Background: an optimization exercise with open tools, aiming at small area. Do not read the settings as production practice. Function was checked by simulation only, so behaviour that the tests miss may differ from the original. Some runs may be left out. An edit can pass the tests and still lose a function that they never use.

Fig. 1: run 1, clock network drawn from the DEF
Drawn at 1.5 px/um.
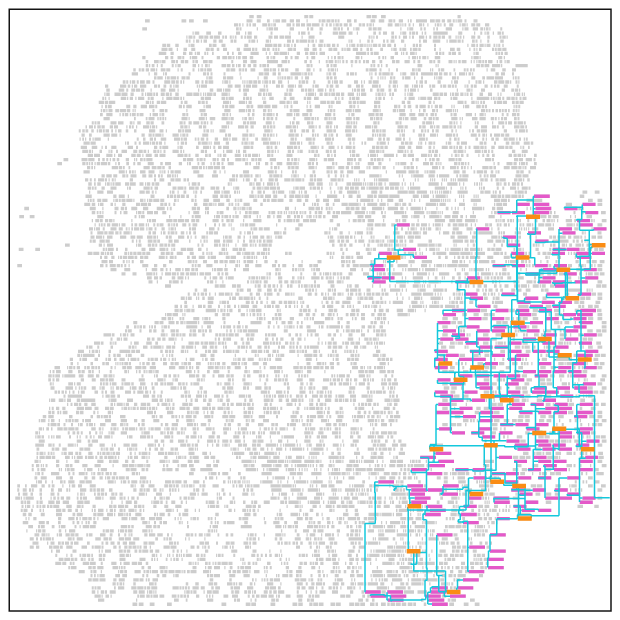
Fig. 2: run 1, placed cells, one color a class
Drawn at 1.5 px/um. Fill, decap, tap and diode cells in gray.
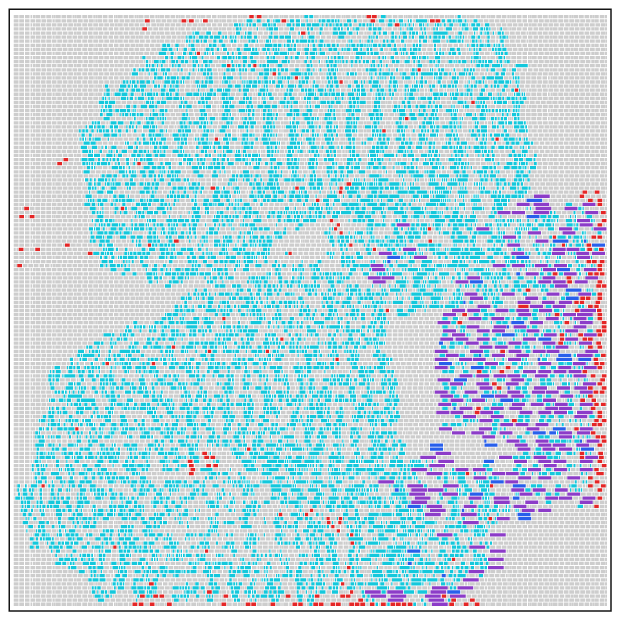
Fig. 3: run 1, wires after detailed routing
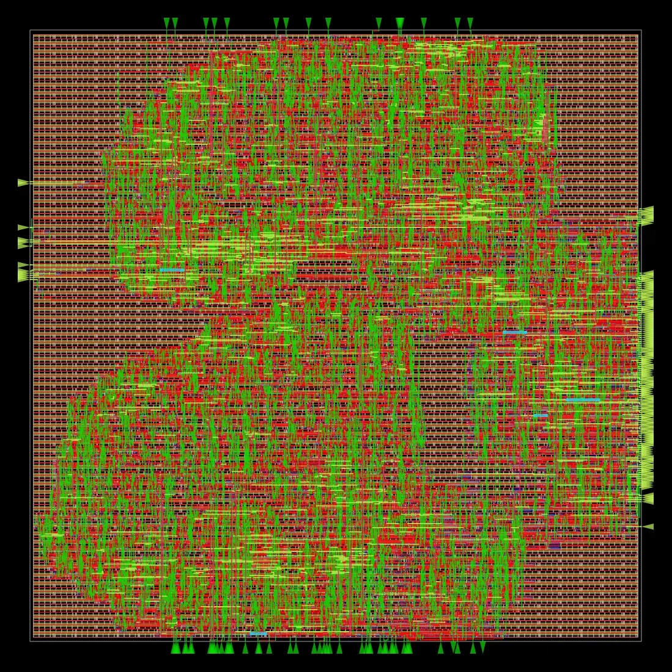
**flow/run.sh**
```bash
#!/bin/bash
# synth_recipe.tcl (not shown) runs the flow's synth.tcl, then flattens the netlist and writes it again
# the make line also repeats each setting of config.mk as NAME=value (left out here)
make -C /OpenROAD-flow-scripts/flow DESIGN_CONFIG=/design/flow/config.mk WORK_HOME=/design/flow/orfs CLKGATE_MAP_FILE= SYNTH_SCRIPT=/design/flow/synth_recipe.tcl finish
```
**flow/config.mk**
```make
export PLATFORM = sky130hd
export DESIGN_NAME = axi4_slave
export DESIGN_NICKNAME = axi4_slave
export VERILOG_FILES = /design/flow/design.v
export SDC_FILE = /design/flow/constraint.sdc
export NUM_CORES = 4
export LEC_CHECK = 0
export CAP_MARGIN = 20
export CORE_MARGIN = 2
export CORE_UTILIZATION = 40
export PLACE_DENSITY = 0.6
export SLEW_MARGIN = 20
```
**flow/constraint.sdc**
```tcl
create_clock -name core_clock -period 200.0 [get_ports {ACLK}]
set_input_delay 40.0000 -clock core_clock [delete_from_list [all_inputs] [get_ports {ACLK}]]
set_output_delay 40.0000 -clock core_clock [all_outputs]
set_load 0.01 [all_outputs]
```
**flow/design.v**
```verilog
module axi4_slave #(
    parameter int          NUM_REGS   = 4     ,
    parameter integer      ID_WIDTH   = 4     ,
    parameter integer      ADDR_WIDTH = 32    ,
    parameter integer      DATA_WIDTH = 32    ,
    parameter logic [31:0] BASE_ADDR  = 32'h0
)(
    input  logic                     ACLK,
    input  logic                     ARESETN,
    input  logic [ID_WIDTH-1:0]       S_AXI_AWID     ,
    input  logic [ADDR_WIDTH-1:0]     S_AXI_AWADDR   ,
    input  logic [7:0]                S_AXI_AWLEN    ,
    input  logic [2:0]                S_AXI_AWSIZE   ,
    input  logic [1:0]                S_AXI_AWBURST  ,
    input  logic                      S_AXI_AWVALID  ,
    output logic                      S_AXI_AWREADY  ,
    input  logic [DATA_WIDTH-1:0]     S_AXI_WDATA    ,
    input  logic [(DATA_WIDTH/8)-1:0] S_AXI_WSTRB    ,
    input  logic                      S_AXI_WLAST    ,
    input  logic                      S_AXI_WVALID   ,
    output logic                      S_AXI_WREADY   ,
    output logic [ID_WIDTH-1:0]       S_AXI_BID      ,
    output logic [1:0]                S_AXI_BRESP    ,
    output logic                      S_AXI_BVALID   ,
    input  logic                      S_AXI_BREADY   ,
    input  logic [ID_WIDTH-1:0  ]     S_AXI_ARID     ,
    input  logic [ADDR_WIDTH-1:0]     S_AXI_ARADDR   ,
    input  logic [7:0]                S_AXI_ARLEN    ,
    input  logic [2:0]                S_AXI_ARSIZE   ,
    input  logic [1:0]                S_AXI_ARBURST  ,
    input  logic                      S_AXI_ARVALID  ,
    output logic                      S_AXI_ARREADY  ,
    output logic [ID_WIDTH-1:0  ]     S_AXI_RID      ,
    output logic [DATA_WIDTH-1:0]     S_AXI_RDATA    ,
    output logic [1:0]                S_AXI_RRESP    ,
    output logic                      S_AXI_RLAST    ,
    output logic                      S_AXI_RVALID   ,
    input  logic                      S_AXI_RREADY   ,
    output logic                      write_en        ,
    output logic                      read_en
);
localparam ADDR_LSB     = $clog2(DATA_WIDTH / 8);
localparam ADDR_INDEX_W = $clog2(NUM_REGS);
logic [DATA_WIDTH-1:0] regfile [NUM_REGS-1:0];  
logic [ADDR_INDEX_W-1:0] write_ptr;
typedef enum logic [1:0] {
    WR_IDLE,     
    WR_WAIT,     
    WR_DATA,     
    WR_RESP      
} wr_state_t;
wr_state_t wr_state, wr_next;
logic awc_hs, wc_hs; 
logic [ADDR_WIDTH-1:0]      addr_latch     ;
logic [ID_WIDTH-1:0]        awid_latch     ;
logic [7:0]  awlen_latch    ;
logic [2:0]  awsize_latch   ;
logic [1:0]  awburst_latch  ;
logic [DATA_WIDTH-1:0]      wdata_latch    ; 
logic [(DATA_WIDTH/8)-1:0]  wstrb_latch    ;
logic                       wlast_latch    ;
logic [ADDR_WIDTH-1:0]      awaddr_latch   ;
logic [11:0] wr_transfer_size, wr_wrap_start, wr_transfer_size_latch, wr_wrap_start_latch, wr_wrap_end, wr_wrap_end_latch;
assign wr_transfer_size = (awlen_latch + 1)*(2**awsize_latch);
assign wr_wrap_start    = (S_AXI_AWADDR/ wr_transfer_size) * wr_transfer_size;
assign wr_wrap_end      = wr_wrap_start + wr_transfer_size;
logic [7:0] wr_beat_count;  
logic awaddr_err, wstrb_err, wr_burst_err;
always_comb begin
    wr_next = wr_state;  
    case(wr_state)
        WR_IDLE : if (S_AXI_AWVALID || S_AXI_WVALID)                          wr_next = WR_WAIT;
        WR_WAIT : if (awc_hs && wc_hs)                                        wr_next = WR_DATA;
        WR_DATA : if (S_AXI_WLAST || wstrb_err || awaddr_err || wr_burst_err) wr_next = WR_RESP;
        WR_RESP : if (S_AXI_BREADY)                                           wr_next = WR_IDLE;
    endcase
end
always_ff @(posedge ACLK or negedge ARESETN) begin
    if (!ARESETN)
        wr_state <= WR_IDLE;
    else
        wr_state <= wr_next;
end
always_ff @(posedge ACLK or negedge ARESETN) begin
    if (!ARESETN) begin
        S_AXI_AWREADY          <=  0    ;
        awc_hs                 <= '0    ;
        awid_latch             <= '0    ;
        awlen_latch            <= '0    ;
        awsize_latch           <= '0    ;
        awburst_latch          <= '0    ;
        awaddr_err             <= '0    ;
        wr_burst_err           <= '0    ;
        S_AXI_WREADY           <=  0    ;
        wr_beat_count          <=  0    ;
        write_ptr              <= '0    ;  
        wc_hs                  <= '0    ;
        wr_transfer_size_latch <= '0    ;
        wr_wrap_start_latch    <= '0    ;
        wr_wrap_end_latch      <= '0    ;
        wstrb_err              <= '0    ;
        S_AXI_BID              <= '0    ;
        S_AXI_BVALID           <= '0    ;
        S_AXI_BRESP            <= 2'b00 ;
        for (int r = 0; r < NUM_REGS; r++)
            regfile[r]         <= '0    ;
    end
    else begin
        case(wr_state)
            WR_IDLE: begin
                S_AXI_AWREADY          <= '0;
                S_AXI_WREADY           <= '0;
                awc_hs                 <= '0;
                awid_latch             <= '0;
                awlen_latch            <= '0;
                awsize_latch           <= '0;
                awburst_latch          <= '0;
                write_ptr              <= '0;
                wr_transfer_size_latch <= '0;
                wr_wrap_start_latch    <= '0;
                wr_wrap_end_latch      <= '0;
                S_AXI_BID              <= '0;
                S_AXI_BRESP            <= '0;
                S_AXI_BVALID           <= '0;
                awaddr_err             <= '0;
                wr_burst_err           <= '0;
                wstrb_err              <= '0;
            end
            WR_WAIT: begin
                if(S_AXI_AWVALID) begin
                    S_AXI_AWREADY          <= 1'b1              ;
                    awc_hs                 <= 1'b1              ;
                    awid_latch             <= S_AXI_AWID        ;
                    awlen_latch            <= S_AXI_AWLEN       ;
                    awsize_latch           <= S_AXI_AWSIZE      ;
                    awburst_latch          <= S_AXI_AWBURST     ;
                    awaddr_latch           <= S_AXI_AWADDR      ;
                    write_ptr              <= S_AXI_AWADDR[4:2] ;
                    wr_transfer_size_latch <= wr_transfer_size  ;
                    wr_wrap_start_latch    <= wr_wrap_start     ;
                    wr_wrap_end_latch      <= wr_wrap_end       ;
                end
                S_AXI_WREADY <= 1'b1;
                if(S_AXI_WVALID) begin
                    wc_hs        <= 1'b1;
                end
            end
            WR_DATA: begin
                S_AXI_AWREADY <= 1'b0;  
                if(!(wstrb_err || awaddr_err || wr_burst_err) && wr_beat_count < awlen_latch + 1) begin
                    for (int i = 0; i < DATA_WIDTH/8; i++) begin
                        if (S_AXI_WSTRB[i])
                            regfile[write_ptr][8*i +: 8] <= S_AXI_WDATA[8*i +: 8];
                    end
                    wr_beat_count <= wr_beat_count + 1;
                    case(awburst_latch)  
                        2'b00: write_ptr <= write_ptr;       
                        2'b01: begin
                            if(write_ptr >= awlen_latch) begin
                                awaddr_err <= 1'b1;
                            end
                            else begin
                                write_ptr <= write_ptr + 1;   
                            end
                        end
                        2'b10: begin                         
                            if (write_ptr + 1 == wr_wrap_end_latch) begin
                                write_ptr <= wr_wrap_start_latch;
                            end
                            else begin
                                write_ptr <= write_ptr + 1;
                            end
                        end
                        2'b11:  wr_burst_err <= 1'b1;   
                    endcase
                end
                if(S_AXI_WSTRB == '0) begin
                    wstrb_err <= 1'b1;
                end
                if (wr_beat_count == 0) begin
                    if(!(awaddr_latch[1:0] == 2'b00)) begin
                        awaddr_err <= 1'b1;
                    end
                end
                if(wr_beat_count > 0) begin
                    if (write_ptr < awaddr_latch[ADDR_LSB +: ADDR_INDEX_W] || write_ptr > awaddr_latch[ADDR_LSB +: ADDR_INDEX_W] + (1 << ADDR_INDEX_W) - 1) begin
                        awaddr_err <=1'b1;
                    end
                end
            end
            WR_RESP: begin
                wr_beat_count <= '0;
                S_AXI_WREADY  <= 1'b0;
                S_AXI_BVALID  <= 1'b1;
                S_AXI_BID     <= awid_latch;
                S_AXI_BRESP  <= (awaddr_err)                ? 2'b11 :   
                                (wstrb_err || wr_burst_err) ? 2'b10 :   
                                                              2'b00 ;   
                if (S_AXI_BREADY && S_AXI_BVALID) begin
                    awc_hs        <= 1'b0;
                    wc_hs         <= 1'b0;
                    S_AXI_BVALID  <= 1'b0;
                    write_ptr     <= '0;
                end
            end
        endcase
    end
end
typedef enum logic [1:0] {
    RD_IDLE,     
    RD_WAIT,     
    RD_DATA      
} rd_state_t;
rd_state_t rd_state, rd_next;
logic ar_hs;
logic [7:0] rd_beat_count;
logic ar_err, r_burst_err;
always_comb begin
    rd_next = rd_state;
    case(rd_state)
        RD_IDLE: if (S_AXI_ARVALID)                               rd_next = RD_WAIT;
        RD_WAIT: if (ar_hs )                                      rd_next = RD_DATA;
        RD_DATA: if (rd_beat_count == 0 || ar_err || r_burst_err) rd_next = RD_IDLE;
    endcase
end
always_ff @(posedge ACLK or negedge ARESETN) begin
    if(!ARESETN) begin
        rd_state <= RD_IDLE;
    end
    else begin
        rd_state <= rd_next;
    end
end
logic [ADDR_INDEX_W-1:0] read_ptr;
logic [ADDR_WIDTH-1:0]  arid_latch    ;
logic [7:0]             arlen_latch   ;
logic [2:0]             arsize_latch  ;
logic [ADDR_WIDTH-1:0]  araddr_latch  ;
logic [1:0]             arburst_latch ;
logic                   rd_complete   ;
logic [11:0] rd_transfer_size, rd_wrap_start, rd_transfer_size_latch, rd_wrap_start_latch, rd_wrap_end, rd_wrap_end_latch;
assign rd_transfer_size = (arlen_latch + 1)*(2**arsize_latch);
assign rd_wrap_start    = (S_AXI_ARADDR/ rd_transfer_size) * rd_transfer_size;
assign rd_wrap_end      = rd_wrap_start + rd_transfer_size;
always_ff @(posedge ACLK or negedge ARESETN) begin
    if(!ARESETN) begin
        S_AXI_ARREADY <=  0   ;
        S_AXI_RID     <= '0   ;
        S_AXI_RDATA   <= '0   ;
        S_AXI_RRESP   <= 2'b00;
        S_AXI_RLAST   <=  0   ;
        S_AXI_RVALID  <=  0   ;
        read_ptr      <= '0   ;
        ar_hs         <=  0   ;
    end
    else begin
        case(rd_state)
            RD_IDLE: begin
                S_AXI_ARREADY          <=  0;
                S_AXI_RLAST            <=  0;
                S_AXI_RVALID           <=  0;
                ar_hs                  <=  0;
                arid_latch             <= '0;
                arlen_latch            <= '0;
                arsize_latch           <= '0;
                araddr_latch           <= '0;
                r_burst_err            <= '0;
                ar_err                 <= '0;
                arburst_latch          <= '0;
                read_ptr               <= '0;
                rd_beat_count          <= '0;
                rd_transfer_size_latch <= '0;
                rd_wrap_start_latch    <= '0;
                rd_wrap_end_latch      <= '0;
            end
            RD_WAIT: begin
                S_AXI_ARREADY          <= 1'b1              ;
                ar_hs                  <= 1'b1              ;
                arid_latch             <= S_AXI_ARID        ;
                arlen_latch            <= S_AXI_ARLEN       ;
                araddr_latch           <= S_AXI_ARADDR      ;
                arsize_latch           <= S_AXI_ARSIZE      ;
                arburst_latch          <= S_AXI_ARBURST     ;
                read_ptr               <= S_AXI_ARADDR[4:2] ;
                rd_beat_count          <= arlen_latch + 1   ;
                rd_transfer_size_latch <= rd_transfer_size  ;
                rd_wrap_start_latch    <= rd_wrap_start     ;   
                rd_wrap_end_latch      <= rd_wrap_end       ;
            end
            RD_DATA: begin
                S_AXI_ARREADY          <= 1'b0;
                if (rd_beat_count == arlen_latch + 1 && !(araddr_latch[1:0] == 2'b00)) begin
                    ar_err <= 1'b1;
                    if (S_AXI_RREADY) begin
                        S_AXI_RVALID <= 1'b1;
                        S_AXI_RLAST  <= 1'b1;
                        S_AXI_RID    <= arid_latch;
                        S_AXI_RRESP  <= 2'b11;
                    end
                end
                else if (rd_beat_count == arlen_latch && (read_ptr < araddr_latch[4:2] || read_ptr > araddr_latch[4:2] + 7)) begin
                    ar_err <= 1'b1;
                    if (S_AXI_RREADY) begin
                        S_AXI_RVALID <= 1'b1;
                        S_AXI_RLAST  <= 1'b1;
                        S_AXI_RID    <= arid_latch;
                        S_AXI_RRESP  <= 2'b11;
                    end
                end
                else if (arburst_latch == 2'b11) begin
                    r_burst_err <= 1'b1;
                    if (S_AXI_RREADY) begin
                        S_AXI_RVALID <= 1'b1;
                        S_AXI_RLAST  <= 1'b1;
                        S_AXI_RID    <= arid_latch;
                        S_AXI_RRESP  <= 2'b01;
                    end
                end
                else begin
                    if(rd_beat_count > 1 && S_AXI_RREADY) begin
                        S_AXI_RVALID <= 1'b1;
                        S_AXI_RDATA  <= regfile[read_ptr];
                        S_AXI_RID    <= arid_latch;
                        case(arburst_latch)
                            2'b00: read_ptr <= read_ptr;         
                            2'b01: 
                                if(read_ptr >= arlen_latch) begin
                                    ar_err <= 1'b1;
                                end
                                else begin 
                                read_ptr <= read_ptr + 1;     
                                end
                            2'b10:                               
                                if (read_ptr + 1 == rd_wrap_end_latch) begin
                                    read_ptr <= rd_wrap_start_latch;
                                end
                                else begin
                                    read_ptr <= read_ptr + 1;
                                end
                        endcase
                        rd_beat_count <= rd_beat_count - 1;
                    end
                    else if (rd_beat_count == 1 && S_AXI_RREADY) begin
                        S_AXI_RVALID <= 1'b1;
                        S_AXI_RLAST  <= 1'b1;
                        S_AXI_RDATA  <= regfile[read_ptr];
                        S_AXI_RID    <= arid_latch;
                        S_AXI_RRESP  <= (ar_err)      ? 2'b11 :   
                                        (r_burst_err) ? 2'b10 :   
                                                        2'b00 ;   
                        rd_beat_count <= 0;
                    end
                end
            end
        endcase
    end
end
assign write_en = awc_hs && wc_hs;
assign read_en  = ar_hs;
endmodule
```
==> results.txt, run 1 <==
The run finished with no timing, DRC or antenna violations. The clock tree from TritonCTS is done. The cell count after placement came out at 10,200. The die is 400 um tall. The detail route stage leaves a number of antenna-violating nets equal to 0. The instance area at placement came out at 0.0665 mm2. The count of maximum capacitance violations is 0. The top cell type by area accounts for 16.0% of the synthesized area. Setup violations remaining at the end of the flow were counted as 0. After synthesis, the largest family of logic cells by area is compound AO/OA/AOI/OAI gates.

Excluding fillers, the count of instances in the completed layout stands at 10,300. The number of gates given a new drive strength after cts came out at 0. The worst endpoint data arrival time is 152.22 ns.

The post-synthesis to final-layout area growth is 7.61%. The sequential share of cell area came out at 10.8%. Broken down by cell family, the worst path's largest delay share belongs to compound AO/OA/AOI/OAI gates. The global-route met2 utilization came out at 37.2%. The library cell used most frequently in the layout, excluding fill and tap cells, is sky130_fd_sc_hd__ha_1. The flip-flop cell with the highest count after synthesis is sky130_fd_sc_hd__dfrtp_1. The largest registers in the layout are regfile: 128 flops, S_AXI_RDATA: 32 flops. The number of slew-limit violations in the final report came out at 0. Static timing analysis puts the maximum clock frequency at 6.59 MHz. Dividing the final minimum period by the clock period gives 75.9%. The die is 400 um wide.

The worst setup path is launched from an input pin. The proportion of layout cells with a drive suffix above 1 came out at 8.70%. The maximum cell stage delay along the critical path is 0.92 ns. For met3 alone, demand over resource in global routing was 1.93%. The startpoint identified for the worst register-to-register timing path is arlen_latch[0]. The buffer and inverter count on the worst path came out at 23. The tightest min-delay check is of the reg2reg type. The critical path's most frequent cell is sky130_fd_sc_hd__o21a_1. In this run, CTS created clock tree buffers numbering 29.

The number of tapcells is 2,058. 6 antenna diodes ended up in the layout. The non-clock buffer count in the final layout came out at 257. Each instance of the synthesized netlist takes up on average 7.65 um2.

The sum of net half-perimeters after detailed placement came out at 152,000 um. In the layout the commonest cells are sky130_fd_sc_hd__ha_1 (798), sky130_fd_sc_hd__nor2_1 (793), sky130_fd_sc_hd__nand2_1 (770).

The setup path with the least slack is of type in2reg. The most frequent cell after synthesis is sky130_fd_sc_hd__ha_1. The adder-cell area share of the yosys netlist came out at 20.8%. The summed instance area of the synthesized netlist came out at 0.0628 mm2. For hold timing, the worst endpoint is S_AXI_RDATA[9]. After synthesis, the share of flip-flops with an asynchronous set or reset is 82.2%. The detailed-route wire length on metal 1 came out at 94,100 um. The combined global-route utilization of all metal layers came out at 23.1%. OpenSTA, run right after detailed placement, puts the worst setup slack at 48.95 ns. The number of failing hold endpoints at the final stage is 0. The routed length on met2 is 83,800 um. Dividing the detail-routed wire length by the instance count gives 18.6 um. The clock transition at the registers of the reported paths is 0.07 ns. The number of hold buffers added after cts is 0. The synthesized instance count is 8,209.

Dividing the detail-routed via count by the number of cells gives 5.96. The maximum level of the CTS H-tree is 1. The floorplan step defined a die boundary enclosing 0.160 mm2. The worst pin sits at a relative slew slack of 25.3%. The via count of the first global-routing pass came to 59,000. The multi-input combinational cells in the finished layout cover a total of 0.0526 mm2. The number of non-clock inverters in the layout is 431. The reg-to-reg critical path endpoint is rd_wrap_end_latch[11].

The total grt overflow came out at 0. For this run, global-route usage on met1 was measured as 33.6%. For this run, combinational gates with multiple inputs come to 7,198. The worst setup path is captured at a register. The count of cells along the worst hold path came out at 2. The floorplan step defined a core boundary enclosing 0.156 mm2. The slack of the worst reg-to-reg path came out at 81.71 ns.

The final instance area is 0.0676 mm2. The flip-flop and latch count after synthesis came out at 281.
-- Fig. 1 (at the start) --
[flip-flops] magenta | count: 281
[clock wires] cyan | length: 3,910 um
[cells driving clock nets] orange | count: 29
routed clock nets: 30
Max Clock Skew: 0.0243 ns
later-pin clock latency in the skew report: 0.58 ns

-- Fig. 2 (at the start) --
| class | color | cells | share of their area |
|---|---|---|---|
| flops | purple | 281 | 11% |
| all other logic | cyan | 7,629 | 83% |
| other buffers and delay cells | red | 257 | 3.7% |
| clock drivers and dummy loads | blue | 54 | 1.6% |

-- Fig. 3 (at the start) --
wirelength, routed: 191,000 um
Routed met3 length: 10,000 um
routed vias: 61,300

## Run 2: files that changed since run 1, shown whole
==> flow/design.v <==
module axi4_slave #(
    parameter int          NUM_REGS   = 4     ,
    parameter integer      ID_WIDTH   = 4     ,
    parameter integer      ADDR_WIDTH = 32    ,
    parameter integer      DATA_WIDTH = 32    ,
    parameter logic [31:0] BASE_ADDR  = 32'h0
)(
    input  logic                     ACLK,
    input  logic                     ARESETN,
    input  logic [ID_WIDTH-1:0]       S_AXI_AWID     ,
    input  logic [ADDR_WIDTH-1:0]     S_AXI_AWADDR   ,
    input  logic [7:0]                S_AXI_AWLEN    ,
    input  logic [2:0]                S_AXI_AWSIZE   ,
    input  logic [1:0]                S_AXI_AWBURST  ,
    input  logic                      S_AXI_AWVALID  ,
    output logic                      S_AXI_AWREADY  ,
    input  logic [DATA_WIDTH-1:0]     S_AXI_WDATA    ,
    input  logic [(DATA_WIDTH/8)-1:0] S_AXI_WSTRB    ,
    input  logic                      S_AXI_WLAST    ,
    input  logic                      S_AXI_WVALID   ,
    output logic                      S_AXI_WREADY   ,
    output logic [ID_WIDTH-1:0]       S_AXI_BID      ,
    output logic [1:0]                S_AXI_BRESP    ,
    output logic                      S_AXI_BVALID   ,
    input  logic                      S_AXI_BREADY   ,
    input  logic [ID_WIDTH-1:0  ]     S_AXI_ARID     ,
    input  logic [ADDR_WIDTH-1:0]     S_AXI_ARADDR   ,
    input  logic [7:0]                S_AXI_ARLEN    ,
    input  logic [2:0]                S_AXI_ARSIZE   ,
    input  logic [1:0]                S_AXI_ARBURST  ,
    input  logic                      S_AXI_ARVALID  ,
    output logic                      S_AXI_ARREADY  ,
    output logic [ID_WIDTH-1:0  ]     S_AXI_RID      ,
    output logic [DATA_WIDTH-1:0]     S_AXI_RDATA    ,
    output logic [1:0]                S_AXI_RRESP    ,
    output logic                      S_AXI_RLAST    ,
    output logic                      S_AXI_RVALID   ,
    input  logic                      S_AXI_RREADY   ,
    output logic                      write_en        ,
    output logic                      read_en
);
function automatic [7:0] inc8(input [7:0] a);
    logic c;
    c = 1'b1;
    for (int k = 0; k < 8; k++) begin
        inc8[k] = a[k] ^ c;
        c = c & a[k];
    end
endfunction
function automatic [7:0] dec8(input [7:0] a);
    logic b;
    b = 1'b1;
    for (int k = 0; k < 8; k++) begin
        dec8[k] = a[k] ^ b;
        b = b & ~a[k];
    end
endfunction
function automatic gt8(input [7:0] a, input [7:0] b);
    logic g;
    g = 1'b0;
    for (int k = 0; k < 8; k++)
        g = (a[k] & ~b[k]) | (~(a[k] ^ b[k]) & g);
    gt8 = g;
endfunction
logic [31:0] regfile [4];
localparam logic [1:0] WR_IDLE = 2'd0, WR_WAIT = 2'd1, WR_DATA = 2'd2, WR_RESP = 2'd3;
logic [1:0] wr_state;
logic       awc_hs, wc_hs, b_out;
logic       awaddr_err, wstrb_err, wr_burst_err;
logic [3:0] awid_q;
logic [7:0] awlen_q;
logic [1:0] awsize_q, awburst_q;
logic [3:0] awaddr_q;
logic [1:0] write_ptr;
logic [2:0] wr_wend;
logic [1:0] wr_wstart;
logic [7:0] wr_beat;
wire w_idle = (wr_state == WR_IDLE);
wire w_wait = (wr_state == WR_WAIT);
wire w_data = (wr_state == WR_DATA);
wire w_resp = (wr_state == WR_RESP);
wire w_err  = awaddr_err | wstrb_err | wr_burst_err;
wire w_ok   = ~w_err & ~gt8(wr_beat, awlen_q);
wire w_lat  = w_wait & S_AXI_AWVALID;
logic [2:0] aw_wend;
logic [1:0] aw_wstart;
axi4_slave_wrap u_wwrap (
    .A(S_AXI_AWADDR), .L(awc_hs ? awlen_q : 8'd0), .S(awc_hs ? awsize_q : 2'd0),
    .wend(aw_wend), .wstart(aw_wstart)
);
always_ff @(posedge ACLK or negedge ARESETN) begin
    if (!ARESETN) begin
        wr_state      <= WR_IDLE;
        S_AXI_AWREADY <= 1'b0;
        S_AXI_WREADY  <= 1'b0;
        S_AXI_BVALID  <= 1'b0;
        awc_hs        <= 1'b0;
        wc_hs         <= 1'b0;
        b_out         <= 1'b0;
    end else begin
        b_out <= w_resp;
        case (wr_state)
            WR_IDLE: begin
                if (S_AXI_AWVALID || S_AXI_WVALID) wr_state <= WR_WAIT;
                S_AXI_AWREADY <= 1'b0;
                S_AXI_WREADY  <= 1'b0;
                S_AXI_BVALID  <= 1'b0;
                awc_hs        <= 1'b0;
            end
            WR_WAIT: begin
                if (awc_hs && wc_hs) wr_state <= WR_DATA;
                if (S_AXI_AWVALID) begin
                    S_AXI_AWREADY <= 1'b1;
                    awc_hs        <= 1'b1;
                end
                S_AXI_WREADY <= 1'b1;
                if (S_AXI_WVALID) wc_hs <= 1'b1;
            end
            WR_DATA: begin
                if (S_AXI_WLAST || w_err) wr_state <= WR_RESP;
                S_AXI_AWREADY <= 1'b0;
            end
            WR_RESP: begin
                if (S_AXI_BREADY) wr_state <= WR_IDLE;
                S_AXI_WREADY <= 1'b0;
                S_AXI_BVALID <= ~(S_AXI_BREADY & S_AXI_BVALID);
                if (S_AXI_BREADY && S_AXI_BVALID) begin
                    awc_hs <= 1'b0;
                    wc_hs  <= 1'b0;
                end
            end
        endcase
    end
end
always_ff @(posedge ACLK) begin
    if (w_idle) begin
        awaddr_err   <= 1'b0;
        wstrb_err    <= 1'b0;
        wr_burst_err <= 1'b0;
        wr_beat      <= 8'd0;
    end
    if (w_lat) begin
        awid_q    <= S_AXI_AWID;
        awlen_q   <= S_AXI_AWLEN;
        awsize_q  <= S_AXI_AWSIZE[1:0];
        awburst_q <= S_AXI_AWBURST;
        awaddr_q  <= S_AXI_AWADDR[3:0];
        write_ptr <= S_AXI_AWADDR[3:2];
        wr_wend   <= aw_wend;
        wr_wstart <= aw_wstart;
    end
    if (w_data) begin
        if (w_ok) begin
            wr_beat <= inc8(wr_beat);
            case (awburst_q)
                2'b01: begin
                    if (~gt8(awlen_q, {6'd0, write_ptr})) awaddr_err <= 1'b1;
                    else                              write_ptr  <= write_ptr + 2'd1;
                end
                2'b10: begin
                    if ({write_ptr == 2'd3, write_ptr + 2'd1} == wr_wend) write_ptr <= wr_wstart;
                    else                                     write_ptr <= write_ptr + 2'd1;
                end
                2'b11: wr_burst_err <= 1'b1;
                default: ;
            endcase
        end
        if (S_AXI_WSTRB == 4'd0) wstrb_err <= 1'b1;
        if (wr_beat == 8'd0) begin
            if (awaddr_q[1:0] != 2'b00) awaddr_err <= 1'b1;
        end else begin
            if ((~write_ptr[1] & awaddr_q[3]) | ((write_ptr[1] ~^ awaddr_q[3]) & ~write_ptr[0] & awaddr_q[2])) awaddr_err <= 1'b1;
        end
    end
end
always_ff @(posedge ACLK or negedge ARESETN) begin
    if (!ARESETN) begin
        for (int r = 0; r < 4; r++) regfile[r] <= '0;
    end else if (w_data && w_ok) begin
        for (int i = 0; i < 4; i++)
            if (S_AXI_WSTRB[i]) regfile[write_ptr][8*i +: 8] <= S_AXI_WDATA[8*i +: 8];
    end
end
assign S_AXI_BID   = b_out ? awid_q : 4'd0;
assign S_AXI_BRESP = ~b_out     ? 2'b00 :
                     awaddr_err ? 2'b11 :
                     (wstrb_err | wr_burst_err) ? 2'b10 : 2'b00;
assign write_en = awc_hs & wc_hs;
localparam logic [1:0] RD_IDLE = 2'd0, RD_WAIT = 2'd1, RD_DATA = 2'd2;
logic [1:0] rd_state;
logic       ar_hs;
logic [3:0] arid_q;
logic [7:0] arlen_q;
logic [1:0] arsize_q, arburst_q;
logic [4:0] araddr_q;
logic [1:0] read_ptr;
logic [2:0] rd_wend;
logic [1:0] rd_wstart;
logic [7:0] rd_beat;
logic       ar_err, r_burst_err;
wire r_idle = (rd_state == RD_IDLE);
wire r_wait = (rd_state == RD_WAIT);
wire r_data = (rd_state == RD_DATA);
wire c1 = (rd_beat == inc8(arlen_q)) && (arlen_q != 8'hff) && (araddr_q[1:0] != 2'b00);
wire c2 = ~c1 && (rd_beat == arlen_q) && (araddr_q[4] || (~read_ptr[1] & araddr_q[3]) | ((read_ptr[1] ~^ araddr_q[3]) & ~read_ptr[0] & araddr_q[2]));
wire c3 = ~c1 && ~c2 && (arburst_q == 2'b11);
wire cn = ~c1 && ~c2 && ~c3;
wire r_beat = cn && S_AXI_RREADY && (rd_beat != 8'd0);
logic [2:0] ar_wend;
logic [1:0] ar_wstart;
axi4_slave_wrap u_rwrap (
    .A(S_AXI_ARADDR), .L(arlen_q), .S(arsize_q),
    .wend(ar_wend), .wstart(ar_wstart)
);
always_ff @(posedge ACLK or negedge ARESETN) begin
    if (!ARESETN) begin
        rd_state      <= RD_IDLE;
        S_AXI_ARREADY <= 1'b0;
        ar_hs         <= 1'b0;
        S_AXI_RID     <= '0;
        S_AXI_RDATA   <= '0;
        S_AXI_RRESP   <= 2'b00;
        S_AXI_RLAST   <= 1'b0;
        S_AXI_RVALID  <= 1'b0;
    end else begin
        case (rd_state)
            RD_IDLE: begin
                if (S_AXI_ARVALID) rd_state <= RD_WAIT;
                S_AXI_ARREADY <= 1'b0;
                S_AXI_RLAST   <= 1'b0;
                S_AXI_RVALID  <= 1'b0;
                ar_hs         <= 1'b0;
            end
            RD_WAIT: begin
                if (ar_hs) rd_state <= RD_DATA;
                S_AXI_ARREADY <= 1'b1;
                ar_hs         <= 1'b1;
            end
            RD_DATA: begin
                if (rd_beat == 8'd0 || ar_err || r_burst_err) rd_state <= RD_IDLE;
                S_AXI_ARREADY <= 1'b0;
                if (S_AXI_RREADY) begin
                    if (c1 || c2 || c3) begin
                        S_AXI_RVALID <= 1'b1;
                        S_AXI_RLAST  <= 1'b1;
                        S_AXI_RID    <= arid_q;
                        S_AXI_RRESP  <= c3 ? 2'b01 : 2'b11;
                    end else if (rd_beat != 8'd0) begin
                        S_AXI_RVALID <= 1'b1;
                        S_AXI_RDATA  <= regfile[read_ptr];
                        S_AXI_RID    <= arid_q;
                        if (rd_beat == 8'd1) begin
                            S_AXI_RLAST <= 1'b1;
                            S_AXI_RRESP <= ar_err ? 2'b11 : r_burst_err ? 2'b10 : 2'b00;
                        end
                    end
                end
            end
            default: ;
        endcase
    end
end
always_ff @(posedge ACLK) begin
    if (r_idle) ar_err <= 1'b0;
    r_burst_err <= r_data && c3;
    if (r_wait) begin
        arid_q    <= S_AXI_ARID;
        arlen_q   <= S_AXI_ARLEN;
        araddr_q  <= S_AXI_ARADDR[4:0];
        arburst_q <= S_AXI_ARBURST;
        read_ptr  <= S_AXI_ARADDR[3:2];
        rd_beat   <= inc8(arlen_q);
        rd_wend   <= ar_wend;
        rd_wstart <= ar_wstart;
        if (!ar_hs) arsize_q <= S_AXI_ARSIZE[1:0];
    end
    if (r_data) begin
        if (c1 || c2) ar_err <= 1'b1;
        if (r_beat) begin
            rd_beat <= dec8(rd_beat);
            if (rd_beat != 8'd1) begin
                case (arburst_q)
                    2'b01: begin
                        if (~gt8(arlen_q, {6'd0, read_ptr})) ar_err   <= 1'b1;
                        else                             read_ptr <= read_ptr + 2'd1;
                    end
                    2'b10: begin
                        if ({read_ptr == 2'd3, read_ptr + 2'd1} == rd_wend) read_ptr <= rd_wstart;
                        else                                    read_ptr <= read_ptr + 2'd1;
                    end
                    default: ;
                endcase
            end
        end
    end
end
assign read_en = ar_hs;
endmodule
module axi4_slave_wrap (
    input  logic [31:0] A,
    input  logic [7:0]  L,
    input  logic [1:0]  S,
    output logic [2:0]  wend,
    output logic [1:0]  wstart
);
    function automatic [7:0] dstep(input [7:0] R, input b, input [7:0] Lv, input integer w);
        logic [8:0] R2, s, nl;
        logic c;
        R2 = {R, b};
        for (int k = 0; k < 9; k++)
            if (k > w) R2[k] = 1'b0;
        nl = ~{1'b0, Lv};
        c  = 1'b0;                        
        for (int k = 0; k < 9; k++) begin
            s[k] = R2[k] ^ nl[k] ^ c;
            c    = (R2[k] & nl[k]) | (R2[k] & c) | (nl[k] & c);
        end
        dstep = c ? s[7:0] : R2[7:0];     
        for (int k = 0; k < 8; k++)
            if (k > w) dstep[k] = 1'b0;
    endfunction
    logic [7:0] r [0:30];
    always_comb begin
        r[0] = 8'd0;
        for (int i = 0; i < 30; i++)
            r[i+1] = dstep(r[i], A[31-i], L, i);
    end
    wire [7:0] r1 = dstep(r[30], A[1], L, 8);
    wire [7:0] r0 = dstep(r1, A[0], L, 8);
    wire [7:0] rm = (S == 2'd0) ? r0 : (S == 2'd1) ? r1 : r[30];
    wire [11:0] X  = (S == 2'd0) ? A[11:0] : (S == 2'd1) ? {1'b0, A[11:1]} : {2'b0, A[11:2]};
    logic [11:0] Y;
    logic [7:0]  n;
    always_comb begin
        logic c;
        logic [7:0] nr;
        nr = ~rm;
        c  = 1'b1;
        for (int k = 0; k < 8; k++) begin           
            n[k] = L[k] ^ nr[k] ^ c;
            c    = (L[k] & nr[k]) | (L[k] & c) | (nr[k] & c);
        end
        c = 1'b1;
        for (int k = 0; k < 12; k++) begin          
            logic nk;
            nk   = (k < 8) ? n[k] : 1'b0;
            Y[k] = X[k] ^ nk ^ c;
            c    = (X[k] & nk) | (X[k] & c) | (nk & c);
        end
    end
    wire [1:0] Z = X[1:0] - rm[1:0];
    always_comb begin
        wend   = 3'd0;
        wstart = 2'd0;
        case (S)
            2'd0: if (Y[11:3] == 9'd0 && Y[2:0] != 3'd0 && (Y[2:0] == 3'd4 || !Y[2]))
                                                     begin wend = Y[2:0];         wstart = Z; end
            2'd1: if (Y[10:2] == 9'd0 && Y[1:0] != 2'd0 && Y[1:0] != 2'd3)
                                                     begin wend = {Y[1:0], 1'b0}; wstart = {Z[0], 1'b0}; end
            default: if (Y[9:0] == 10'd1)            begin wend = 3'd4;           wstart = 2'd0; end
        endcase
    end
endmodule
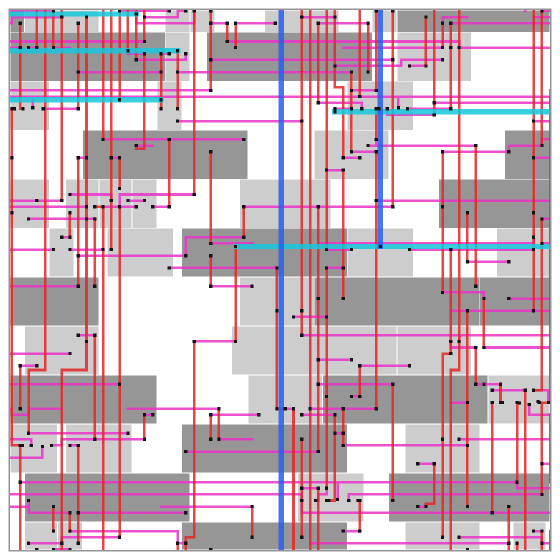
Fig. 4. Close-up of the layout (run 2).
Region (197, 197) to (227, 227) um. Cells in gray, sequential cells in the stronger gray; small squares are vias.
| layer | color |
|---|---|
| met4 | blue |
| met3 | cyan |
| met2 | red |
| met1 | magenta |
cells with their middle in the window: 42
most frequent: dfrtp_1 (13), mux2_2 (10), a222oi_1 (5)
netlist names of flops here include: regfile (11), S_AXI_RDATA (2)
sequential cells in the window: 13

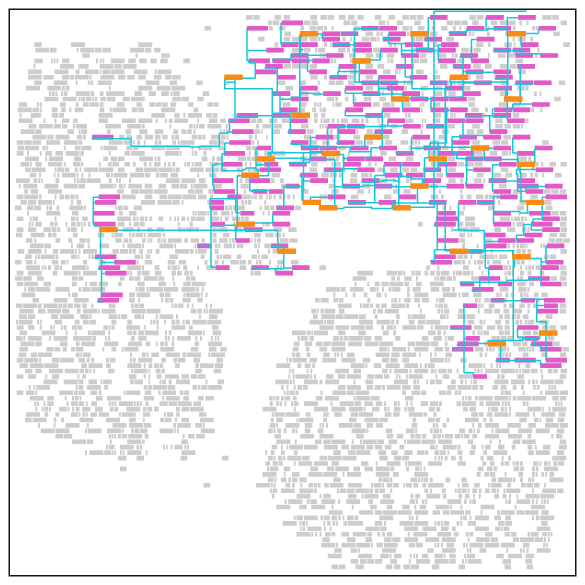
Fig. 5. Clock network drawn from the DEF (run 2).
Drawn at 2 px/um.
Max Clock Skew: 0.0298 ns

==> results.txt, run 2 <==
Sequential cells make up 18.7% of the cell area. The detailed-route wire length on metal 1 came out at 34,100 um. The sum of routed wire length over all layers is 76,000 um. The routed layout has 23,200 vias.

The finished cells cover 0.0350 mm2. The clock transition at the registers of the reported paths is 0.06 ns. The total grt overflow is 0.

At the placement stage, the worst setup path has a slack of 60.46 ns. The flip-flop and latch count after synthesis came out at 256. The portion of synthesized area spent on multiplexers is 14.2%. The synthesized instance count came out at 2,985. The worst register-to-register path ends at rd_wstart[1].

The via count normalized by instance count is 5.51. The number of routed nets with antenna violations came out at 0. Yosys instantiated no cell more often than sky130_fd_sc_hd__fa_1. In the global route stage, met1 resource usage came out at 26.4%. After synthesis, the largest family of logic cells by area is adder cells. The mean instance size in the synthesized netlist is 10.4 um2. Tap insertion was completed with 1,040 tapcells. The tool flagged a number of max-cap violations equal to 0. In the final layout, the registers with the most flip-flops are regfile: 128 flops, S_AXI_RDATA: 32 flops. The number of standard cells in the layout, taps in and fillers out is 4,206.

The count of cells along the worst hold path came out at 2. The die covers 0.0798 mm2. The nature of the critical path startpoint is an input pin. In this run the critical register-to-register path is launched from arlen_q[4].

The critical path's most frequent cell is sky130_fd_sc_hd__fa_1. The maximum cell stage delay along the critical path is 0.61 ns. In this run the tightest slew margin relative to its limit is 34.1%.

The region available for standard cell placement spans 0.0771 mm2. The summed instance area of the synthesized netlist came out at 0.0310 mm2. The clock insertion delay at the later pin of the skew report is 0.58 ns. The highest clock rate is 7.20 MHz. The number of hold buffers added after cts is 0. The area of the multi-input gates is 0.0231 mm2.

The antenna diode instance count came out at 3. The most common library cell in the layout ignoring fill and taps is sky130_fd_sc_hd__fa_1. The proportion of netlist area held by the largest area contributor came out at 27.0%. The number of buffers created by CTS is 28. The global-route met2 utilization is 33.2%.

The number of slew-limit violations in the final report was 0. The area share of buffers outside the clock network is 6.31%. The proportion of layout cells with a drive suffix above 1 came out at 16.1%. The run finished with no timing, DRC or antenna violations. In the layout the commonest cells are sky130_fd_sc_hd__fa_1 (418), sky130_fd_sc_hd__mux2_2 (297), sky130_fd_sc_hd__nand2_1 (292). The number of non-clock inverters in the layout came out at 253. Across every metal layer, demand over resource in global routing totals 19.4%. Of the available clock period, the critical path in the final layout requires 69.4%. The buffer and inverter count on the worst path came out at 64. The path class of the tightest hold or removal check is reg2reg. The adder-cell area share of the yosys netlist came out at 32.2%.

The number of failing hold endpoints at the final stage was 0. After synthesis, the most frequently instantiated cells are sky130_fd_sc_hd__fa_1 (418), sky130_fd_sc_hd__mux2_2 (297), sky130_fd_sc_hd__nand2_1 (294). The met3 wirelength from detailed routing came out at 3350 um.

Measured along the y axis, the die boundary spans 283 um. In the detailed route, the total length drawn on met2 is 37,300 um. The non-clock buffer count in the final layout came out at 230. Including well taps, the total number of placed cells is 4,153. The met3 routing resource usage after global routing came out at 2.68%. The via count of the first global-routing pass came to 23,600. The sum of net half-perimeters after detailed placement came out at 58,000 um. The worst hold path terminates at wr_burst_err. The fraction of synthesis flops using an asynchronous set or reset pin came out at 70.3%. The worst setup path is captured at a register.

The final number of setup-violating endpoints is 0. Multi-input combinational cells in the finished layout were counted as 2,374.

The instance area at placement is 0.0341 mm2. CTS built an H-tree with a depth of 1. The cell type group with the largest total delay on the critical path is adder cells.

The worst setup path is of the in2reg kind. The first global-routing pass estimated 126,000 um of wire. The slack of the worst reg-to-reg path is 100.33 ns. The clock tree from TritonCTS is done.
--- run 3 (diff from run 2) ---
--- a/flow/design.v
+++ b/flow/design.v
@@ -72,6 +72,4 @@
 logic [1:0] awsize_q, awburst_q;
-logic [3:0] awaddr_q;
+logic [11:0] awaddr_q;
 logic [1:0] write_ptr;
-logic [2:0] wr_wend;
-logic [1:0] wr_wstart;
 logic [7:0] wr_beat;
@@ -84,7 +82,8 @@
 wire w_lat  = w_wait & S_AXI_AWVALID;
-logic [2:0] aw_wend;
-logic [1:0] aw_wstart;
+logic [2:0] wr_wend;
+logic [1:0] wr_wstart;
 axi4_slave_wrap u_wwrap (
+    .ACLK(ACLK), .load(w_lat), .first(w_wait),
     .A(S_AXI_AWADDR), .L(awc_hs ? awlen_q : 8'd0), .S(awc_hs ? awsize_q : 2'd0),
-    .wend(aw_wend), .wstart(aw_wstart)
+    .A_q(awaddr_q), .wend(wr_wend), .wstart(wr_wstart)
 );
@@ -146,6 +145,3 @@
         awburst_q <= S_AXI_AWBURST;
-        awaddr_q  <= S_AXI_AWADDR[3:0];
         write_ptr <= S_AXI_AWADDR[3:2];
-        wr_wend   <= aw_wend;
-        wr_wstart <= aw_wstart;
     end
@@ -194,6 +190,4 @@
 logic [1:0] arsize_q, arburst_q;
-logic [4:0] araddr_q;
+logic [11:0] araddr_q;
 logic [1:0] read_ptr;
-logic [2:0] rd_wend;
-logic [1:0] rd_wstart;
 logic [7:0] rd_beat;
@@ -208,7 +202,8 @@
 wire r_beat = cn && S_AXI_RREADY && (rd_beat != 8'd0);
-logic [2:0] ar_wend;
-logic [1:0] ar_wstart;
+logic [2:0] rd_wend;
+logic [1:0] rd_wstart;
 axi4_slave_wrap u_rwrap (
+    .ACLK(ACLK), .load(r_wait), .first(r_wait),
     .A(S_AXI_ARADDR), .L(arlen_q), .S(arsize_q),
-    .wend(ar_wend), .wstart(ar_wstart)
+    .A_q(araddr_q), .wend(rd_wend), .wstart(rd_wstart)
 );
@@ -268,3 +263,2 @@
         arlen_q   <= S_AXI_ARLEN;
-        araddr_q  <= S_AXI_ARADDR[4:0];
         arburst_q <= S_AXI_ARBURST;
@@ -272,4 +266,2 @@
         rd_beat   <= inc8(arlen_q);
-        rd_wend   <= ar_wend;
-        rd_wstart <= ar_wstart;
         if (!ar_hs) arsize_q <= S_AXI_ARSIZE[1:0];
@@ -299,2 +291,5 @@
 module axi4_slave_wrap (
+    input  logic        ACLK,
+    input  logic        load,
+    input  logic        first,
     input  logic [31:0] A,
@@ -302,2 +297,3 @@
     input  logic [1:0]  S,
+    output logic [11:0] A_q,
     output logic [2:0]  wend,
@@ -321,12 +317,28 @@
     endfunction
-    logic [7:0] r [0:30];
+    logic [7:0] R_q, L_q;
+    logic [1:0] S_q;
+    logic [7:0] h [0:8];
+    always_comb begin
+        h[0] = 8'd0;
+        for (int i = 0; i < 8; i++)
+            h[i+1] = dstep(h[i], A[31-i], L, i);
+    end
+    wire [11:0] bits = first ? A[23:12] : A_q;
+    wire [7:0]  Lsel = first ? L : L_q;
+    logic [7:0] r [0:12];
     always_comb begin
-        r[0] = 8'd0;
-        for (int i = 0; i < 30; i++)
-            r[i+1] = dstep(r[i], A[31-i], L, i);
-    end
-    wire [7:0] r1 = dstep(r[30], A[1], L, 8);
-    wire [7:0] r0 = dstep(r1, A[0], L, 8);
-    wire [7:0] rm = (S == 2'd0) ? r0 : (S == 2'd1) ? r1 : r[30];
-    wire [11:0] X  = (S == 2'd0) ? A[11:0] : (S == 2'd1) ? {1'b0, A[11:1]} : {2'b0, A[11:2]};
+        r[0] = first ? h[8] : R_q;
+        for (int i = 0; i < 12; i++)
+            r[i+1] = dstep(r[i], bits[11-i], Lsel, 8);
+    end
+    always_ff @(posedge ACLK) begin
+        if (load) begin
+            R_q <= r[12];
+            A_q <= A[11:0];
+            L_q <= L;
+            S_q <= S;
+        end
+    end
+    wire [7:0]  rm = (S_q == 2'd0) ? r[12] : (S_q == 2'd1) ? r[11] : r[10];
+    wire [11:0] X  = (S_q == 2'd0) ? A_q : (S_q == 2'd1) ? {1'b0, A_q[11:1]} : {2'b0, A_q[11:2]};
     logic [11:0] Y;
@@ -339,4 +351,4 @@
         for (int k = 0; k < 8; k++) begin           
-            n[k] = L[k] ^ nr[k] ^ c;
-            c    = (L[k] & nr[k]) | (L[k] & c) | (nr[k] & c);
+            n[k] = L_q[k] ^ nr[k] ^ c;
+            c    = (L_q[k] & nr[k]) | (L_q[k] & c) | (nr[k] & c);
         end
@@ -354,3 +366,3 @@
         wstart = 2'd0;
-        case (S)
+        case (S_q)
             2'd0: if (Y[11:3] == 9'd0 && Y[2:0] != 3'd0 && (Y[2:0] == 3'd4 || !Y[2]))
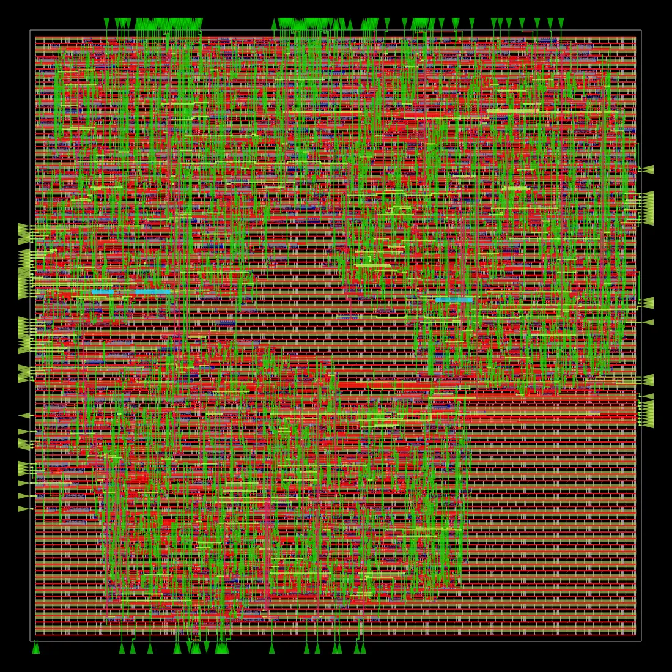
Fig. 6. Wires after detailed routing (run 3).
wirelength, routed: 68,200 um
total global routing track utilization: 20.5%
top sig layer: met5
routed vias: 19,500
Routed met3 length: 2980 um

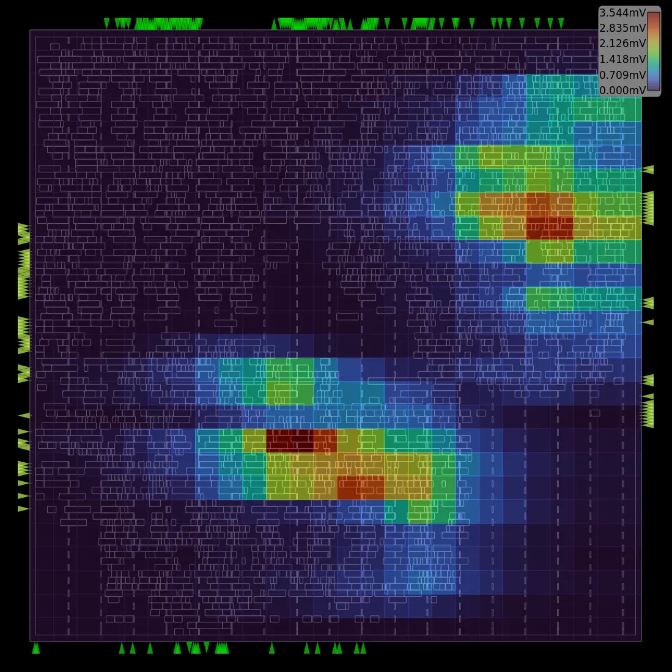
Fig. 7. Supply voltage drop heat map (run 3).

==> results.txt, run 3 <==
Of the post-synthesis cell area, the dominant cell type holds 19.1%. Buffers placed on the I/O ports in this run total 191. The adder-cell area share of the yosys netlist came out at 24.3%. Among all flip-flop cells after synthesis, the most frequent one is sky130_fd_sc_hd__dfrtp_1. The post-synthesis cell type with the largest combined area is sky130_fd_sc_hd__fa_1. The summed instance area of the synthesized netlist is 0.0259 mm2. The later pin in the worst-skew pair is clocked with a latency of 0.56 ns. The critical path in this run is classified as in2reg. The clock buffer instance count of the final layout is 57.

The number of logic stages on the critical path including buffering came out at 230. The flip-flop and latch count after synthesis came out at 297. The multiplexer area fraction after synthesis is 14.5%. The count of maximum capacitance violations is 0. The worst hold path was traced through 0 stages.

The via count normalized by instance count came out at 5.53. The largest registers in the layout are regfile: 128 flops, S_AXI_RDATA: 32 flops. In the final routed layout, each cell accounts on average for 19.4 um.

The most frequent cell after synthesis is sky130_fd_sc_hd__fa_1. The via count of the first global-routing pass was 20,400.

The sum of net half-perimeters after detailed placement is 51,600 um. The post-synthesis to final-layout area growth came out at 15.9%. The cell count after placement is 3,454. The number of gates given a new drive strength after cts is 0. The antenna diode instance count came out at 1. Registers represent a cell area share of 25.6%. The worst setup path is launched from an input pin. Summing all multi-input logic gate instances after layout gives 0.0171 mm2. The number of non-clock inverters in the layout came out at 214. The sequential cell count of the final layout came out at 297. The total grt overflow is 0. The slack of the worst reg-to-reg path is 129.60 ns. After synthesis, the share of flip-flops with an asynchronous set or reset is 60.6%. The count of multi-input gates came out at 1,867. The critical path's most frequent cell is sky130_fd_sc_hd__fa_1.

The number of failing hold endpoints at the final stage is 0. The flow inserted 855 tap cells. The worst setup path is captured at a register. Derived from the worst setup path, the maximum achievable clock frequency is 9.19 MHz. The worst path in the final design needs a cycle of 108.86 ns, including I/O delays and setup. In the final layout, clock buffers and inverters account for 4.22% of the cell area.

The number of hold buffers added after cts came out at 0. The largest clock skew in the final design is 0.0259 ns. The synthesized instance count is 2,478.

The number of buffers created by CTS came out at 37. The number of nets produced by synthesis came out at 2,974. In this run the critical register-to-register path is captured at write_ptr[1]. The clock transition at the registers of the reported paths came out at 0.06 ns. The cell type group with the largest total delay on the critical path is adder cells.

The mean instance size in the synthesized netlist came out at 10.5 um2. The startpoint identified for the worst register-to-register timing path is awc_hs. Once detail routing completed, the nets flagged for antenna violations numbered 0. Cells with a size suffix above 1 make up 15.2% of the layout. The commonest cells after synthesis are sky130_fd_sc_hd__fa_1 (248), sky130_fd_sc_hd__mux2_2 (233), sky130_fd_sc_hd__nand2_1 (233). In this run the number of H-tree levels came out at 2.

The non-clock buffer count in the final layout is 221. The number of standard cells in the layout, taps in and fillers out came out at 3,522. The area enclosed by the die boundary is 0.0669 mm2. In the final routing, the length of wire on met1 measures 30,400 um. The class of the tightest hold or removal check is reg2reg.

The die span in y came out at 259 um. The met1 global-route usage came out at 27.4%. In this run the standard cell core region covers 0.0642 mm2.

For hold timing, the worst endpoint is u_rwrap.S_q[1]. For met2 alone, demand over resource in global routing was 34.1%. The met3 routing resource usage after global routing came out at 2.90%. The post-placement worst setup slack is 90.69 ns. The maximum cell stage delay along the critical path is 0.83 ns. The final instance area came out at 0.0301 mm2. The area share of buffers outside the clock network came out at 7.13%. The worst-case setup margin in the final layout came out at 91.14 ns. The clock tree from TritonCTS is done. The run finished with no timing, DRC or antenna violations. The instance area at placement came out at 0.0288 mm2.

The wire length of the first global-routing pass is 110,000 um. After synthesis, the largest family of logic cells by area is adder cells. The number of slew-limit violations in the final report came out at 0. The final cycle utilization of the critical path is 54.4%. The routed length on met2 is 32,500 um. The final number of setup-violating endpoints is 0. The library cell used most frequently in the layout, excluding fill and tap cells, is sky130_fd_sc_hd__fa_1. Measured along the x axis, the die boundary spans 259 um. In the layout the commonest cells are sky130_fd_sc_hd__fa_1 (248), sky130_fd_sc_hd__nand2_1 (233), sky130_fd_sc_hd__mux2_2 (233). STA puts the critical path data arrival time at 109.28 ns. The relative slew slack is 32.3%.

The buffer and inverter count on the worst path is 30.
--- run 4 (diff from run 3) ---
--- a/flow/design.v
+++ b/flow/design.v
@@ -64,13 +64,21 @@
 endfunction
+function automatic lt2(input [1:0] a, input [1:0] b);
+    lt2 = (~a[1] & b[1]) | ((a[1] ~^ b[1]) & ~a[0] & b[0]);
+endfunction
 logic [31:0] regfile [4];
+logic [3:0]  reg_ok;
 localparam logic [1:0] WR_IDLE = 2'd0, WR_WAIT = 2'd1, WR_DATA = 2'd2, WR_RESP = 2'd3;
-logic [1:0] wr_state;
-logic       awc_hs, wc_hs, b_out;
-logic       awaddr_err, wstrb_err, wr_burst_err;
-logic [3:0] awid_q;
-logic [7:0] awlen_q;
-logic [1:0] awsize_q, awburst_q;
+logic [1:0]  wr_state;
+logic        awc_hs, wc_hs, b_out;
+logic        awaddr_err, wstrb_err, wr_burst_err;
+logic [3:0]  awid_q;
+logic [7:0]  awlen_q;        
+logic [1:0]  awsize_q, awburst_q;
+logic [7:0]  wdiv_l;         
+logic [1:0]  wdiv_s;         
 logic [11:0] awaddr_q;
-logic [1:0] write_ptr;
-logic [7:0] wr_beat;
+logic [1:0]  write_ptr;
+logic [7:0]  wr_beat;
+logic [2:0]  wr_wend;
+logic [1:0]  wr_wstart;
 wire w_idle = (wr_state == WR_IDLE);
@@ -82,7 +90,8 @@
 wire w_lat  = w_wait & S_AXI_AWVALID;
-logic [2:0] wr_wend;
-logic [1:0] wr_wstart;
+wire w_we   = w_data & w_ok;
+wire [7:0] aw_l = awc_hs ? awlen_q  : 8'd0;
+wire [1:0] aw_s = awc_hs ? awsize_q : 2'd0;
 axi4_slave_wrap u_wwrap (
     .ACLK(ACLK), .load(w_lat), .first(w_wait),
-    .A(S_AXI_AWADDR), .L(awc_hs ? awlen_q : 8'd0), .S(awc_hs ? awsize_q : 2'd0),
+    .A(S_AXI_AWADDR), .L(w_wait ? aw_l : wdiv_l), .S(wdiv_s),
     .A_q(awaddr_q), .wend(wr_wend), .wstart(wr_wstart)
@@ -145,2 +154,4 @@
         awburst_q <= S_AXI_AWBURST;
+        wdiv_l    <= aw_l;
+        wdiv_s    <= aw_s;
         write_ptr <= S_AXI_AWADDR[3:2];
@@ -153,3 +164,3 @@
                     if (~gt8(awlen_q, {6'd0, write_ptr})) awaddr_err <= 1'b1;
-                    else                              write_ptr  <= write_ptr + 2'd1;
+                    else                                  write_ptr  <= write_ptr + 2'd1;
                 end
@@ -157,3 +168,3 @@
                     if ({write_ptr == 2'd3, write_ptr + 2'd1} == wr_wend) write_ptr <= wr_wstart;
-                    else                                     write_ptr <= write_ptr + 2'd1;
+                    else                                                  write_ptr <= write_ptr + 2'd1;
                 end
@@ -167,3 +178,3 @@
         end else begin
-            if ((~write_ptr[1] & awaddr_q[3]) | ((write_ptr[1] ~^ awaddr_q[3]) & ~write_ptr[0] & awaddr_q[2])) awaddr_err <= 1'b1;
+            if (lt2(write_ptr, awaddr_q[3:2])) awaddr_err <= 1'b1;
         end
@@ -172,7 +183,10 @@
 always_ff @(posedge ACLK or negedge ARESETN) begin
-    if (!ARESETN) begin
-        for (int r = 0; r < 4; r++) regfile[r] <= '0;
-    end else if (w_data && w_ok) begin
+    if (!ARESETN)  reg_ok            <= 4'd0;
+    else if (w_we) reg_ok[write_ptr] <= 1'b1;
+end
+always_ff @(posedge ACLK) begin
+    if (w_we) begin
         for (int i = 0; i < 4; i++)
-            if (S_AXI_WSTRB[i]) regfile[write_ptr][8*i +: 8] <= S_AXI_WDATA[8*i +: 8];
+            if (S_AXI_WSTRB[i] || !reg_ok[write_ptr])
+                regfile[write_ptr][8*i +: 8] <= S_AXI_WSTRB[i] ? S_AXI_WDATA[8*i +: 8] : 8'h00;
     end
@@ -185,11 +199,14 @@
 localparam logic [1:0] RD_IDLE = 2'd0, RD_WAIT = 2'd1, RD_DATA = 2'd2;
-logic [1:0] rd_state;
-logic       ar_hs;
-logic [3:0] arid_q;
-logic [7:0] arlen_q;
-logic [1:0] arsize_q, arburst_q;
+logic [1:0]  rd_state;
+logic        ar_hs;
+logic [3:0]  arid_q;
+logic [7:0]  arlen_q;        
+logic [7:0]  arlen2_q;       
+logic [1:0]  arsize_q, arburst_q;
 logic [11:0] araddr_q;
-logic [1:0] read_ptr;
-logic [7:0] rd_beat;
-logic       ar_err, r_burst_err;
+logic [1:0]  read_ptr;
+logic [2:0]  rd_wend;
+logic [1:0]  rd_wstart;
+logic [7:0]  rd_beat;
+logic        ar_err, r_burst_err;
 wire r_idle = (rd_state == RD_IDLE);
@@ -197,4 +214,4 @@
 wire r_data = (rd_state == RD_DATA);
-wire c1 = (rd_beat == inc8(arlen_q)) && (arlen_q != 8'hff) && (araddr_q[1:0] != 2'b00);
-wire c2 = ~c1 && (rd_beat == arlen_q) && (araddr_q[4] || (~read_ptr[1] & araddr_q[3]) | ((read_ptr[1] ~^ araddr_q[3]) & ~read_ptr[0] & araddr_q[2]));
+wire c1 = (rd_beat == inc8(arlen2_q)) && (arlen2_q != 8'hff) && (araddr_q[1:0] != 2'b00);
+wire c2 = ~c1 && (rd_beat == arlen2_q) && (araddr_q[4] || lt2(read_ptr, araddr_q[3:2]));
 wire c3 = ~c1 && ~c2 && (arburst_q == 2'b11);
@@ -202,4 +219,2 @@
 wire r_beat = cn && S_AXI_RREADY && (rd_beat != 8'd0);
-logic [2:0] rd_wend;
-logic [1:0] rd_wstart;
 axi4_slave_wrap u_rwrap (
@@ -209,2 +224,3 @@
 );
+wire [31:0] rd_word = reg_ok[read_ptr] ? regfile[read_ptr] : 32'd0;
 always_ff @(posedge ACLK or negedge ARESETN) begin
@@ -244,3 +260,3 @@
                         S_AXI_RVALID <= 1'b1;
-                        S_AXI_RDATA  <= regfile[read_ptr];
+                        S_AXI_RDATA  <= rd_word;
                         S_AXI_RID    <= arid_q;
@@ -262,7 +278,11 @@
         arid_q    <= S_AXI_ARID;
-        arlen_q   <= S_AXI_ARLEN;
         arburst_q <= S_AXI_ARBURST;
         read_ptr  <= S_AXI_ARADDR[3:2];
-        rd_beat   <= inc8(arlen_q);
-        if (!ar_hs) arsize_q <= S_AXI_ARSIZE[1:0];
+        if (!ar_hs) begin
+            arlen_q  <= S_AXI_ARLEN;
+            arsize_q <= S_AXI_ARSIZE[1:0];
+        end else begin
+            arlen2_q <= S_AXI_ARLEN;
+            rd_beat  <= inc8(arlen_q);
+        end
     end
@@ -275,4 +295,4 @@
                     2'b01: begin
-                        if (~gt8(arlen_q, {6'd0, read_ptr})) ar_err   <= 1'b1;
-                        else                             read_ptr <= read_ptr + 2'd1;
+                        if (~gt8(arlen2_q, {6'd0, read_ptr})) ar_err   <= 1'b1;
+                        else                                  read_ptr <= read_ptr + 2'd1;
                     end
@@ -280,3 +300,3 @@
                         if ({read_ptr == 2'd3, read_ptr + 2'd1} == rd_wend) read_ptr <= rd_wstart;
-                        else                                    read_ptr <= read_ptr + 2'd1;
+                        else                                                read_ptr <= read_ptr + 2'd1;
                     end
@@ -317,4 +337,3 @@
     endfunction
-    logic [7:0] R_q, L_q;
-    logic [1:0] S_q;
+    logic [7:0] R_q;
     logic [7:0] h [0:8];
@@ -326,3 +345,2 @@
     wire [11:0] bits = first ? A[23:12] : A_q;
-    wire [7:0]  Lsel = first ? L : L_q;
     logic [7:0] r [0:12];
@@ -331,3 +349,3 @@
         for (int i = 0; i < 12; i++)
-            r[i+1] = dstep(r[i], bits[11-i], Lsel, 8);
+            r[i+1] = dstep(r[i], bits[11-i], L, 8);
     end
@@ -337,8 +355,6 @@
             A_q <= A[11:0];
-            L_q <= L;
-            S_q <= S;
         end
     end
-    wire [7:0]  rm = (S_q == 2'd0) ? r[12] : (S_q == 2'd1) ? r[11] : r[10];
-    wire [11:0] X  = (S_q == 2'd0) ? A_q : (S_q == 2'd1) ? {1'b0, A_q[11:1]} : {2'b0, A_q[11:2]};
+    wire [7:0]  rm = (S == 2'd0) ? r[12] : (S == 2'd1) ? r[11] : r[10];
+    wire [11:0] X  = (S == 2'd0) ? A_q : (S == 2'd1) ? {1'b0, A_q[11:1]} : {2'b0, A_q[11:2]};
     logic [11:0] Y;
@@ -351,4 +367,4 @@
         for (int k = 0; k < 8; k++) begin           
-            n[k] = L_q[k] ^ nr[k] ^ c;
-            c    = (L_q[k] & nr[k]) | (L_q[k] & c) | (nr[k] & c);
+            n[k] = L[k] ^ nr[k] ^ c;
+            c    = (L[k] & nr[k]) | (L[k] & c) | (nr[k] & c);
         end
@@ -366,3 +382,3 @@
         wstart = 2'd0;
-        case (S_q)
+        case (S)
             2'd0: if (Y[11:3] == 9'd0 && Y[2:0] != 3'd0 && (Y[2:0] == 3'd4 || !Y[2]))
==> flow/flow/run.sh (new file) <==
#!/bin/bash
# Standard layout, logged.
bash standard.sh > standard.log 2>&1
==> flow/standard.sh (new file) <==
#!/bin/bash
# synth_recipe.tcl (not shown) runs the flow's synth.tcl, then flattens the netlist and writes it again
# the make line also repeats each setting of config.mk as NAME=value (left out here)
make -C /OpenROAD-flow-scripts/flow DESIGN_CONFIG=/design/flow/config.mk WORK_HOME=/design/flow/orfs CLKGATE_MAP_FILE= SYNTH_SCRIPT=/design/flow/synth_recipe.tcl "${@:-finish}"
removed: flow/run.sh
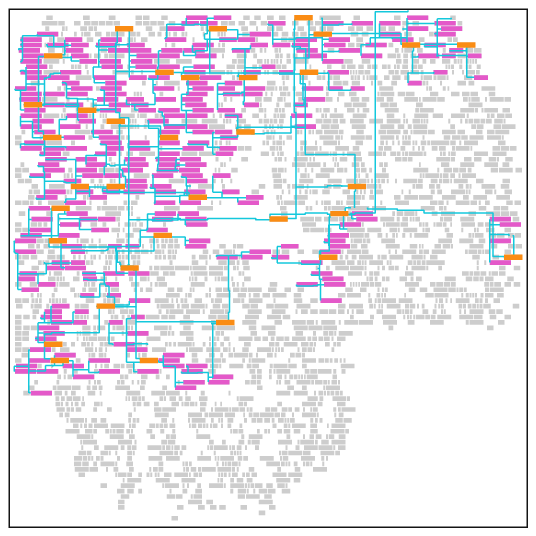
Fig. 8. Clock network drawn from the DEF (run 4).
Drawn at 2 px/um.
later-pin clock latency in the skew report: 0.56 ns
Max Clock Skew: 0.0181 ns

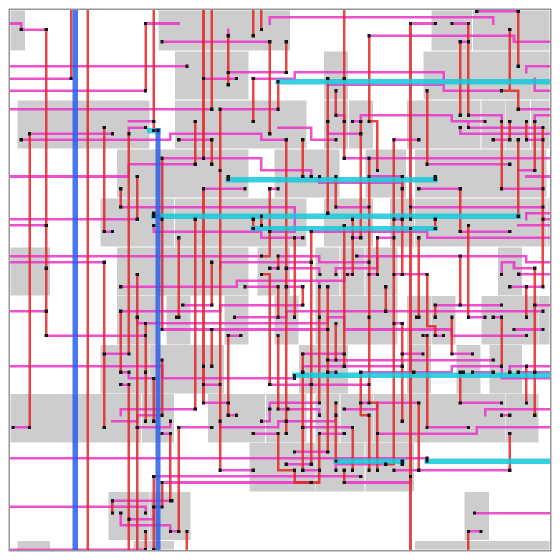
Fig. 9. Close-up of the layout (run 4).
Region (179, 179) to (209, 209) um. Cells in gray, sequential cells in the stronger gray; small squares are vias.
| layer | color |
|---|---|
| met3 | cyan |
| met1 | magenta |
| met2 | red |
| met4 | blue |
most frequent: fa_1 (12), nand2_1 (10), inv_1 (7)
cells with their middle in the window: 58
sequential cells in the window: 0

==> results.txt, run 4 <==
The clock drives 299 sinks. The number of antenna violations at the first check in global routing is 9. The number of flops mapped to enable cells by yosys came out at 218.

The minimum period implied by the final worst setup slack came out at 103.78 ns. The maximum cell stage delay along the critical path came out at 0.63 ns. The sequential cell count of the final layout came out at 299.

The I/O pin total came out at 194. The final cycle utilization of the critical path is 51.9%. The number of hold buffers added after cts came out at 0.

The sum of net half-perimeters after detailed placement came out at 51,700 um. The number of non-clock inverters in the layout came out at 185. The synthesized instance count came out at 2,357.

The maximum level of the CTS H-tree is 2. The final instance area came out at 0.0298 mm2. Measured along the x axis, the die boundary spans 258 um. In this design, the largest share of critical-path delay is due to adder cells. The sum of routed wire length over all layers came out at 66,900 um. The number of tapcells came out at 855. The number of buffers created by CTS came out at 34. The sort of element at the end of the critical path is a register. In the synthesized netlist the dominant register cell turns out to be sky130_fd_sc_hd__edfxtp_1. The endpoint identified for the worst register-to-register timing path is write_ptr[1]. The clock transition at the registers of the reported paths is 0.06 ns. The worst hold path terminates at wstrb_err.

After synthesis, the most frequently instantiated cells are sky130_fd_sc_hd__fa_1 (249), sky130_fd_sc_hd__nand2_1 (242), sky130_fd_sc_hd__edfxtp_1 (218). The count of maximum capacitance violations came out at 0. The wire length of the first global-routing pass is 107,000 um. After Yosys synthesis, full adders, half adders and majority gates account for 24.5% of the synthesized area. The worst endpoint data arrival time came out at 104.21 ns. The leading cell category by total area is multi-input gates. The parity-gate share of the synthesized area counting xor and xnor cells came out at 1.15%. The die span in y is 258 um. The count of input and output buffers came out at 191. In this run the critical register-to-register path is launched from wr_state[1]. The worst register-to-register path has a setup slack of 134.23 ns. The number of failing hold endpoints at the final stage came out at 0. The count of distinct cell types in the synthesized netlist came out at 108.

The critical path's most frequent cell is sky130_fd_sc_hd__fa_1. Once placement finished, the instance area stood at 0.0287 mm2. Before CTS, the worst setup slack after placement is 96.01 ns. In the post-synthesis netlist, the cell with the most instances is sky130_fd_sc_hd__fa_1. After detailed routing, the wire length on met1 is 29,900 um. In the final layout, the registers with the most flip-flops are regfile: 128 flops, S_AXI_RDATA: 32 flops.

The number of DRC violations after detailed routing came out at 0. The routed length on met2 is 31,500 um. The post-synthesis to final-layout area growth came out at 15.3%.

The via count normalized by instance count is 5.57. In this run the most critical hold path is launched from wstrb_err. The detailed-route wire length per cell came out at 19.6 um. The final number of setup-violating endpoints is 0. The non-clock buffer count in the final layout is 221.

After synthesis, the share of cell area in mux cells is 11.3%. The sequential share of cell area came out at 28.3%. The buffer and inverter count on the worst path came out at 36. The cell count after placement came out at 3,350. The area enclosed by the die boundary is 0.0667 mm2. Across every metal layer, demand over resource in global routing totals 20.2%. The area share of buffers outside the clock network is 7.15%. The antenna diode instance count is 3. The number of logic stages on the critical path including buffering is 239. The biggest fanout along the worst timing path is 17. The number of slew-limit violations in the final report came out at 0.

The dominant combinational cell family by area after synthesis is adder cells. In this run, post-CTS repair resized a total of 0 instances. The fraction of area in multi-input gates came out at 54.9%.

The number of DRC markers in iteration 0 came out at 1,320. Leaving out fill and tap cells, the most frequent cells in the layout are sky130_fd_sc_hd__fa_1 (249), sky130_fd_sc_hd__nand2_1 (242), sky130_fd_sc_hd__edfxtp_1 (218). The clock buffer instance count of the final layout came out at 49.

Of all cell types, the one taking the most synthesized area is sky130_fd_sc_hd__edfxtp_1. The via count of the first global-routing pass is 19,400. The number of standard cells in the layout, taps in and fillers out came out at 3,415. The total grt overflow is 0. The number of vias after detailed routing is 19,000. The proportion of layout cells with a drive suffix above 1 is 12.0%. The worst setup path is launched from an input pin.

The relative slew slack is 25.3%. The region available for standard cell placement spans 0.0642 mm2. For this configuration, the core starts out at a cell density of 40.2%. Tracing the worst setup path back leads to its startpoint at S_AXI_AWADDR[31]. The flip-flop count of the largest register after layout is 128.

1,790 cells are multi-input combinational gates. In this run the top signal layer used is met5. The worst hold path was traced through 2 stages. The flow ran to the end and the layout has no timing, DRC or antenna violations. The detail route stage leaves a number of antenna-violating nets equal to 0. Setup repair after global routing left no endpoint under its margin. The sequential share of the synthesized area is 32.7%. The slowest stage of the critical path is the sky130_fd_sc_hd__or3_1 cell. The core occupancy in the finished layout is 46.4%. The met3 wirelength from detailed routing came out at 3950 um. The number of cells on the worst reg-to-reg path is 242. The number of nets produced by synthesis came out at 2,856. Global routing consumed, on the met2 layer, 32.9% of the routing resources.

The met3 routing resource usage after global routing came out at 3.61%. The summed instance area of the synthesized netlist is 0.0259 mm2. The floorplan row count is 93. Clock tree buffers and inverters occupy 3.66% of the routed design's cell area.

The mean instance size in the synthesized netlist came out at 11.0 um2. The maximum buffer depth of the clock tree is 3. Following the worst setup path forward leads to its endpoint at write_ptr[1]. The most common library cell in the layout ignoring fill and taps is sky130_fd_sc_hd__fa_1. For met1 alone, demand over resource in global routing was 27.9%. The sequential cell area in the final layout is 0.00845 mm2.

The highest clock rate is 9.64 MHz. Setup slack on the critical path of the routed design comes to 96.22 ns. TritonCTS built the clock tree. The tightest hold margin came out at 0.474 ns.

The fraction of synthesis flops using an asynchronous set or reset pin is 18.7%. The flip-flop and latch count after synthesis is 299. The first TritonRoute pass finished after 5 iterations. The setup path with the least slack is of type in2reg. The tightest min-delay check is of the reg2reg type. The area of the multi-input gates is 0.0164 mm2. In this run the biggest area consumer among cell types represents 25.3% of the synthesized area.
--- run 5 (diff from run 4) ---
==> flow/flow/run.sh (replaced) <==
#!/bin/bash
# Standard layout, with the smallest buffer on each port.
export BUFFER_PORTS_ARGS="-buffer_cell sky130_fd_sc_hd__buf_1"
bash standard.sh > standard.log 2>&1
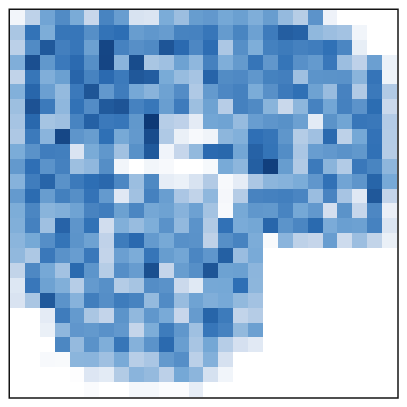
Fig. 10. Placement density heat map (run 5).
Drawn at 1.5 px/um. The die is cut into 26 by 26 equal tiles; white is low, dark blue is high, 0 to 100% covered.
emptiest ninth of the die: south-east
densest ninth of the die: north-west
tiles over 75% full: 7.5%

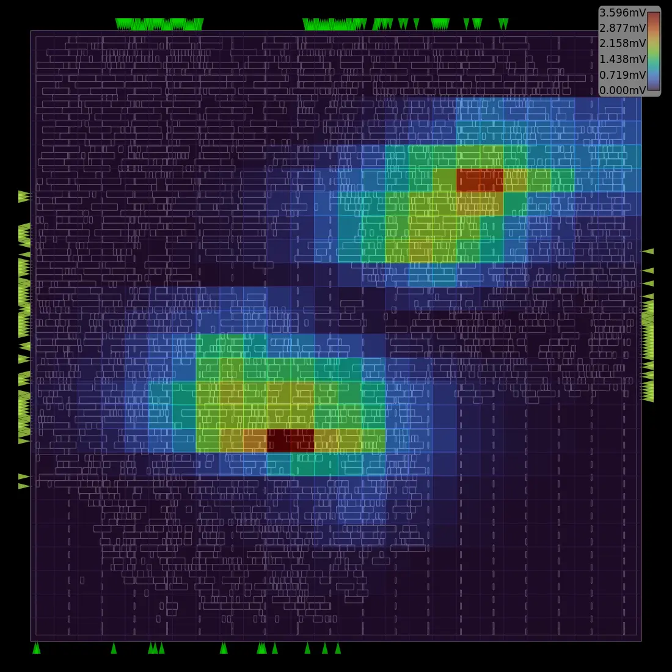
Fig. 11. Supply voltage drop heat map (run 5).

==> results.txt, run 5 <==
The run finished with no timing, DRC or antenna violations. The worst hold path endpoint is wr_burst_err. The instance area at placement is 0.0275 mm2. The number of slew-limit violations in the final report was 0. Setup repair after global routing left no endpoint under its margin. The worst endpoint data arrival time is 103.73 ns. The clock insertion delay at the later pin of the skew report is 0.56 ns. The final instance area is 0.0286 mm2. The sequential share of the synthesized area came out at 32.7%. For this design the top-level I/O count stands at 194. The non-clock buffer count in the final layout is 220.

The min-delay analysis places its worst path in the category reg2reg. The initial utilization of the core area, before any placement, comes to 40.2%. The first global-routing pass estimated 109,000 um of wire. The area share of buffers outside the clock network came out at 3.27%. The post-placement worst setup slack came out at 96.46 ns. The biggest area contributor in the post-synthesis netlist is sky130_fd_sc_hd__edfxtp_1.

Leaving out fill and tap cells, the most frequent cell in the layout is sky130_fd_sc_hd__fa_1. The source of the worst register-to-register timing path is wr_state[1]. On the critical path, the stage with the largest delay is an instance of sky130_fd_sc_hd__or4_1. The number of routed nets with antenna violations came out at 0.

The routed length on met2 came out at 31,400 um. sky130_fd_sc_hd__fa_1 is the most common cell in the netlist. The register with the most flip-flops in the layout has 128 of them. The number of nets produced by synthesis is 2,856. The top cell types in the final layout, fill and taps aside, are sky130_fd_sc_hd__fa_1 (249), sky130_fd_sc_hd__nand2_1 (242), sky130_fd_sc_hd__edfxtp_1 (218). The number of hold buffers added after cts is 0. The met3 wirelength from detailed routing is 4010 um.

Counting stages on the worst path, the most repeated cell is sky130_fd_sc_hd__fa_1. In the synthesized netlist the dominant register cell turns out to be sky130_fd_sc_hd__edfxtp_1. Before antenna repair, the detailed router went through 5 iterations.

The count of input and output buffers came out at 191. The worst setup path is launched from an input pin. In this run the core area contains 93 standard-cell rows. Counting instances, the worst hold path has a depth of 2. The clock transition at the registers of the reported paths came out at 0.06 ns. The buffer and inverter count on the worst path is 36. The sum of net half-perimeters after detailed placement is 51,600 um.

The proportion of layout cells with a drive suffix above 1 is 12.0%. Summing the areas of all xor and xnor instances in the mapped netlist gives 1.15% of the synthesized area. Dividing the detail-routed wire length by the instance count gives 19.7 um. After layout, the worst path uses 51.7% of the clock period.

After synthesis, the largest family of logic cells by area is adder cells. After synthesis, the most frequently instantiated cells are sky130_fd_sc_hd__fa_1 (249), sky130_fd_sc_hd__nand2_1 (242), sky130_fd_sc_hd__edfxtp_1 (218). Between clock sinks in the finished design, the worst skew comes to 0.0250 ns.

The area enclosed by the die boundary is 0.0667 mm2. The maximum level of the CTS H-tree came out at 2. After detailed placement, the design holds a cell count of 3,349.

The minimum period implied by the final worst setup slack is 103.31 ns. The number of flops mapped to enable cells by yosys came out at 218. The count of distinct cell types in the synthesized netlist is 108. The worst register-to-register path ends at write_ptr[1]. The number of antenna violations at the first check in global routing came out at 4.

The number of failing hold endpoints at the final stage is 0. The worst min-delay path startpoint is wr_burst_err. In the final layout, the registers with the most flip-flops are regfile: 128 flops, S_AXI_RDATA: 32 flops.

The synthesized instance count came out at 2,357. After detailed routing, the number of vias per cell comes to 5.60. The flip-flop and latch count after synthesis is 299. Global routing consumed, on the met1 layer, 28.1% of the routing resources. Summing all flip-flop and latch instances after layout gives 0.00845 mm2. The number of tapcells came out at 855. Summed over its instances, the top area cell type makes up 25.3% of the synthesized netlist area. The standard cell core area came out at 0.0642 mm2. For this block, the via count after detailed routing is 19,100. The floorplan step set the die width to 258 um. The number of cells on the worst reg-to-reg path came out at 242. In this design, the stage delay of the slowest critical-path cell is 0.63 ns. The tightest hold margin is 0.461 ns. The sequential cell count of the final layout came out at 299. The detailed-route wire length on metal 1 is 29,900 um.

The post-synthesis to final-layout area growth is 10.7%. In this run the worst setup path begins at S_AXI_AWADDR[31]. The tool flagged a number of max-cap violations equal to 0. The fraction of synthesis flops using an asynchronous set or reset pin is 18.7%. TritonCTS built the clock tree.

After global routing the overflow that remains totals 0. Ranked by total area, the top cell class in this layout is multi-input gates. The met3 routing resource usage after global routing is 3.57%. STA classifies the critical path endpoint as a register.

The antenna diode instance count came out at 1. The worst setup path is of the in2reg kind. The summed instance area of the synthesized netlist came out at 0.0259 mm2. The worst-case setup margin in the final layout came out at 96.69 ns. The core occupancy in the finished layout is 44.6%.

The synthesized netlist devotes 24.5% of its cell area to adder and majority cells. The number of logic stages on the critical path including buffering is 239. The number of non-clock inverters in the layout came out at 185. The final number of setup-violating endpoints is 0. The via count of the first global-routing pass came out at 20,000. The portion of the layout cell area used by clock cells is 3.87%. The cell type group with the largest total delay on the critical path is adder cells. The number of gates resized after CTS was 0. The die span in y came out at 258 um.

Global routing consumed, over all layers together, 20.3% of the routing resources. The final layout contains routed wiring with a total length of 67,300 um. In this run the top signal layer used is met5. The maximum buffer depth of the clock tree came out at 3.
--- run 6 (diff from run 5) ---
==> flow/flow/run.sh (replaced) <==
#!/bin/bash
# Standard ORFS layout with three changes, each tool logging to its own file:
#  - synthesis maps the logic with an area-oriented ABC script (flow/abc_area.script)
#    instead of ORFS's delay-oriented one; everything else in synthesis is unchanged,
#    so the registers are the standard synthesis's;
#  - each port gets the smallest buffer (buf_1) instead of clkdlybuf4s50_1;
#  - the clock tree uses smaller clock buffers and no dummy loads.
set -e
HERE=$(pwd)
rm -rf scripts_area
cp -r "$FLOW_HOME/scripts" scripts_area
cp flow/abc_area.script scripts_area/abc_speed.script
export SCRIPTS_DIR=$HERE/scripts_area
export BUFFER_PORTS_ARGS="-buffer_cell sky130_fd_sc_hd__buf_1"
export CTS_ARGS="-sink_clustering_enable -repair_clock_nets -dont_use_dummy_load -buf_list sky130_fd_sc_hd__clkbuf_8 -sink_clustering_size 20 -sink_clustering_max_diameter 60"
bash standard.sh > standard.log 2>&1
==> flow/flow/abc_area.script (new file) <==
strash
balance
rewrite
refactor
balance
rewrite
rewrite -z
balance
refactor -z
rewrite -z
balance
dch -f
amap -m
topo
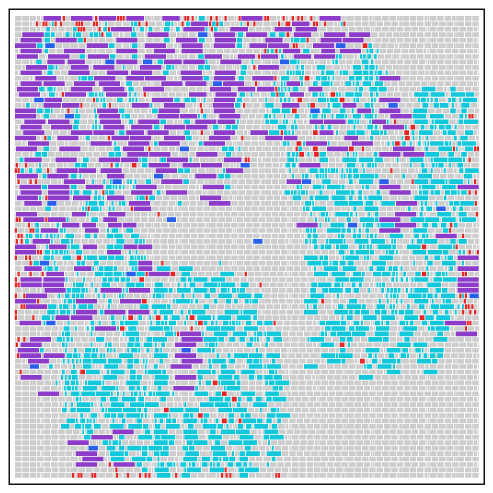
Fig. 12. Placed cells, one color a class (run 6).
Drawn at 2 px/um. Fill, decap, tap and diode cells in gray.
| class | color | cells | share of their area |
|---|---|---|---|
| cells driving clock nets | blue | 29 | 1.7% |
| other buffers and delay cells | red | 233 | 4.4% |
| flops | purple | 299 | 37% |
| all other logic | cyan | 1,518 | 57% |
utilization after layout: 44.7%
final instance area: 0.0240 mm2
floorplan row count: 85
Core Region: 0.0537 mm2

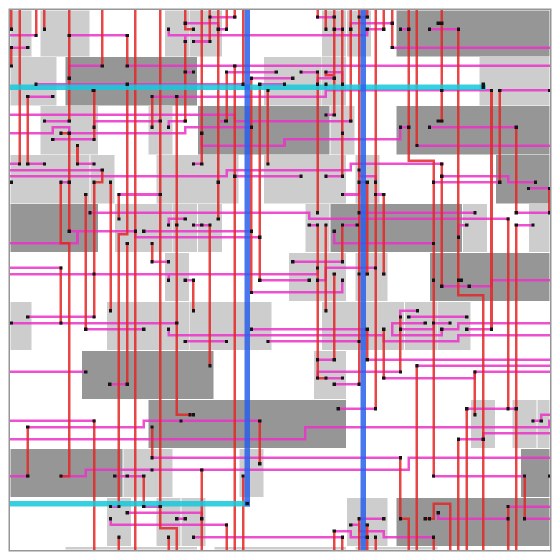
Fig. 13. Close-up of the layout (run 6).
Region (163, 163) to (193, 193) um. Cells in gray, sequential cells in the stronger gray; small squares are vias.
| layer | color |
|---|---|
| met2 | red |
| met1 | magenta |
| met3 | cyan |
| met4 | blue |
most frequent: clkinv_1 (9), nor2_1 (8), ha_1 (7)
netlist names of flops here include: rd_beat (4), arlen2_q (3), arlen_q (2)
cells with their middle in the window: 51
sequential cells in the window: 10

==> results.txt, run 6 <==
In this run the critical register-to-register path is launched from wr_state[1]. The count of input and output buffers came out at 191. The synthesized netlist devotes 0.0808% of its cell area to XOR and XNOR gates.

The number of cells on the worst reg-to-reg path came out at 234. The sort of element at the end of the critical path is a register. For the final database, setup skew stands at 0.121 ns. The maximum level of the CTS H-tree came out at 1. The worst-case setup margin in the final layout is 100.69 ns. The most frequent cell after synthesis is sky130_fd_sc_hd__fa_1.

Max-cap violations in this run came to 0. The worst setup path is of the in2reg kind. The flow ran to the end and the layout has no timing, DRC or antenna violations. Detailed placement ended at an HPWL of 40,600 um.

For met2 alone, demand over resource in global routing was 34.1%. The cell type group with the largest total delay on the critical path is adder cells. The flip-flop and latch count after synthesis is 299. The area enclosed by the die boundary came out at 0.0560 mm2. The clock tree from TritonCTS is done. In this run the worst path has a maximum fanout of 10. The total grt overflow came out at 0. In this run the remaining antenna-violating nets after routing total 0. The die span in y is 237 um. The number of DRC markers in iteration 0 came out at 952. The critical path starts at S_AXI_AWADDR[31].

By area, multi-input gates come first. The met3 wirelength from detailed routing came out at 2930 um.

1,280 cells are multi-input combinational gates. Leaving out fill and tap cells, the most frequent cell in the layout is sky130_fd_sc_hd__fa_1. The count of cells along the worst hold path came out at 2. The post-synthesis cell type with the largest combined area is sky130_fd_sc_hd__edfxtp_1. The largest single stage delay on the critical path is 0.67 ns. Signal routing reaches up to met5.

The summed instance area of the synthesized netlist came out at 0.0217 mm2. For this configuration, the core starts out at a cell density of 40.3%. The worst setup path is launched from an input pin.

The number of DRC violations after detailed routing came out at 0. The minimum period implied by the final worst setup slack is 99.31 ns. Clock-pin slew was measured on the worst setup and hold paths at 0.09 ns. Compared with the post-synthesis result, the final layout area differs by 10.8%.

The fraction of synthesis flops using an asynchronous set or reset pin came out at 18.7%. The number of standard cells in the layout, taps in and fillers out came out at 2,778. The post-placement worst setup slack is 100.22 ns. The number of gates given a new drive strength after cts came out at 0. The instance area at placement is 0.0236 mm2. The worst pin sits at a relative slew slack of 28.5%. The maximum buffer depth of the clock tree came out at 3. Among all stages on the critical path, the largest delay is contributed by sky130_fd_sc_hd__a2111oi_0. The sum of routed wire length over all layers is 55,200 um. The portion of the layout cell area used by clock cells is 1.66%. Summing all flip-flop and latch instances after layout gives 0.00845 mm2. The fraction of area in multi-input gates came out at 51.5%. Ranked by instance count, the synthesized netlist is headed by sky130_fd_sc_hd__fa_1 (249), sky130_fd_sc_hd__clkinv_1 (238), sky130_fd_sc_hd__edfxtp_1 (218).

After synthesis, the largest family of logic cells by area is adder cells. The clock buffer instance count of the final layout came out at 29. The mean instance size in the synthesized netlist came out at 11.9 um2. The detailed-route wire length on metal 1 is 23,700 um.

The sequential share of the synthesized area came out at 39.0%. The non-clock buffer count in the final layout is 233. The count of distinct cell types in the synthesized netlist came out at 52.

The most critical setup path has its endpoint at write_ptr[0]. The number of logic stages on the critical path including buffering is 231. Wire segments on met2 add up to 27,100 um in the final route. The largest registers in the layout are regfile: 128 flops, S_AXI_RDATA: 32 flops. The number of non-clock inverters in the layout is 238.

The via count of the first global-routing pass was 16,600. The combined global-route utilization of all metal layers came out at 20.1%. The antenna diode instance count is 3.

The worst hold path terminates at S_AXI_RDATA[4]. Measured against the total synthesized area, the mux share comes to 0.104%. The proportion of netlist area held by the largest area contributor is 30.2%. The cell count after synthesis came out at 1,817. The area share of buffers outside the clock network is 4.28%.

The proportion of layout cells with a drive suffix above 1 came out at 3.94%. The number of slew-limit violations in the final report came out at 0. The clock insertion delay at the later pin of the skew report is 0.67 ns. The adder-cell area share of the yosys netlist is 29.2%. The buffer and inverter count on the worst path is 53. In the global route stage, met3 resource usage came out at 3.29%. The flow inserted 696 tap cells.

The library cells used most frequently in the layout, excluding fill and tap cells, are sky130_fd_sc_hd__fa_1 (249), sky130_fd_sc_hd__clkinv_1 (235), sky130_fd_sc_hd__edfxtp_1 (218). The endpoint identified for the worst register-to-register timing path is write_ptr[0].

The tightest hold margin is 0.479 ns. The number of hold buffers added after cts came out at 0. The cell that appears most often on the critical path is sky130_fd_sc_hd__fa_1. The number of buffers created by CTS came out at 29. In this run the count of I/O pins placed on the die edge is 194. Global routing used 26.8% of the available met1 tracks.

The final cycle utilization of the critical path came out at 49.7%. The number of sinks driven by the clock tree is 299.

The flip-flop count of the largest register after layout came out at 128. The wire length of the first global-routing pass is 90,000 um.
--- run 7 (diff from run 6) ---
--- a/flow/design.v
+++ b/flow/design.v
@@ -214,3 +214,4 @@
 wire r_data = (rd_state == RD_DATA);
-wire c1 = (rd_beat == inc8(arlen2_q)) && (arlen2_q != 8'hff) && (araddr_q[1:0] != 2'b00);
+wire [7:0] rd_beat_m1 = dec8(rd_beat);
+wire c1 = (rd_beat_m1 == arlen2_q) && (rd_beat != 8'd0) && (araddr_q[1:0] != 2'b00);
 wire c2 = ~c1 && (rd_beat == arlen2_q) && (araddr_q[4] || lt2(read_ptr, araddr_q[3:2]));
@@ -291,3 +292,3 @@
         if (r_beat) begin
-            rd_beat <= dec8(rd_beat);
+            rd_beat <= rd_beat_m1;
             if (rd_beat != 8'd1) begin
@@ -357,9 +358,10 @@
     end
-    wire [7:0]  rm = (S == 2'd0) ? r[12] : (S == 2'd1) ? r[11] : r[10];
-    wire [11:0] X  = (S == 2'd0) ? A_q : (S == 2'd1) ? {1'b0, A_q[11:1]} : {2'b0, A_q[11:2]};
-    logic [11:0] Y;
-    logic [7:0]  n;
+    wire [7:0] rm = (S == 2'd0) ? r[12] : (S == 2'd1) ? r[11] : r[10];
+    wire [7:0] X8 = (S == 2'd0) ? A_q[7:0] : (S == 2'd1) ? A_q[8:1] : A_q[9:2];
+    wire hz = (S == 2'd0) ? (A_q[11:8] == 4'h0) : (S == 2'd1) ? (A_q[11:9] == 3'h0) : (A_q[11:10] == 2'h0);
+    wire ho = (S == 2'd0) ? (A_q[11:8] == 4'hf) : (S == 2'd1) ? (A_q[11:9] == 3'h7) : (A_q[11:10] == 2'h3);
+    logic [8:0] s9;
     always_comb begin
         logic c;
-        logic [7:0] nr;
+        logic [7:0] n, nr;
         nr = ~rm;
@@ -371,10 +373,14 @@
         c = 1'b1;
-        for (int k = 0; k < 12; k++) begin          
-            logic nk;
-            nk   = (k < 8) ? n[k] : 1'b0;
-            Y[k] = X[k] ^ nk ^ c;
-            c    = (X[k] & nk) | (X[k] & c) | (nk & c);
+        for (int k = 0; k < 8; k++) begin           
+            s9[k] = X8[k] ^ n[k] ^ c;
+            c     = (X8[k] & n[k]) | (X8[k] & c) | (n[k] & c);
         end
+        s9[8] = c;
     end
-    wire [1:0] Z = X[1:0] - rm[1:0];
+    wire lo_ok = (s9[7:3] == 5'd0) &&
+                 ((S == 2'd0) ? (s9[2:0] != 3'd0 && (!s9[2] || s9[1:0] == 2'd0)) :
+                  (S == 2'd1) ? (!s9[2] && s9[1:0] != 2'd0 && s9[1:0] != 2'd3) :
+                                (s9[2:0] == 3'd1));
+    wire hit = lo_ok && ((hz && !s9[8]) || (ho && s9[8]));
+    wire [1:0] Z = X8[1:0] - rm[1:0];
     always_comb begin
@@ -382,9 +388,9 @@
         wstart = 2'd0;
-        case (S)
-            2'd0: if (Y[11:3] == 9'd0 && Y[2:0] != 3'd0 && (Y[2:0] == 3'd4 || !Y[2]))
-                                                     begin wend = Y[2:0];         wstart = Z; end
-            2'd1: if (Y[10:2] == 9'd0 && Y[1:0] != 2'd0 && Y[1:0] != 2'd3)
-                                                     begin wend = {Y[1:0], 1'b0}; wstart = {Z[0], 1'b0}; end
-            default: if (Y[9:0] == 10'd1)            begin wend = 3'd4;           wstart = 2'd0; end
-        endcase
+        if (hit) begin
+            case (S)
+                2'd0:    begin wend = s9[2:0];         wstart = Z;            end
+                2'd1:    begin wend = {s9[1:0], 1'b0}; wstart = {Z[0], 1'b0}; end
+                default: begin wend = 3'd4;            wstart = 2'd0;         end
+            endcase
+        end
     end
--- a/flow/flow/run.sh
+++ b/flow/flow/run.sh
@@ -14,3 +14,3 @@
 export BUFFER_PORTS_ARGS="-buffer_cell sky130_fd_sc_hd__buf_1"
-export CTS_ARGS="-sink_clustering_enable -repair_clock_nets -dont_use_dummy_load -buf_list sky130_fd_sc_hd__clkbuf_8 -sink_clustering_size 20 -sink_clustering_max_diameter 60"
+export CTS_ARGS="-sink_clustering_enable -repair_clock_nets -dont_use_dummy_load -buf_list sky130_fd_sc_hd__clkbuf_16 -sink_clustering_size 40 -sink_clustering_max_diameter 60"
 bash standard.sh > standard.log 2>&1
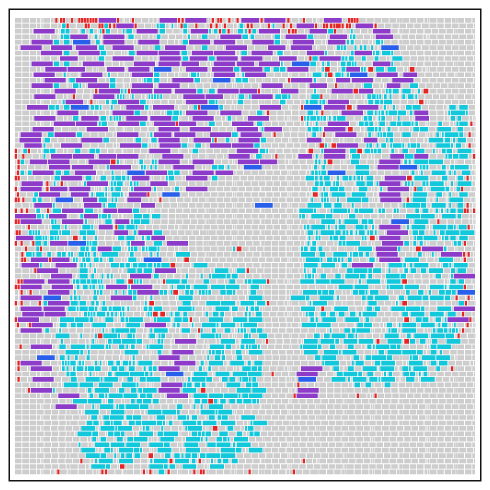
Fig. 14. Placed cells, one color a class (run 7).
Drawn at 2 px/um. Fill, decap, tap and diode cells in gray.
| class | color | cells | share of their area |
|---|---|---|---|
| all other logic | cyan | 1,451 | 56% |
| flops | purple | 299 | 37% |
| other buffers and delay cells | red | 233 | 4.5% |
| cells driving clock nets | blue | 24 | 2.6% |

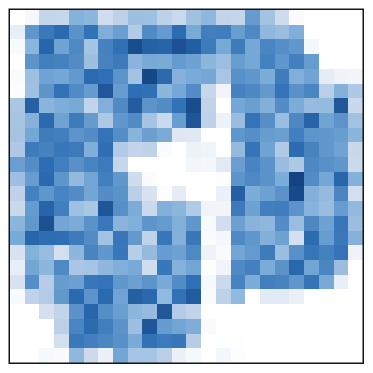
Fig. 15. Placement density heat map (run 7).
Drawn at 1.5 px/um. The die is cut into 24 by 24 equal tiles; white is low, dark blue is high, 0 to 100% covered.
utilization after layout: 45.4%
starting density of the core: 40.5%
Core Region: 0.0527 mm2

==> results.txt, run 7 <==
The flow ran to the end and the layout has no timing, DRC or antenna violations. Port buffering added 191 buffers. The flip-flop cell with the highest count after synthesis is sky130_fd_sc_hd__edfxtp_1.

The clock buffer instance count of the final layout came out at 24. The maximum buffer depth of the clock tree came out at 3. The post-placement worst setup slack is 100.37 ns. In the detailed route, the total length drawn on met2 is 26,600 um. The via count of the first global-routing pass came out at 16,000.

The relative slew slack is 24.9%. The dominant combinational cell family by area after synthesis is adder cells. The portion of the layout cell area used by clock cells came out at 2.51%. The final number of setup-violating endpoints came out at 0. Counting the inverters off the clock network in the layout gives 219. The floorplan has 84 rows. When the netlist entered floorplanning its net count stood at 2,239.

The worst min-delay path startpoint is S_AXI_RDATA[7]. The tightest hold margin came out at 0.476 ns. The number of logic stages on the critical path including buffering is 226. The number of hold buffers added after cts came out at 0. Yosys mapped a number of flops with a built-in enable equal to 218. The minimum period implied by the final worst setup slack is 99.10 ns. Global routing finished with a remaining overflow of 0.

The cell count after placement came out at 2,668. The finished cells cover 0.0239 mm2. The worst endpoint data arrival time is 99.56 ns. The sort of element at the end of the critical path is a register. The sequential share of the synthesized area came out at 39.6%. For met3 alone, demand over resource in global routing was 2.63%. In this run the worst hold path is classified as reg2reg. The flip-flop and latch count after synthesis came out at 299.

Multi-input logic gates represent a cell area share of 50.8%. The flow inserted 688 tap cells. The flip-flop count of the largest register after layout came out at 128. In the final layout, the multi-input gates occupy 0.0121 mm2. The synthesized instance count is 1,750. The number of failing hold endpoints at the final stage came out at 0. The largest registers in the layout are regfile: 128 flops, S_AXI_RDATA: 32 flops. In the final routing, the length of wire on met1 measures 24,000 um. The path with the worst hold slack has its endpoint at S_AXI_RDATA[7]. The count of distinct cell types in the synthesized netlist is 47. The number of sinks driven by the clock tree is 299. The HPWL after detailed placement is 40,500 um.

The most frequent cell after synthesis is sky130_fd_sc_hd__fa_1. 4 antenna diodes ended up in the layout. The top register by number of flip-flops is regfile. The start point of the critical path is S_AXI_AWADDR[31].

The commonest cells after synthesis are sky130_fd_sc_hd__fa_1 (249), sky130_fd_sc_hd__clkinv_1 (219), sky130_fd_sc_hd__edfxtp_1 (218). Each instance of the synthesized netlist takes up on average 12.2 um2. The final cycle utilization of the critical path came out at 49.6%. The multiplexer area fraction after synthesis came out at 0.0527%.

The instance area at placement came out at 0.0233 mm2. The sequential share of cell area is 35.4%. The maximum level of the CTS H-tree came out at 1.

The wire length of the first global-routing pass came out at 88,900 um. Across every metal layer, demand over resource in global routing totals 19.9%. The final layout contains routed wiring with a total length of 55,000 um.

The I/O pin total came out at 194. The number of slew-limit violations in the final report came to 0. Summed over all nets, wire length on met3 after detailed routing comes to 2950 um. The reg-to-reg critical path endpoint is write_ptr[1].

In this design, the largest share of critical-path delay is due to adder cells. The non-clock buffer count in the final layout came out at 233. The buffer and inverter count on the worst path came out at 49. The count of cells along the worst hold path came out at 2. Routed signal wires occupy layers up through met5. The post-route netlist has 3.84% of its cells at a drive strength greater than 1. In this run the vertical extent of the chip is 235 um.

The worst-case setup margin in the final layout came out at 100.90 ns. The leading cell category by total area is multi-input gates. The largest total area in the synthesized netlist belongs to sky130_fd_sc_hd__edfxtp_1. The post-synthesis to final-layout area growth is 11.9%. The count of multi-input gates is 1,232.

The count of cells in the finished layout, fillers not included, comes to 2,699. Counting flops with an async set or reset pin after synthesis yields a share of 18.7%. The clock insertion delay at the later pin of the skew report is 0.58 ns. The parity-gate share of the synthesized area counting xor and xnor cells came out at 0.0410%. The critical path ends at write_ptr[1]. The detail route stage leaves a number of antenna-violating nets equal to 0. Buffers inserted during clock tree synthesis total 24. For met2 alone, demand over resource in global routing was 33.2%. The slowest stage of the critical path belongs to the cell sky130_fd_sc_hd__a2111oi_0. The via count normalized by instance count came out at 5.85.

The met1 global-route usage came out at 27.4%. The area enclosed by the die boundary came out at 0.0552 mm2. The most common library cell in the layout ignoring fill and taps is sky130_fd_sc_hd__fa_1. Across the run, the number of max-cap violations was 0. By instance count, the cell type seen most on the critical path is sky130_fd_sc_hd__fa_1.

The largest clock skew in the final design is 0.0826 ns. The detailed-route wire length per cell came out at 20.4 um. The critical path in this run is classified as in2reg. The number of antenna violations at the first check in global routing is 5.

Setup repair after global routing left no endpoint under its margin.

The number of gates given a new drive strength after cts is 0. The number of DRC markers in iteration 0 came out at 1,059. Setup slack on the worst reg-to-reg path comes out at 138.44 ns. Leaving out fill and tap cells, the most frequent cells in the layout are sky130_fd_sc_hd__fa_1 (249), sky130_fd_sc_hd__edfxtp_1 (218), sky130_fd_sc_hd__clkinv_1 (216).

The adder-cell area share of the yosys netlist is 29.1%. Measured in cells, the most critical reg-to-reg path has a length of 230.
--- run 8 (diff from run 7) ---
--- a/flow/flow/run.sh
+++ b/flow/flow/run.sh
@@ -14,3 +14,3 @@
 export BUFFER_PORTS_ARGS="-buffer_cell sky130_fd_sc_hd__buf_1"
-export CTS_ARGS="-sink_clustering_enable -repair_clock_nets -dont_use_dummy_load -buf_list sky130_fd_sc_hd__clkbuf_16 -sink_clustering_size 40 -sink_clustering_max_diameter 60"
+export CTS_ARGS="-sink_clustering_enable -repair_clock_nets -dont_use_dummy_load -buf_list sky130_fd_sc_hd__clkbuf_8 -sink_clustering_size 20 -sink_clustering_max_diameter 60"
 bash standard.sh > standard.log 2>&1
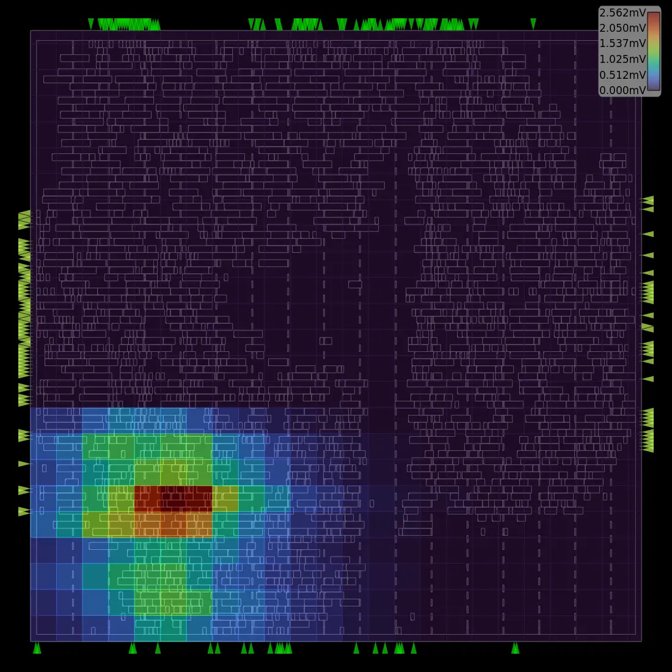
Fig. 16. Supply voltage drop heat map (run 8).

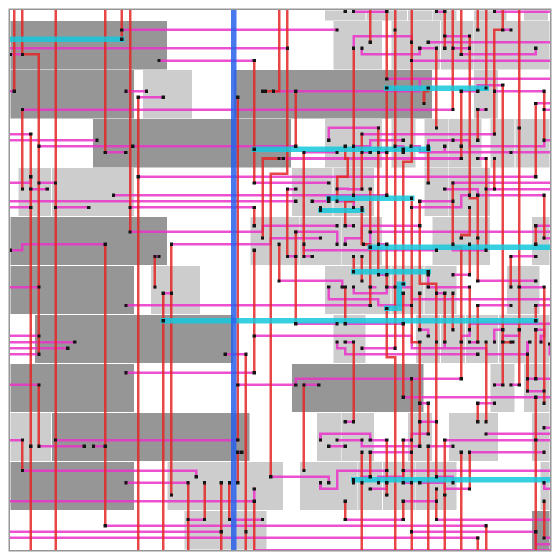
Fig. 17. Close-up of the layout (run 8).
Region (161, 161) to (191, 191) um. Cells in gray, sequential cells in the stronger gray; small squares are vias.
| layer | color |
|---|---|
| met3 | cyan |
| met4 | blue |
| met2 | red |
| met1 | magenta |
sequential cells in the window: 11
cells with their middle in the window: 57
netlist names of flops here include: arlen2_q (5), arlen_q (3), u_rwrap.A_q (2)
most frequent: edfxtp_1 (10)

==> results.txt, run 8 <==
The run finished with no timing, DRC or antenna violations. The number of routed nets with antenna violations is 0. In the routed design, unresolved DRC markers number 0. Buffers inserted to repair hold after CTS numbered 0. The portion of synthesized area spent on multiplexers is 0.0527%. Of the available clock period, the critical path in the final layout requires 49.5%. The count of multi-input gates came out at 1,232. The buffer and inverter count on the worst path came out at 49. After synthesis, the largest family of logic cells by area is adder cells.

The worst hold path endpoint is S_AXI_RDATA[29]. Of the cells placed in the final design, the portion with a size suffix greater than 1 is 3.88%. The detailed-route wire length per cell came out at 20.3 um.

The via count of the first global-routing pass came out at 16,000. The tightest hold margin is 0.485 ns. Ranked by instance count, the synthesized netlist is headed by sky130_fd_sc_hd__fa_1 (249), sky130_fd_sc_hd__clkinv_1 (219), sky130_fd_sc_hd__edfxtp_1 (218).

The biggest slice of the area belongs to multi-input gates. In this run the worst setup path terminates at write_ptr[1]. The number of flops mapped to enable cells by yosys came out at 218.

Along the worst hold path, the cell count comes to 2. The relative slew slack came out at 23.5%. The cell type group with the largest total delay on the critical path is adder cells.

The cell count after placement is 2,668. The standard cell core area is 0.0527 mm2. The pre-antenna-repair detailed-routing pass consisted of 6 iterations. The critical path's most frequent cell is sky130_fd_sc_hd__fa_1. The sum of net half-perimeters after detailed placement is 40,500 um.

The nature of the critical path startpoint is an input pin. The wire length of the first global-routing pass is 89,000 um. Wire segments on met3 add up to 2980 um in the final route. Of the total standard cell area in the layout, the multi-input combinational portion is 51.3%. No sink is reached through more buffers than the 3 on the longest clock path.

The flip-flop count of the largest register after layout came out at 128. Clock skew on the completed layout was measured at 0.116 ns.

The cell at the slowest stage of the critical path is sky130_fd_sc_hd__a221oi_1. The non-clock buffer count in the final layout is 233. Counting every sink on the clock net gives 299.

The clock transition at the registers of the reported paths came out at 0.11 ns. The maximum cell stage delay along the critical path came out at 0.85 ns. Of all the cell area in the finished design, non-clock buffers hold 4.34%.

sky130_fd_sc_hd__fa_1 is the most common cell in the netlist. For this run, the share of the core covered by cells in the final layout is 44.9%. Along the worst path, the maximum fanout reaches 10. The number of gates given a new drive strength after cts came out at 0.

The final instance area is 0.0236 mm2. Pin placement for this block handled 194 I/O pins. The final number of setup-violating endpoints came out at 0. The number of failing hold endpoints at the final stage came out at 0. The startpoint identified for the worst hold timing path is S_AXI_RDATA[29]. The post-synthesis to final-layout area growth came out at 10.7%.

The clock insertion delay at the later pin of the skew report came out at 0.65 ns. The floorplan row count came out at 84. The library cells used most frequently in the layout, excluding fill and tap cells, are sky130_fd_sc_hd__fa_1 (249), sky130_fd_sc_hd__edfxtp_1 (218), sky130_fd_sc_hd__clkinv_1 (216). Setup repair after global routing left no endpoint under its margin.

The die span in y is 235 um. In the finished layout, the clock tree contains a buffer count of 25. The number of slew-limit violations in the final report was 0. The number of logic stages on the critical path including buffering is 226. For this run the aggregate overflow at the end of global routing stands at 0. The clock tree from TritonCTS is done. The routed length on met2 came out at 26,500 um. STA classifies the critical path endpoint as a register. The number of antenna violations at the first check in global routing is 4.

The number of vias after detailed routing is 15,700. In this run the biggest area consumer among cell types represents 30.7% of the synthesized area. In this run the horizontal extent of the chip is 235 um. The top register by number of flip-flops is regfile.

The count of distinct cell types in the synthesized netlist came out at 47. The most common library cell in the layout ignoring fill and taps is sky130_fd_sc_hd__fa_1. The detailed-route wire length on metal 1 came out at 23,900 um.

The number of clock buffers added by TritonCTS is 25. The number of cells on the worst reg-to-reg path came out at 230. The post-placement worst setup slack is 100.37 ns. The source of the worst register-to-register timing path is wr_state[1]. The highest clock rate came out at 10.1 MHz.

After detailed placement, the total cell area comes to 0.0233 mm2. The worst hold path belongs to the class reg2reg. Measured on the final layout, the clock distribution area share stands at 1.46%. CTS built an H-tree with a depth of 1. The global-route met2 utilization is 33.1%.

The count of maximum capacitance violations came out at 0. Buffers placed on the I/O ports in this run total 191. Of all cell types, the one taking the most synthesized area is sky130_fd_sc_hd__edfxtp_1.

A synthesized cell averages 12.2 um2. The sequential cell area in the final layout is 0.00845 mm2. The number of non-clock inverters in the layout is 219. The adder-cell area share of the yosys netlist came out at 29.1%. The sum of routed wire length over all layers is 54,900 um. The flow inserted 688 tap cells. The antenna diode instance count came out at 4. The number of standard cells in the layout, taps in and fillers out came out at 2,700.

The fraction of synthesis flops using an asynchronous set or reset pin came out at 18.7%. The highest metal layer carrying signal wires in the routed design is met5. Sequential cells were found to cover 39.6% of the synthesized design area. Global routing used 27.4% of the available met1 tracks.

The flip-flop and latch count after synthesis is 299. The area enclosed by the die boundary is 0.0552 mm2. The met3 routing resource usage after global routing is 2.80%. Among all flip-flop cells after synthesis, the most frequent one is sky130_fd_sc_hd__edfxtp_1. The number of DRC markers in iteration 0 is 1,106.

Global routing used 19.9% of the available tracks across all layers. The layer with the highest usage after global routing is met2. The post-synthesis simple-gate area fraction came out at 6.11%. The sequential share of cell area is 35.7%. The slack of the worst reg-to-reg path is 138.36 ns. The parity-gate share of the synthesized area counting xor and xnor cells came out at 0.0410%. Synthesis produced 1,750 cells. The worst register-to-register path ends at write_ptr[1]. Summing every instance area after synthesis gives 0.0214 mm2.
--- run 9 (diff from run 8) ---
--- a/flow/config.mk
+++ b/flow/config.mk
@@ -10,2 +10,3 @@
 export CORE_UTILIZATION = 40
+export GPL_TIMING_DRIVEN = 0
 export PLACE_DENSITY = 0.6
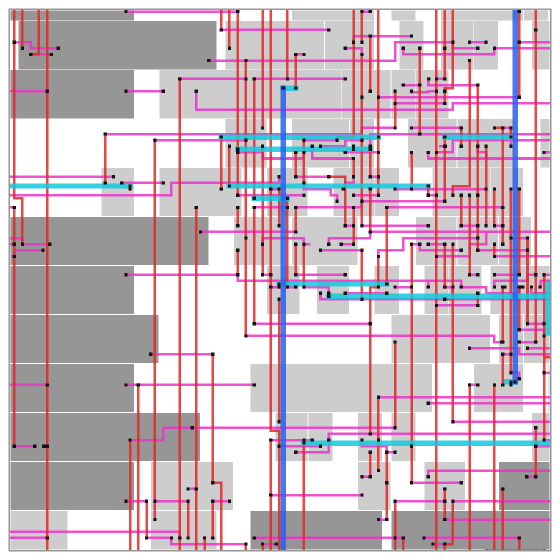
Fig. 18. Close-up of the layout (run 9).
Region (161, 161) to (191, 191) um. Cells in gray, sequential cells in the stronger gray; small squares are vias.
| layer | color |
|---|---|
| met1 | magenta |
| met4 | blue |
| met2 | red |
| met3 | cyan |
sequential cells in the window: 10
most frequent: edfxtp_1 (9), nor2_1 (5)
cells with their middle in the window: 57
netlist names of flops here include: arlen2_q (4), arlen_q (3), u_rwrap.A_q (2)

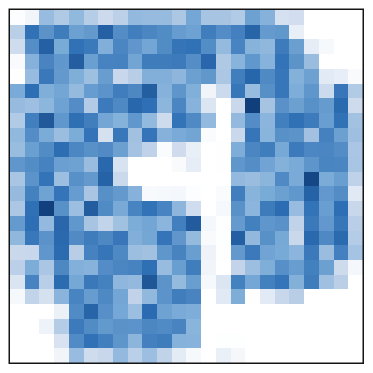
Fig. 19. Placement density heat map (run 9).
Drawn at 1.5 px/um. The die is cut into 24 by 24 equal tiles; white is low, dark blue is high, 0 to 100% covered.
emptiest ninth of the die: south-east
mean over tiles: 42%
tiles over 75% full: 5.6%
utilization after layout: 45.3%

==> results.txt, run 9 <==
The number of nets produced by synthesis is 2,239. The clock transition at the registers of the reported paths came out at 0.08 ns. In this run, placement finished with an instance count of 2,648.

The slack of the worst reg-to-reg path came out at 134.83 ns. The die span in y is 235 um. The clock period could shrink to 101.75 ns.

The met3 wirelength from detailed routing is 2450 um. In the final layout, flip-flops and latches occupy 0.00845 mm2.

Prior to clock tree synthesis, the placed netlist has a worst setup slack of 96.61 ns. The portion of the layout cell area used by clock cells is 1.56%. The I/O pin total is 194. The library cells used most frequently in the layout, excluding fill and tap cells, are sky130_fd_sc_hd__fa_1 (249), sky130_fd_sc_hd__edfxtp_1 (218), sky130_fd_sc_hd__clkinv_1 (210). The highest clock rate is 9.83 MHz.

TritonCTS built the clock tree. The number of hold buffers added after cts came out at 0. The source of the worst register-to-register timing path is wr_state[1]. The via count of the first global-routing pass came to 16,200.

The number of slew-limit violations in the final report came out at 0. The standard cell core area came out at 0.0527 mm2. The clock insertion delay at the later pin of the skew report is 0.65 ns. The number of routed nets with antenna violations came out at 0. The design has 299 sequential cells. Signal routing reaches up to met5. The worst register-to-register path ends at write_ptr[1]. The initial cell density of the core is 40.5%. The post-synthesis cell type with the largest combined area is sky130_fd_sc_hd__edfxtp_1. The clock buffer instance count of the final layout came out at 27. The commonest cells after synthesis are sky130_fd_sc_hd__fa_1 (249), sky130_fd_sc_hd__clkinv_1 (219), sky130_fd_sc_hd__edfxtp_1 (218).

The via count normalized by instance count is 5.83. The worst-case setup margin in the final layout came out at 98.25 ns. The count of multi-input gates came out at 1,232.

The post-synthesis simple-gate area fraction is 6.11%. The final instance area came out at 0.0238 mm2. The wire length of the first global-routing pass came out at 89,200 um. The parity-gate share of the synthesized area counting xor and xnor cells came out at 0.0410%.

The largest registers in the layout are regfile: 128 flops, S_AXI_RDATA: 32 flops. After synthesis, the largest family of logic cells by area is adder cells. The number of DRC markers in iteration 0 is 936. The flip-flop count of the largest register after layout is 128.

The width of the chip came out at 235 um. The area share of buffers outside the clock network is 4.87%. The sum of routed wire length over all layers came out at 54,800 um. The number of sinks driven by the clock tree came out at 299. The number of non-clock inverters in the layout came out at 219. The path with the worst hold slack has its endpoint at S_AXI_RDATA[31]. The routed length on met2 came out at 26,900 um. In this run the deepest clock path goes through 3 buffers. The tightest hold margin came out at 0.473 ns. The top register by number of flip-flops is regfile. The detailed-route wire length per cell came out at 20.4 um. The biggest fanout along the worst timing path came out at 10.

The plain and repair buffers instantiated in the layout total 218. Global routing used 20.0% of the available tracks.

The worst hold path begins at S_AXI_RDATA[31]. The number of gates given a new drive strength after cts came out at 0. The total grt overflow came out at 0. Each instance of the synthesized netlist takes up on average 12.2 um2. The synthesized instance count came out at 1,750. In the final layout, multi-input gates take up 51.0% of the cell area. Among the stages of the critical path, the cell type that occurs most often is sky130_fd_sc_hd__fa_1. The number of buffers created by CTS is 27.

STA classifies the critical path endpoint as a register. Of the post-synthesis cell area, the dominant cell type holds 30.7%. Across the routed clock network, the largest skew measured is 0.117 ns. Setup repair after global routing left no endpoint under its margin.

The final number of setup-violating endpoints is 0. The library cell used most frequently in the layout, excluding fill and tap cells, is sky130_fd_sc_hd__fa_1. The floorplan row count came out at 84.

Yosys mapped a number of flops with a built-in enable equal to 218. The met3 routing resource usage after global routing is 2.85%. The count of input and output buffers is 191.

Counting flops and latches in the post-synthesis netlist gives 299. The cell at the slowest stage of the critical path is sky130_fd_sc_hd__a2111oi_0. The most critical setup path has its startpoint at S_AXI_AWADDR[31]. The proportion of layout cells with a drive suffix above 1 came out at 3.71%. The run finished with no timing, DRC or antenna violations. For this run, the slowest stage of the critical path takes 0.87 ns. The count of distinct cell types in the synthesized netlist came out at 47. The summed instance area of the synthesized netlist is 0.0214 mm2.

The kind of critical path is in2reg. Sequential cells make up 35.4% of the cell area. The instance area at placement came out at 0.0234 mm2. The critical path ends at write_ptr[1]. The sum of net half-perimeters after detailed placement came out at 41,500 um. The detailed-route wire length on metal 1 came out at 24,000 um. The critical path runs through a total of 225 cells. The number of antenna violations at the first check in global routing was 7.

The sequential share of the synthesized area came out at 39.6%. After synthesis, the share of cell area in mux cells is 0.0527%. The number of DRC violations after detailed routing is 0. The number of vias after detailed routing came out at 15,700. The fraction of synthesis flops using an asynchronous set or reset pin came out at 18.7%. The number of failing hold endpoints at the final stage is 0.

The die covers 0.0552 mm2. The flip-flop cell with the highest count after synthesis is sky130_fd_sc_hd__edfxtp_1. The count of maximum capacitance violations came out at 0.
--- run 10 (diff from run 9) ---
--- a/flow/config.mk
+++ b/flow/config.mk
@@ -7,7 +7,6 @@
 export LEC_CHECK = 0
-export CAP_MARGIN = 20
+export CAP_MARGIN = 5
 export CORE_MARGIN = 2
 export CORE_UTILIZATION = 40
-export GPL_TIMING_DRIVEN = 0
 export PLACE_DENSITY = 0.6
-export SLEW_MARGIN = 20
+export SLEW_MARGIN = 5
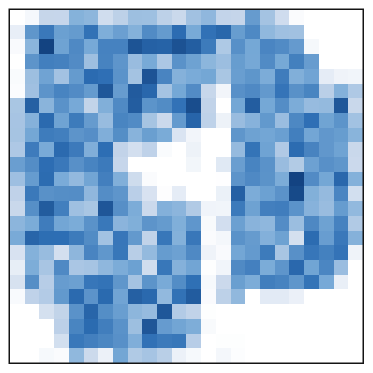
Fig. 20. Placement density heat map (run 10).
Drawn at 1.5 px/um. The die is cut into 24 by 24 equal tiles; white is low, dark blue is high, 0 to 100% covered.
mean over tiles: 41%
tiles over 75% full: 7.6%
fullest tile: 93%
emptiest ninth of the die: south-east
nearly empty tiles: 17%

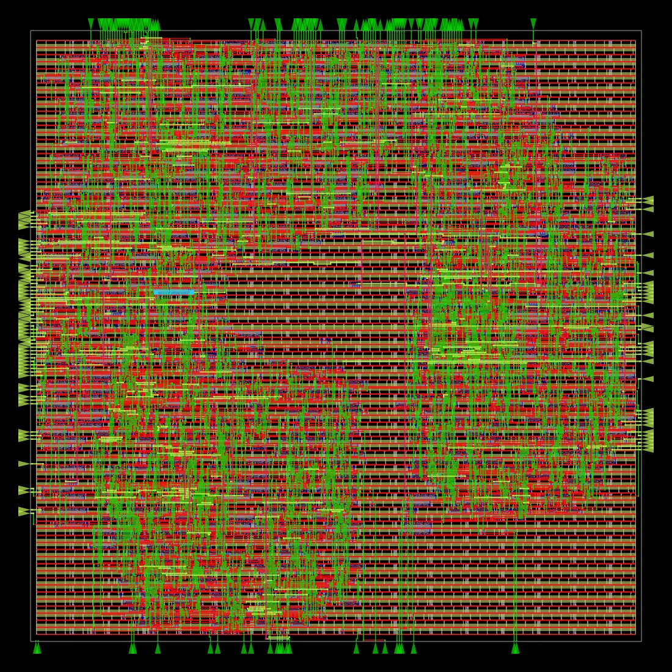
Fig. 21. Wires after detailed routing (run 10).
met2 WL post-DR: 26,600 um
total global routing track utilization: 19.9%
wire length per cell after detailed routing: 20.4 um
wirelength, routed: 54,900 um
Routed met3 length: 3060 um

==> results.txt, run 10 <==
The flow ran to the end and the layout has no timing, DRC or antenna violations. The count of maximum capacitance violations is 0. The slowest stage of the critical path belongs to the cell sky130_fd_sc_hd__a221oi_1. The sequential share of cell area is 35.8%.

After detailed routing, no signal wire sits above met5. The instance area at placement is 0.0233 mm2. The biggest fanout along the worst timing path came out at 10.

The standard cell core area came out at 0.0527 mm2. The relative slew slack is 23.5%. The number of hold buffers added after cts came out at 0. The flip-flop and latch count after synthesis is 299.

Once the floorplan was initialized, standard cells occupied 40.5% of the core. The post-synthesis to final-layout area growth is 10.6%. TritonCTS built the clock tree. The clock buffer instance count of the final layout is 25.

Grouping stages by cell kind, the critical path spends the most delay in adder cells. The post-synthesis simple-gate area fraction is 6.11%. The die span in y is 235 um. Multiplexer cells account for 0.0527% of the synthesized area.

Of the cells placed in the final design, the portion with a size suffix greater than 1 is 3.74%. For this run, global-route usage on met2 was measured as 33.1%. Summed over all layers, the global routing overflow is 0. The number of buffers and inverters on the critical path is 48. The layer flagged by global routing as most heavily used is met2. For hold timing, the worst endpoint is S_AXI_RID[2]. The number of sinks driven by the clock tree is 299. The slack of the worst reg-to-reg path came out at 138.08 ns. The via count of the first global-routing pass is 16,000.

The number of failing hold endpoints at the final stage is 0. In this run the core area contains 84 standard-cell rows. The number of routed nets with antenna violations is 0. The largest registers in the layout are regfile: 128 flops, S_AXI_RDATA: 32 flops. The sequential share of the synthesized area came out at 39.6%.

In this run the number of H-tree levels came out at 1. The non-clock buffer count in the final layout is 230. The most critical setup path has its endpoint at write_ptr[1]. The worst hold path belongs to the class reg2reg. The worst-case setup margin in the final layout came out at 100.65 ns.

The number of antenna violations at the first check in global routing came out at 4. The start point of the critical path is S_AXI_AWADDR[31]. The largest clock skew in the final design came out at 0.113 ns.

Of the total synthesized cell area, the portion taken by full adders, half adders and majority gates is 29.1%. The sequential cell area in the final layout is 0.00845 mm2. The width of the chip came out at 235 um.

The number of gates given a new drive strength after cts is 0. The fraction of final cell area spent on non-clock buffers in this run is 4.28%. The source of the worst register-to-register timing path is wr_state[1]. Global routing consumed, on the met1 layer, 27.4% of the routing resources.

The clock passes through at most 3 buffers. In this run the critical register-to-register path is captured at write_ptr[1]. The number of vias after detailed routing is 15,700. The final number of setup-violating endpoints is 0. Ranked by flip-flop count, first place goes to regfile.

Multi-input logic gates represent a cell area share of 51.3%. In this run the most critical hold path is launched from arid_q[2].

The top cell types in the final layout, fill and taps aside, are sky130_fd_sc_hd__fa_1 (249), sky130_fd_sc_hd__edfxtp_1 (218), sky130_fd_sc_hd__clkinv_1 (216).

The parity-gate share of the synthesized area counting xor and xnor cells came out at 0.0410%. The kind of critical path is in2reg. The post-synthesis cell type with the largest combined area is sky130_fd_sc_hd__edfxtp_1. The most common library cell in the layout ignoring fill and taps is sky130_fd_sc_hd__fa_1.

Sorting the synthesized cells by how often they occur yields sky130_fd_sc_hd__fa_1 (249), sky130_fd_sc_hd__clkinv_1 (219), sky130_fd_sc_hd__edfxtp_1 (218). The count of multi-input gates is 1,232.

Setup repair after global routing left no endpoint under its margin. The antenna diode instance count came out at 4. The tightest hold margin came out at 0.487 ns.

The worst endpoint data arrival time is 99.89 ns.
--- run 11 (diff from run 10) ---
--- a/flow/config.mk
+++ b/flow/config.mk
@@ -9,4 +9,4 @@
 export CORE_MARGIN = 2
-export CORE_UTILIZATION = 40
-export PLACE_DENSITY = 0.6
+export CORE_UTILIZATION = 65
+export PLACE_DENSITY = 0.75
 export SLEW_MARGIN = 5
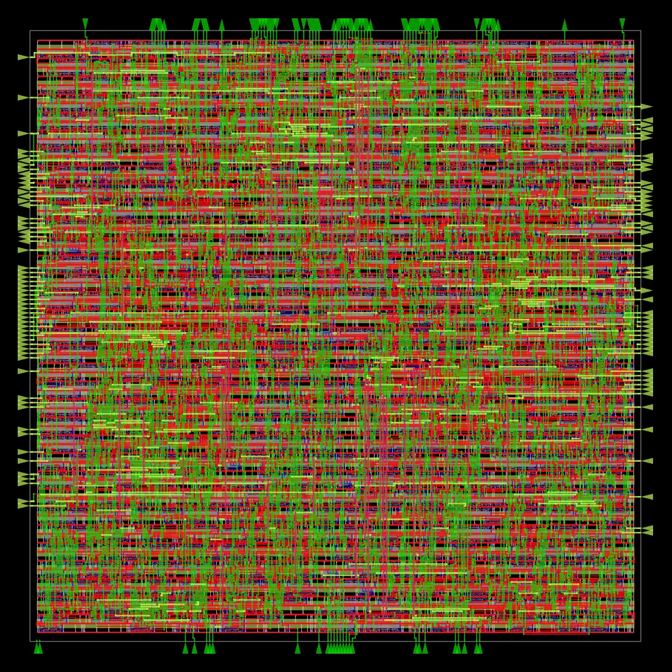
Fig. 22. Wires after detailed routing (run 11).
routed vias: 16,000
wirelength, routed: 51,600 um

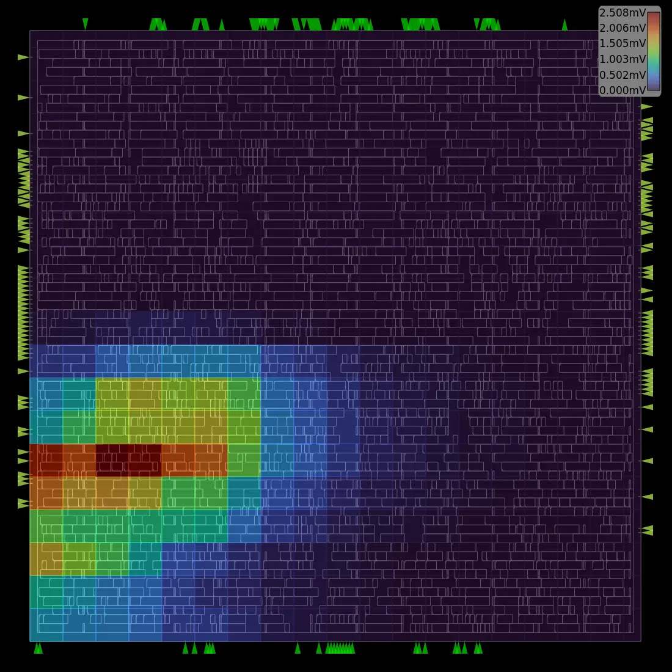
Fig. 23. Supply voltage drop heat map (run 11).

==> results.txt, run 11 <==
The biggest fanout along the worst timing path is 10. The maximum cell stage delay along the critical path is 0.88 ns. The start point of the critical path is S_AXI_AWADDR[31]. The portion of the layout cell area used by clock cells came out at 1.65%. The fraction of final cell area spent on non-clock buffers in this run is 4.27%. Sorting the synthesized cells by how often they occur yields sky130_fd_sc_hd__fa_1 (249), sky130_fd_sc_hd__clkinv_1 (219), sky130_fd_sc_hd__edfxtp_1 (218). The number of antenna diodes in the final layout is 1. Counting flops and latches in the post-synthesis netlist gives 299.

The sort of element at the end of the critical path is a register. The synthesized instance count is 1,750. The final layout contains a sequential cell count of 299. The number of slew-limit violations in the final report came out at 0. Of the total standard cell area in the layout, the multi-input combinational portion is 52.0%. In this design, the largest share of critical-path delay is due to adder cells. The count of maximum capacitance violations is 0. Once the clock tree was built, the resizer swapped 0 gates to a different size. The first-pass iteration count of the detailed router came out at 7. The largest registers in the layout are regfile: 128 flops, S_AXI_RDATA: 32 flops. The number of non-clock inverters in the layout came out at 219. The tightest hold margin came out at 0.440 ns. The sequential cell area in the final layout is 0.00845 mm2.

The count of input and output buffers is 191. In the final design, more cell area goes to multi-input gates than to any other class. The uppermost metal layer occupied by signal nets is met4. The die span in y came out at 185 um.

Along the worst hold path, the cell count comes to 1. The width of the chip came out at 185 um. In this run the biggest area consumer among cell types represents 30.7% of the synthesized area.

The worst endpoint data arrival time is 101.46 ns. The floorplan row count is 66. 194 I/O pins were placed. The number of DRC violations after detailed routing is 0. The parity-gate share of the synthesized area counting xor and xnor cells is 0.0410%. The number of failing hold endpoints at the final stage came out at 0. The flip-flop count of the largest register after layout came out at 128.

Across the whole layout, storage elements make up 36.2% of the cell area. The worst-case setup margin in the final layout is 99.08 ns. The minimum period implied by the final worst setup slack came out at 100.92 ns.

The standard cell core area came out at 0.0325 mm2. After global routing the overflow that remains totals 0. In this run the critical register-to-register path is launched from wr_state[1].

The reg-to-reg critical path endpoint is write_ptr[1]. The clock transition at the registers of the reported paths came out at 0.11 ns. The met3 routing resource usage after global routing came out at 3.40%. In the routed layout, each cell is associated on average with a via count of 6.52. TritonCTS built the clock tree.

Global routing used 43.4% of the available met1 tracks. The run finished with no timing, DRC or antenna violations. The mean instance size in the synthesized netlist came out at 12.2 um2.

The highest clock rate is 9.91 MHz. The slowest stage of the critical path is the sky130_fd_sc_hd__a221oi_1 cell. The buffer and inverter count on the worst path came out at 48. The number of logic stages on the critical path including buffering is 225.

The most numerous cell type found on the critical path is sky130_fd_sc_hd__fa_1. STA classifies the critical path startpoint as an input pin. The core occupancy in the finished layout is 71.9%. The number of hold buffers added after cts came out at 0. The maximum buffer depth of the clock tree came out at 3. The post-placement worst setup slack came out at 99.06 ns. The first global-routing pass estimated 83,600 um of wire. The met3 wirelength from detailed routing came out at 3080 um. Among all flip-flop cells after synthesis, the most frequent one is sky130_fd_sc_hd__edfxtp_1. The non-clock buffer count in the final layout came out at 228. The area of the multi-input gates is 0.0121 mm2.

The slack of the worst reg-to-reg path is 135.79 ns. The maximum level of the CTS H-tree is 1. The number of antenna violations at the first check in global routing is 1. The relative slew slack is 24.0%.

Of the total synthesized cell area, the portion taken by AND, OR, NAND and NOR gates is 6.11%. The combined global-route utilization of all metal layers came out at 31.0%. Once the floorplan was initialized, standard cells occupied 65.8% of the core. The final cycle utilization of the critical path is 50.5%. The clock insertion delay at the later pin of the skew report is 0.65 ns. After Yosys synthesis, full adders, half adders and majority gates account for 29.1% of the synthesized area.

The number of nets produced by synthesis came out at 2,239. The proportion of layout cells with a drive suffix above 1 came out at 3.74%. The number of cells on the worst reg-to-reg path came out at 228.

The clock buffer instance count of the final layout came out at 28.

==> re-timing with driven ports <==
The results above use ideal ports. As a check the final layouts listed here were re-extracted and re-timed, cells and wires unchanged.
Step 1 assumes that a clkbuf_16 drives the clock port and a buf_2 every other input.
Step 2 also shifts input and output timing later by t, the mid clock arrival at the registers, as if the neighbouring blocks saw the same clock.
Slacks: ideal / step 1 / step 2; pairs: ideal / step 1.
run | t (ns) | setup WS [ns] | worst setup path after step 2 | worst slew at a driven data input, ns
run 1 | 0.617 | 48.189 / 48.214 / 47.597 | input to register | 0.14
run 2 | 0.614 | 61.122 / 61.119 / 60.505 | input to register | 0.12
run 3 | 0.605 | 91.139 / 91.173 / 90.569 | input to register | 0.11
run 4 | 0.603 | 96.217 / 96.246 / 95.643 | input to register | 0.12
run 5 | 0.592 | 96.688 / 96.719 / 96.127 | input to register | 0.12
run 6 | 0.657 | 100.689 / 100.673 / 100.015 | input to register | 0.12
run 7 | 0.582 | 100.896 / 100.868 / 100.286 | input to register | 0.13
run 8 | 0.627 | 100.906 / 100.871 / 100.243 | input to register | 0.13
run 9 | 0.635 | 98.255 / 98.230 / 97.595 | input to register | 0.12
run 10 | 0.625 | 100.650 / 100.611 / 99.986 | input to register | 0.13
run 11 | 0.644 | 99.081 / 99.105 / 98.461 | input to register | 0.09
After both steps every run listed still meets setup and hold. For run 6, which loses most, drivers alone change the setup slack by -0.016 ns; drivers and shift together by -0.674 ns.
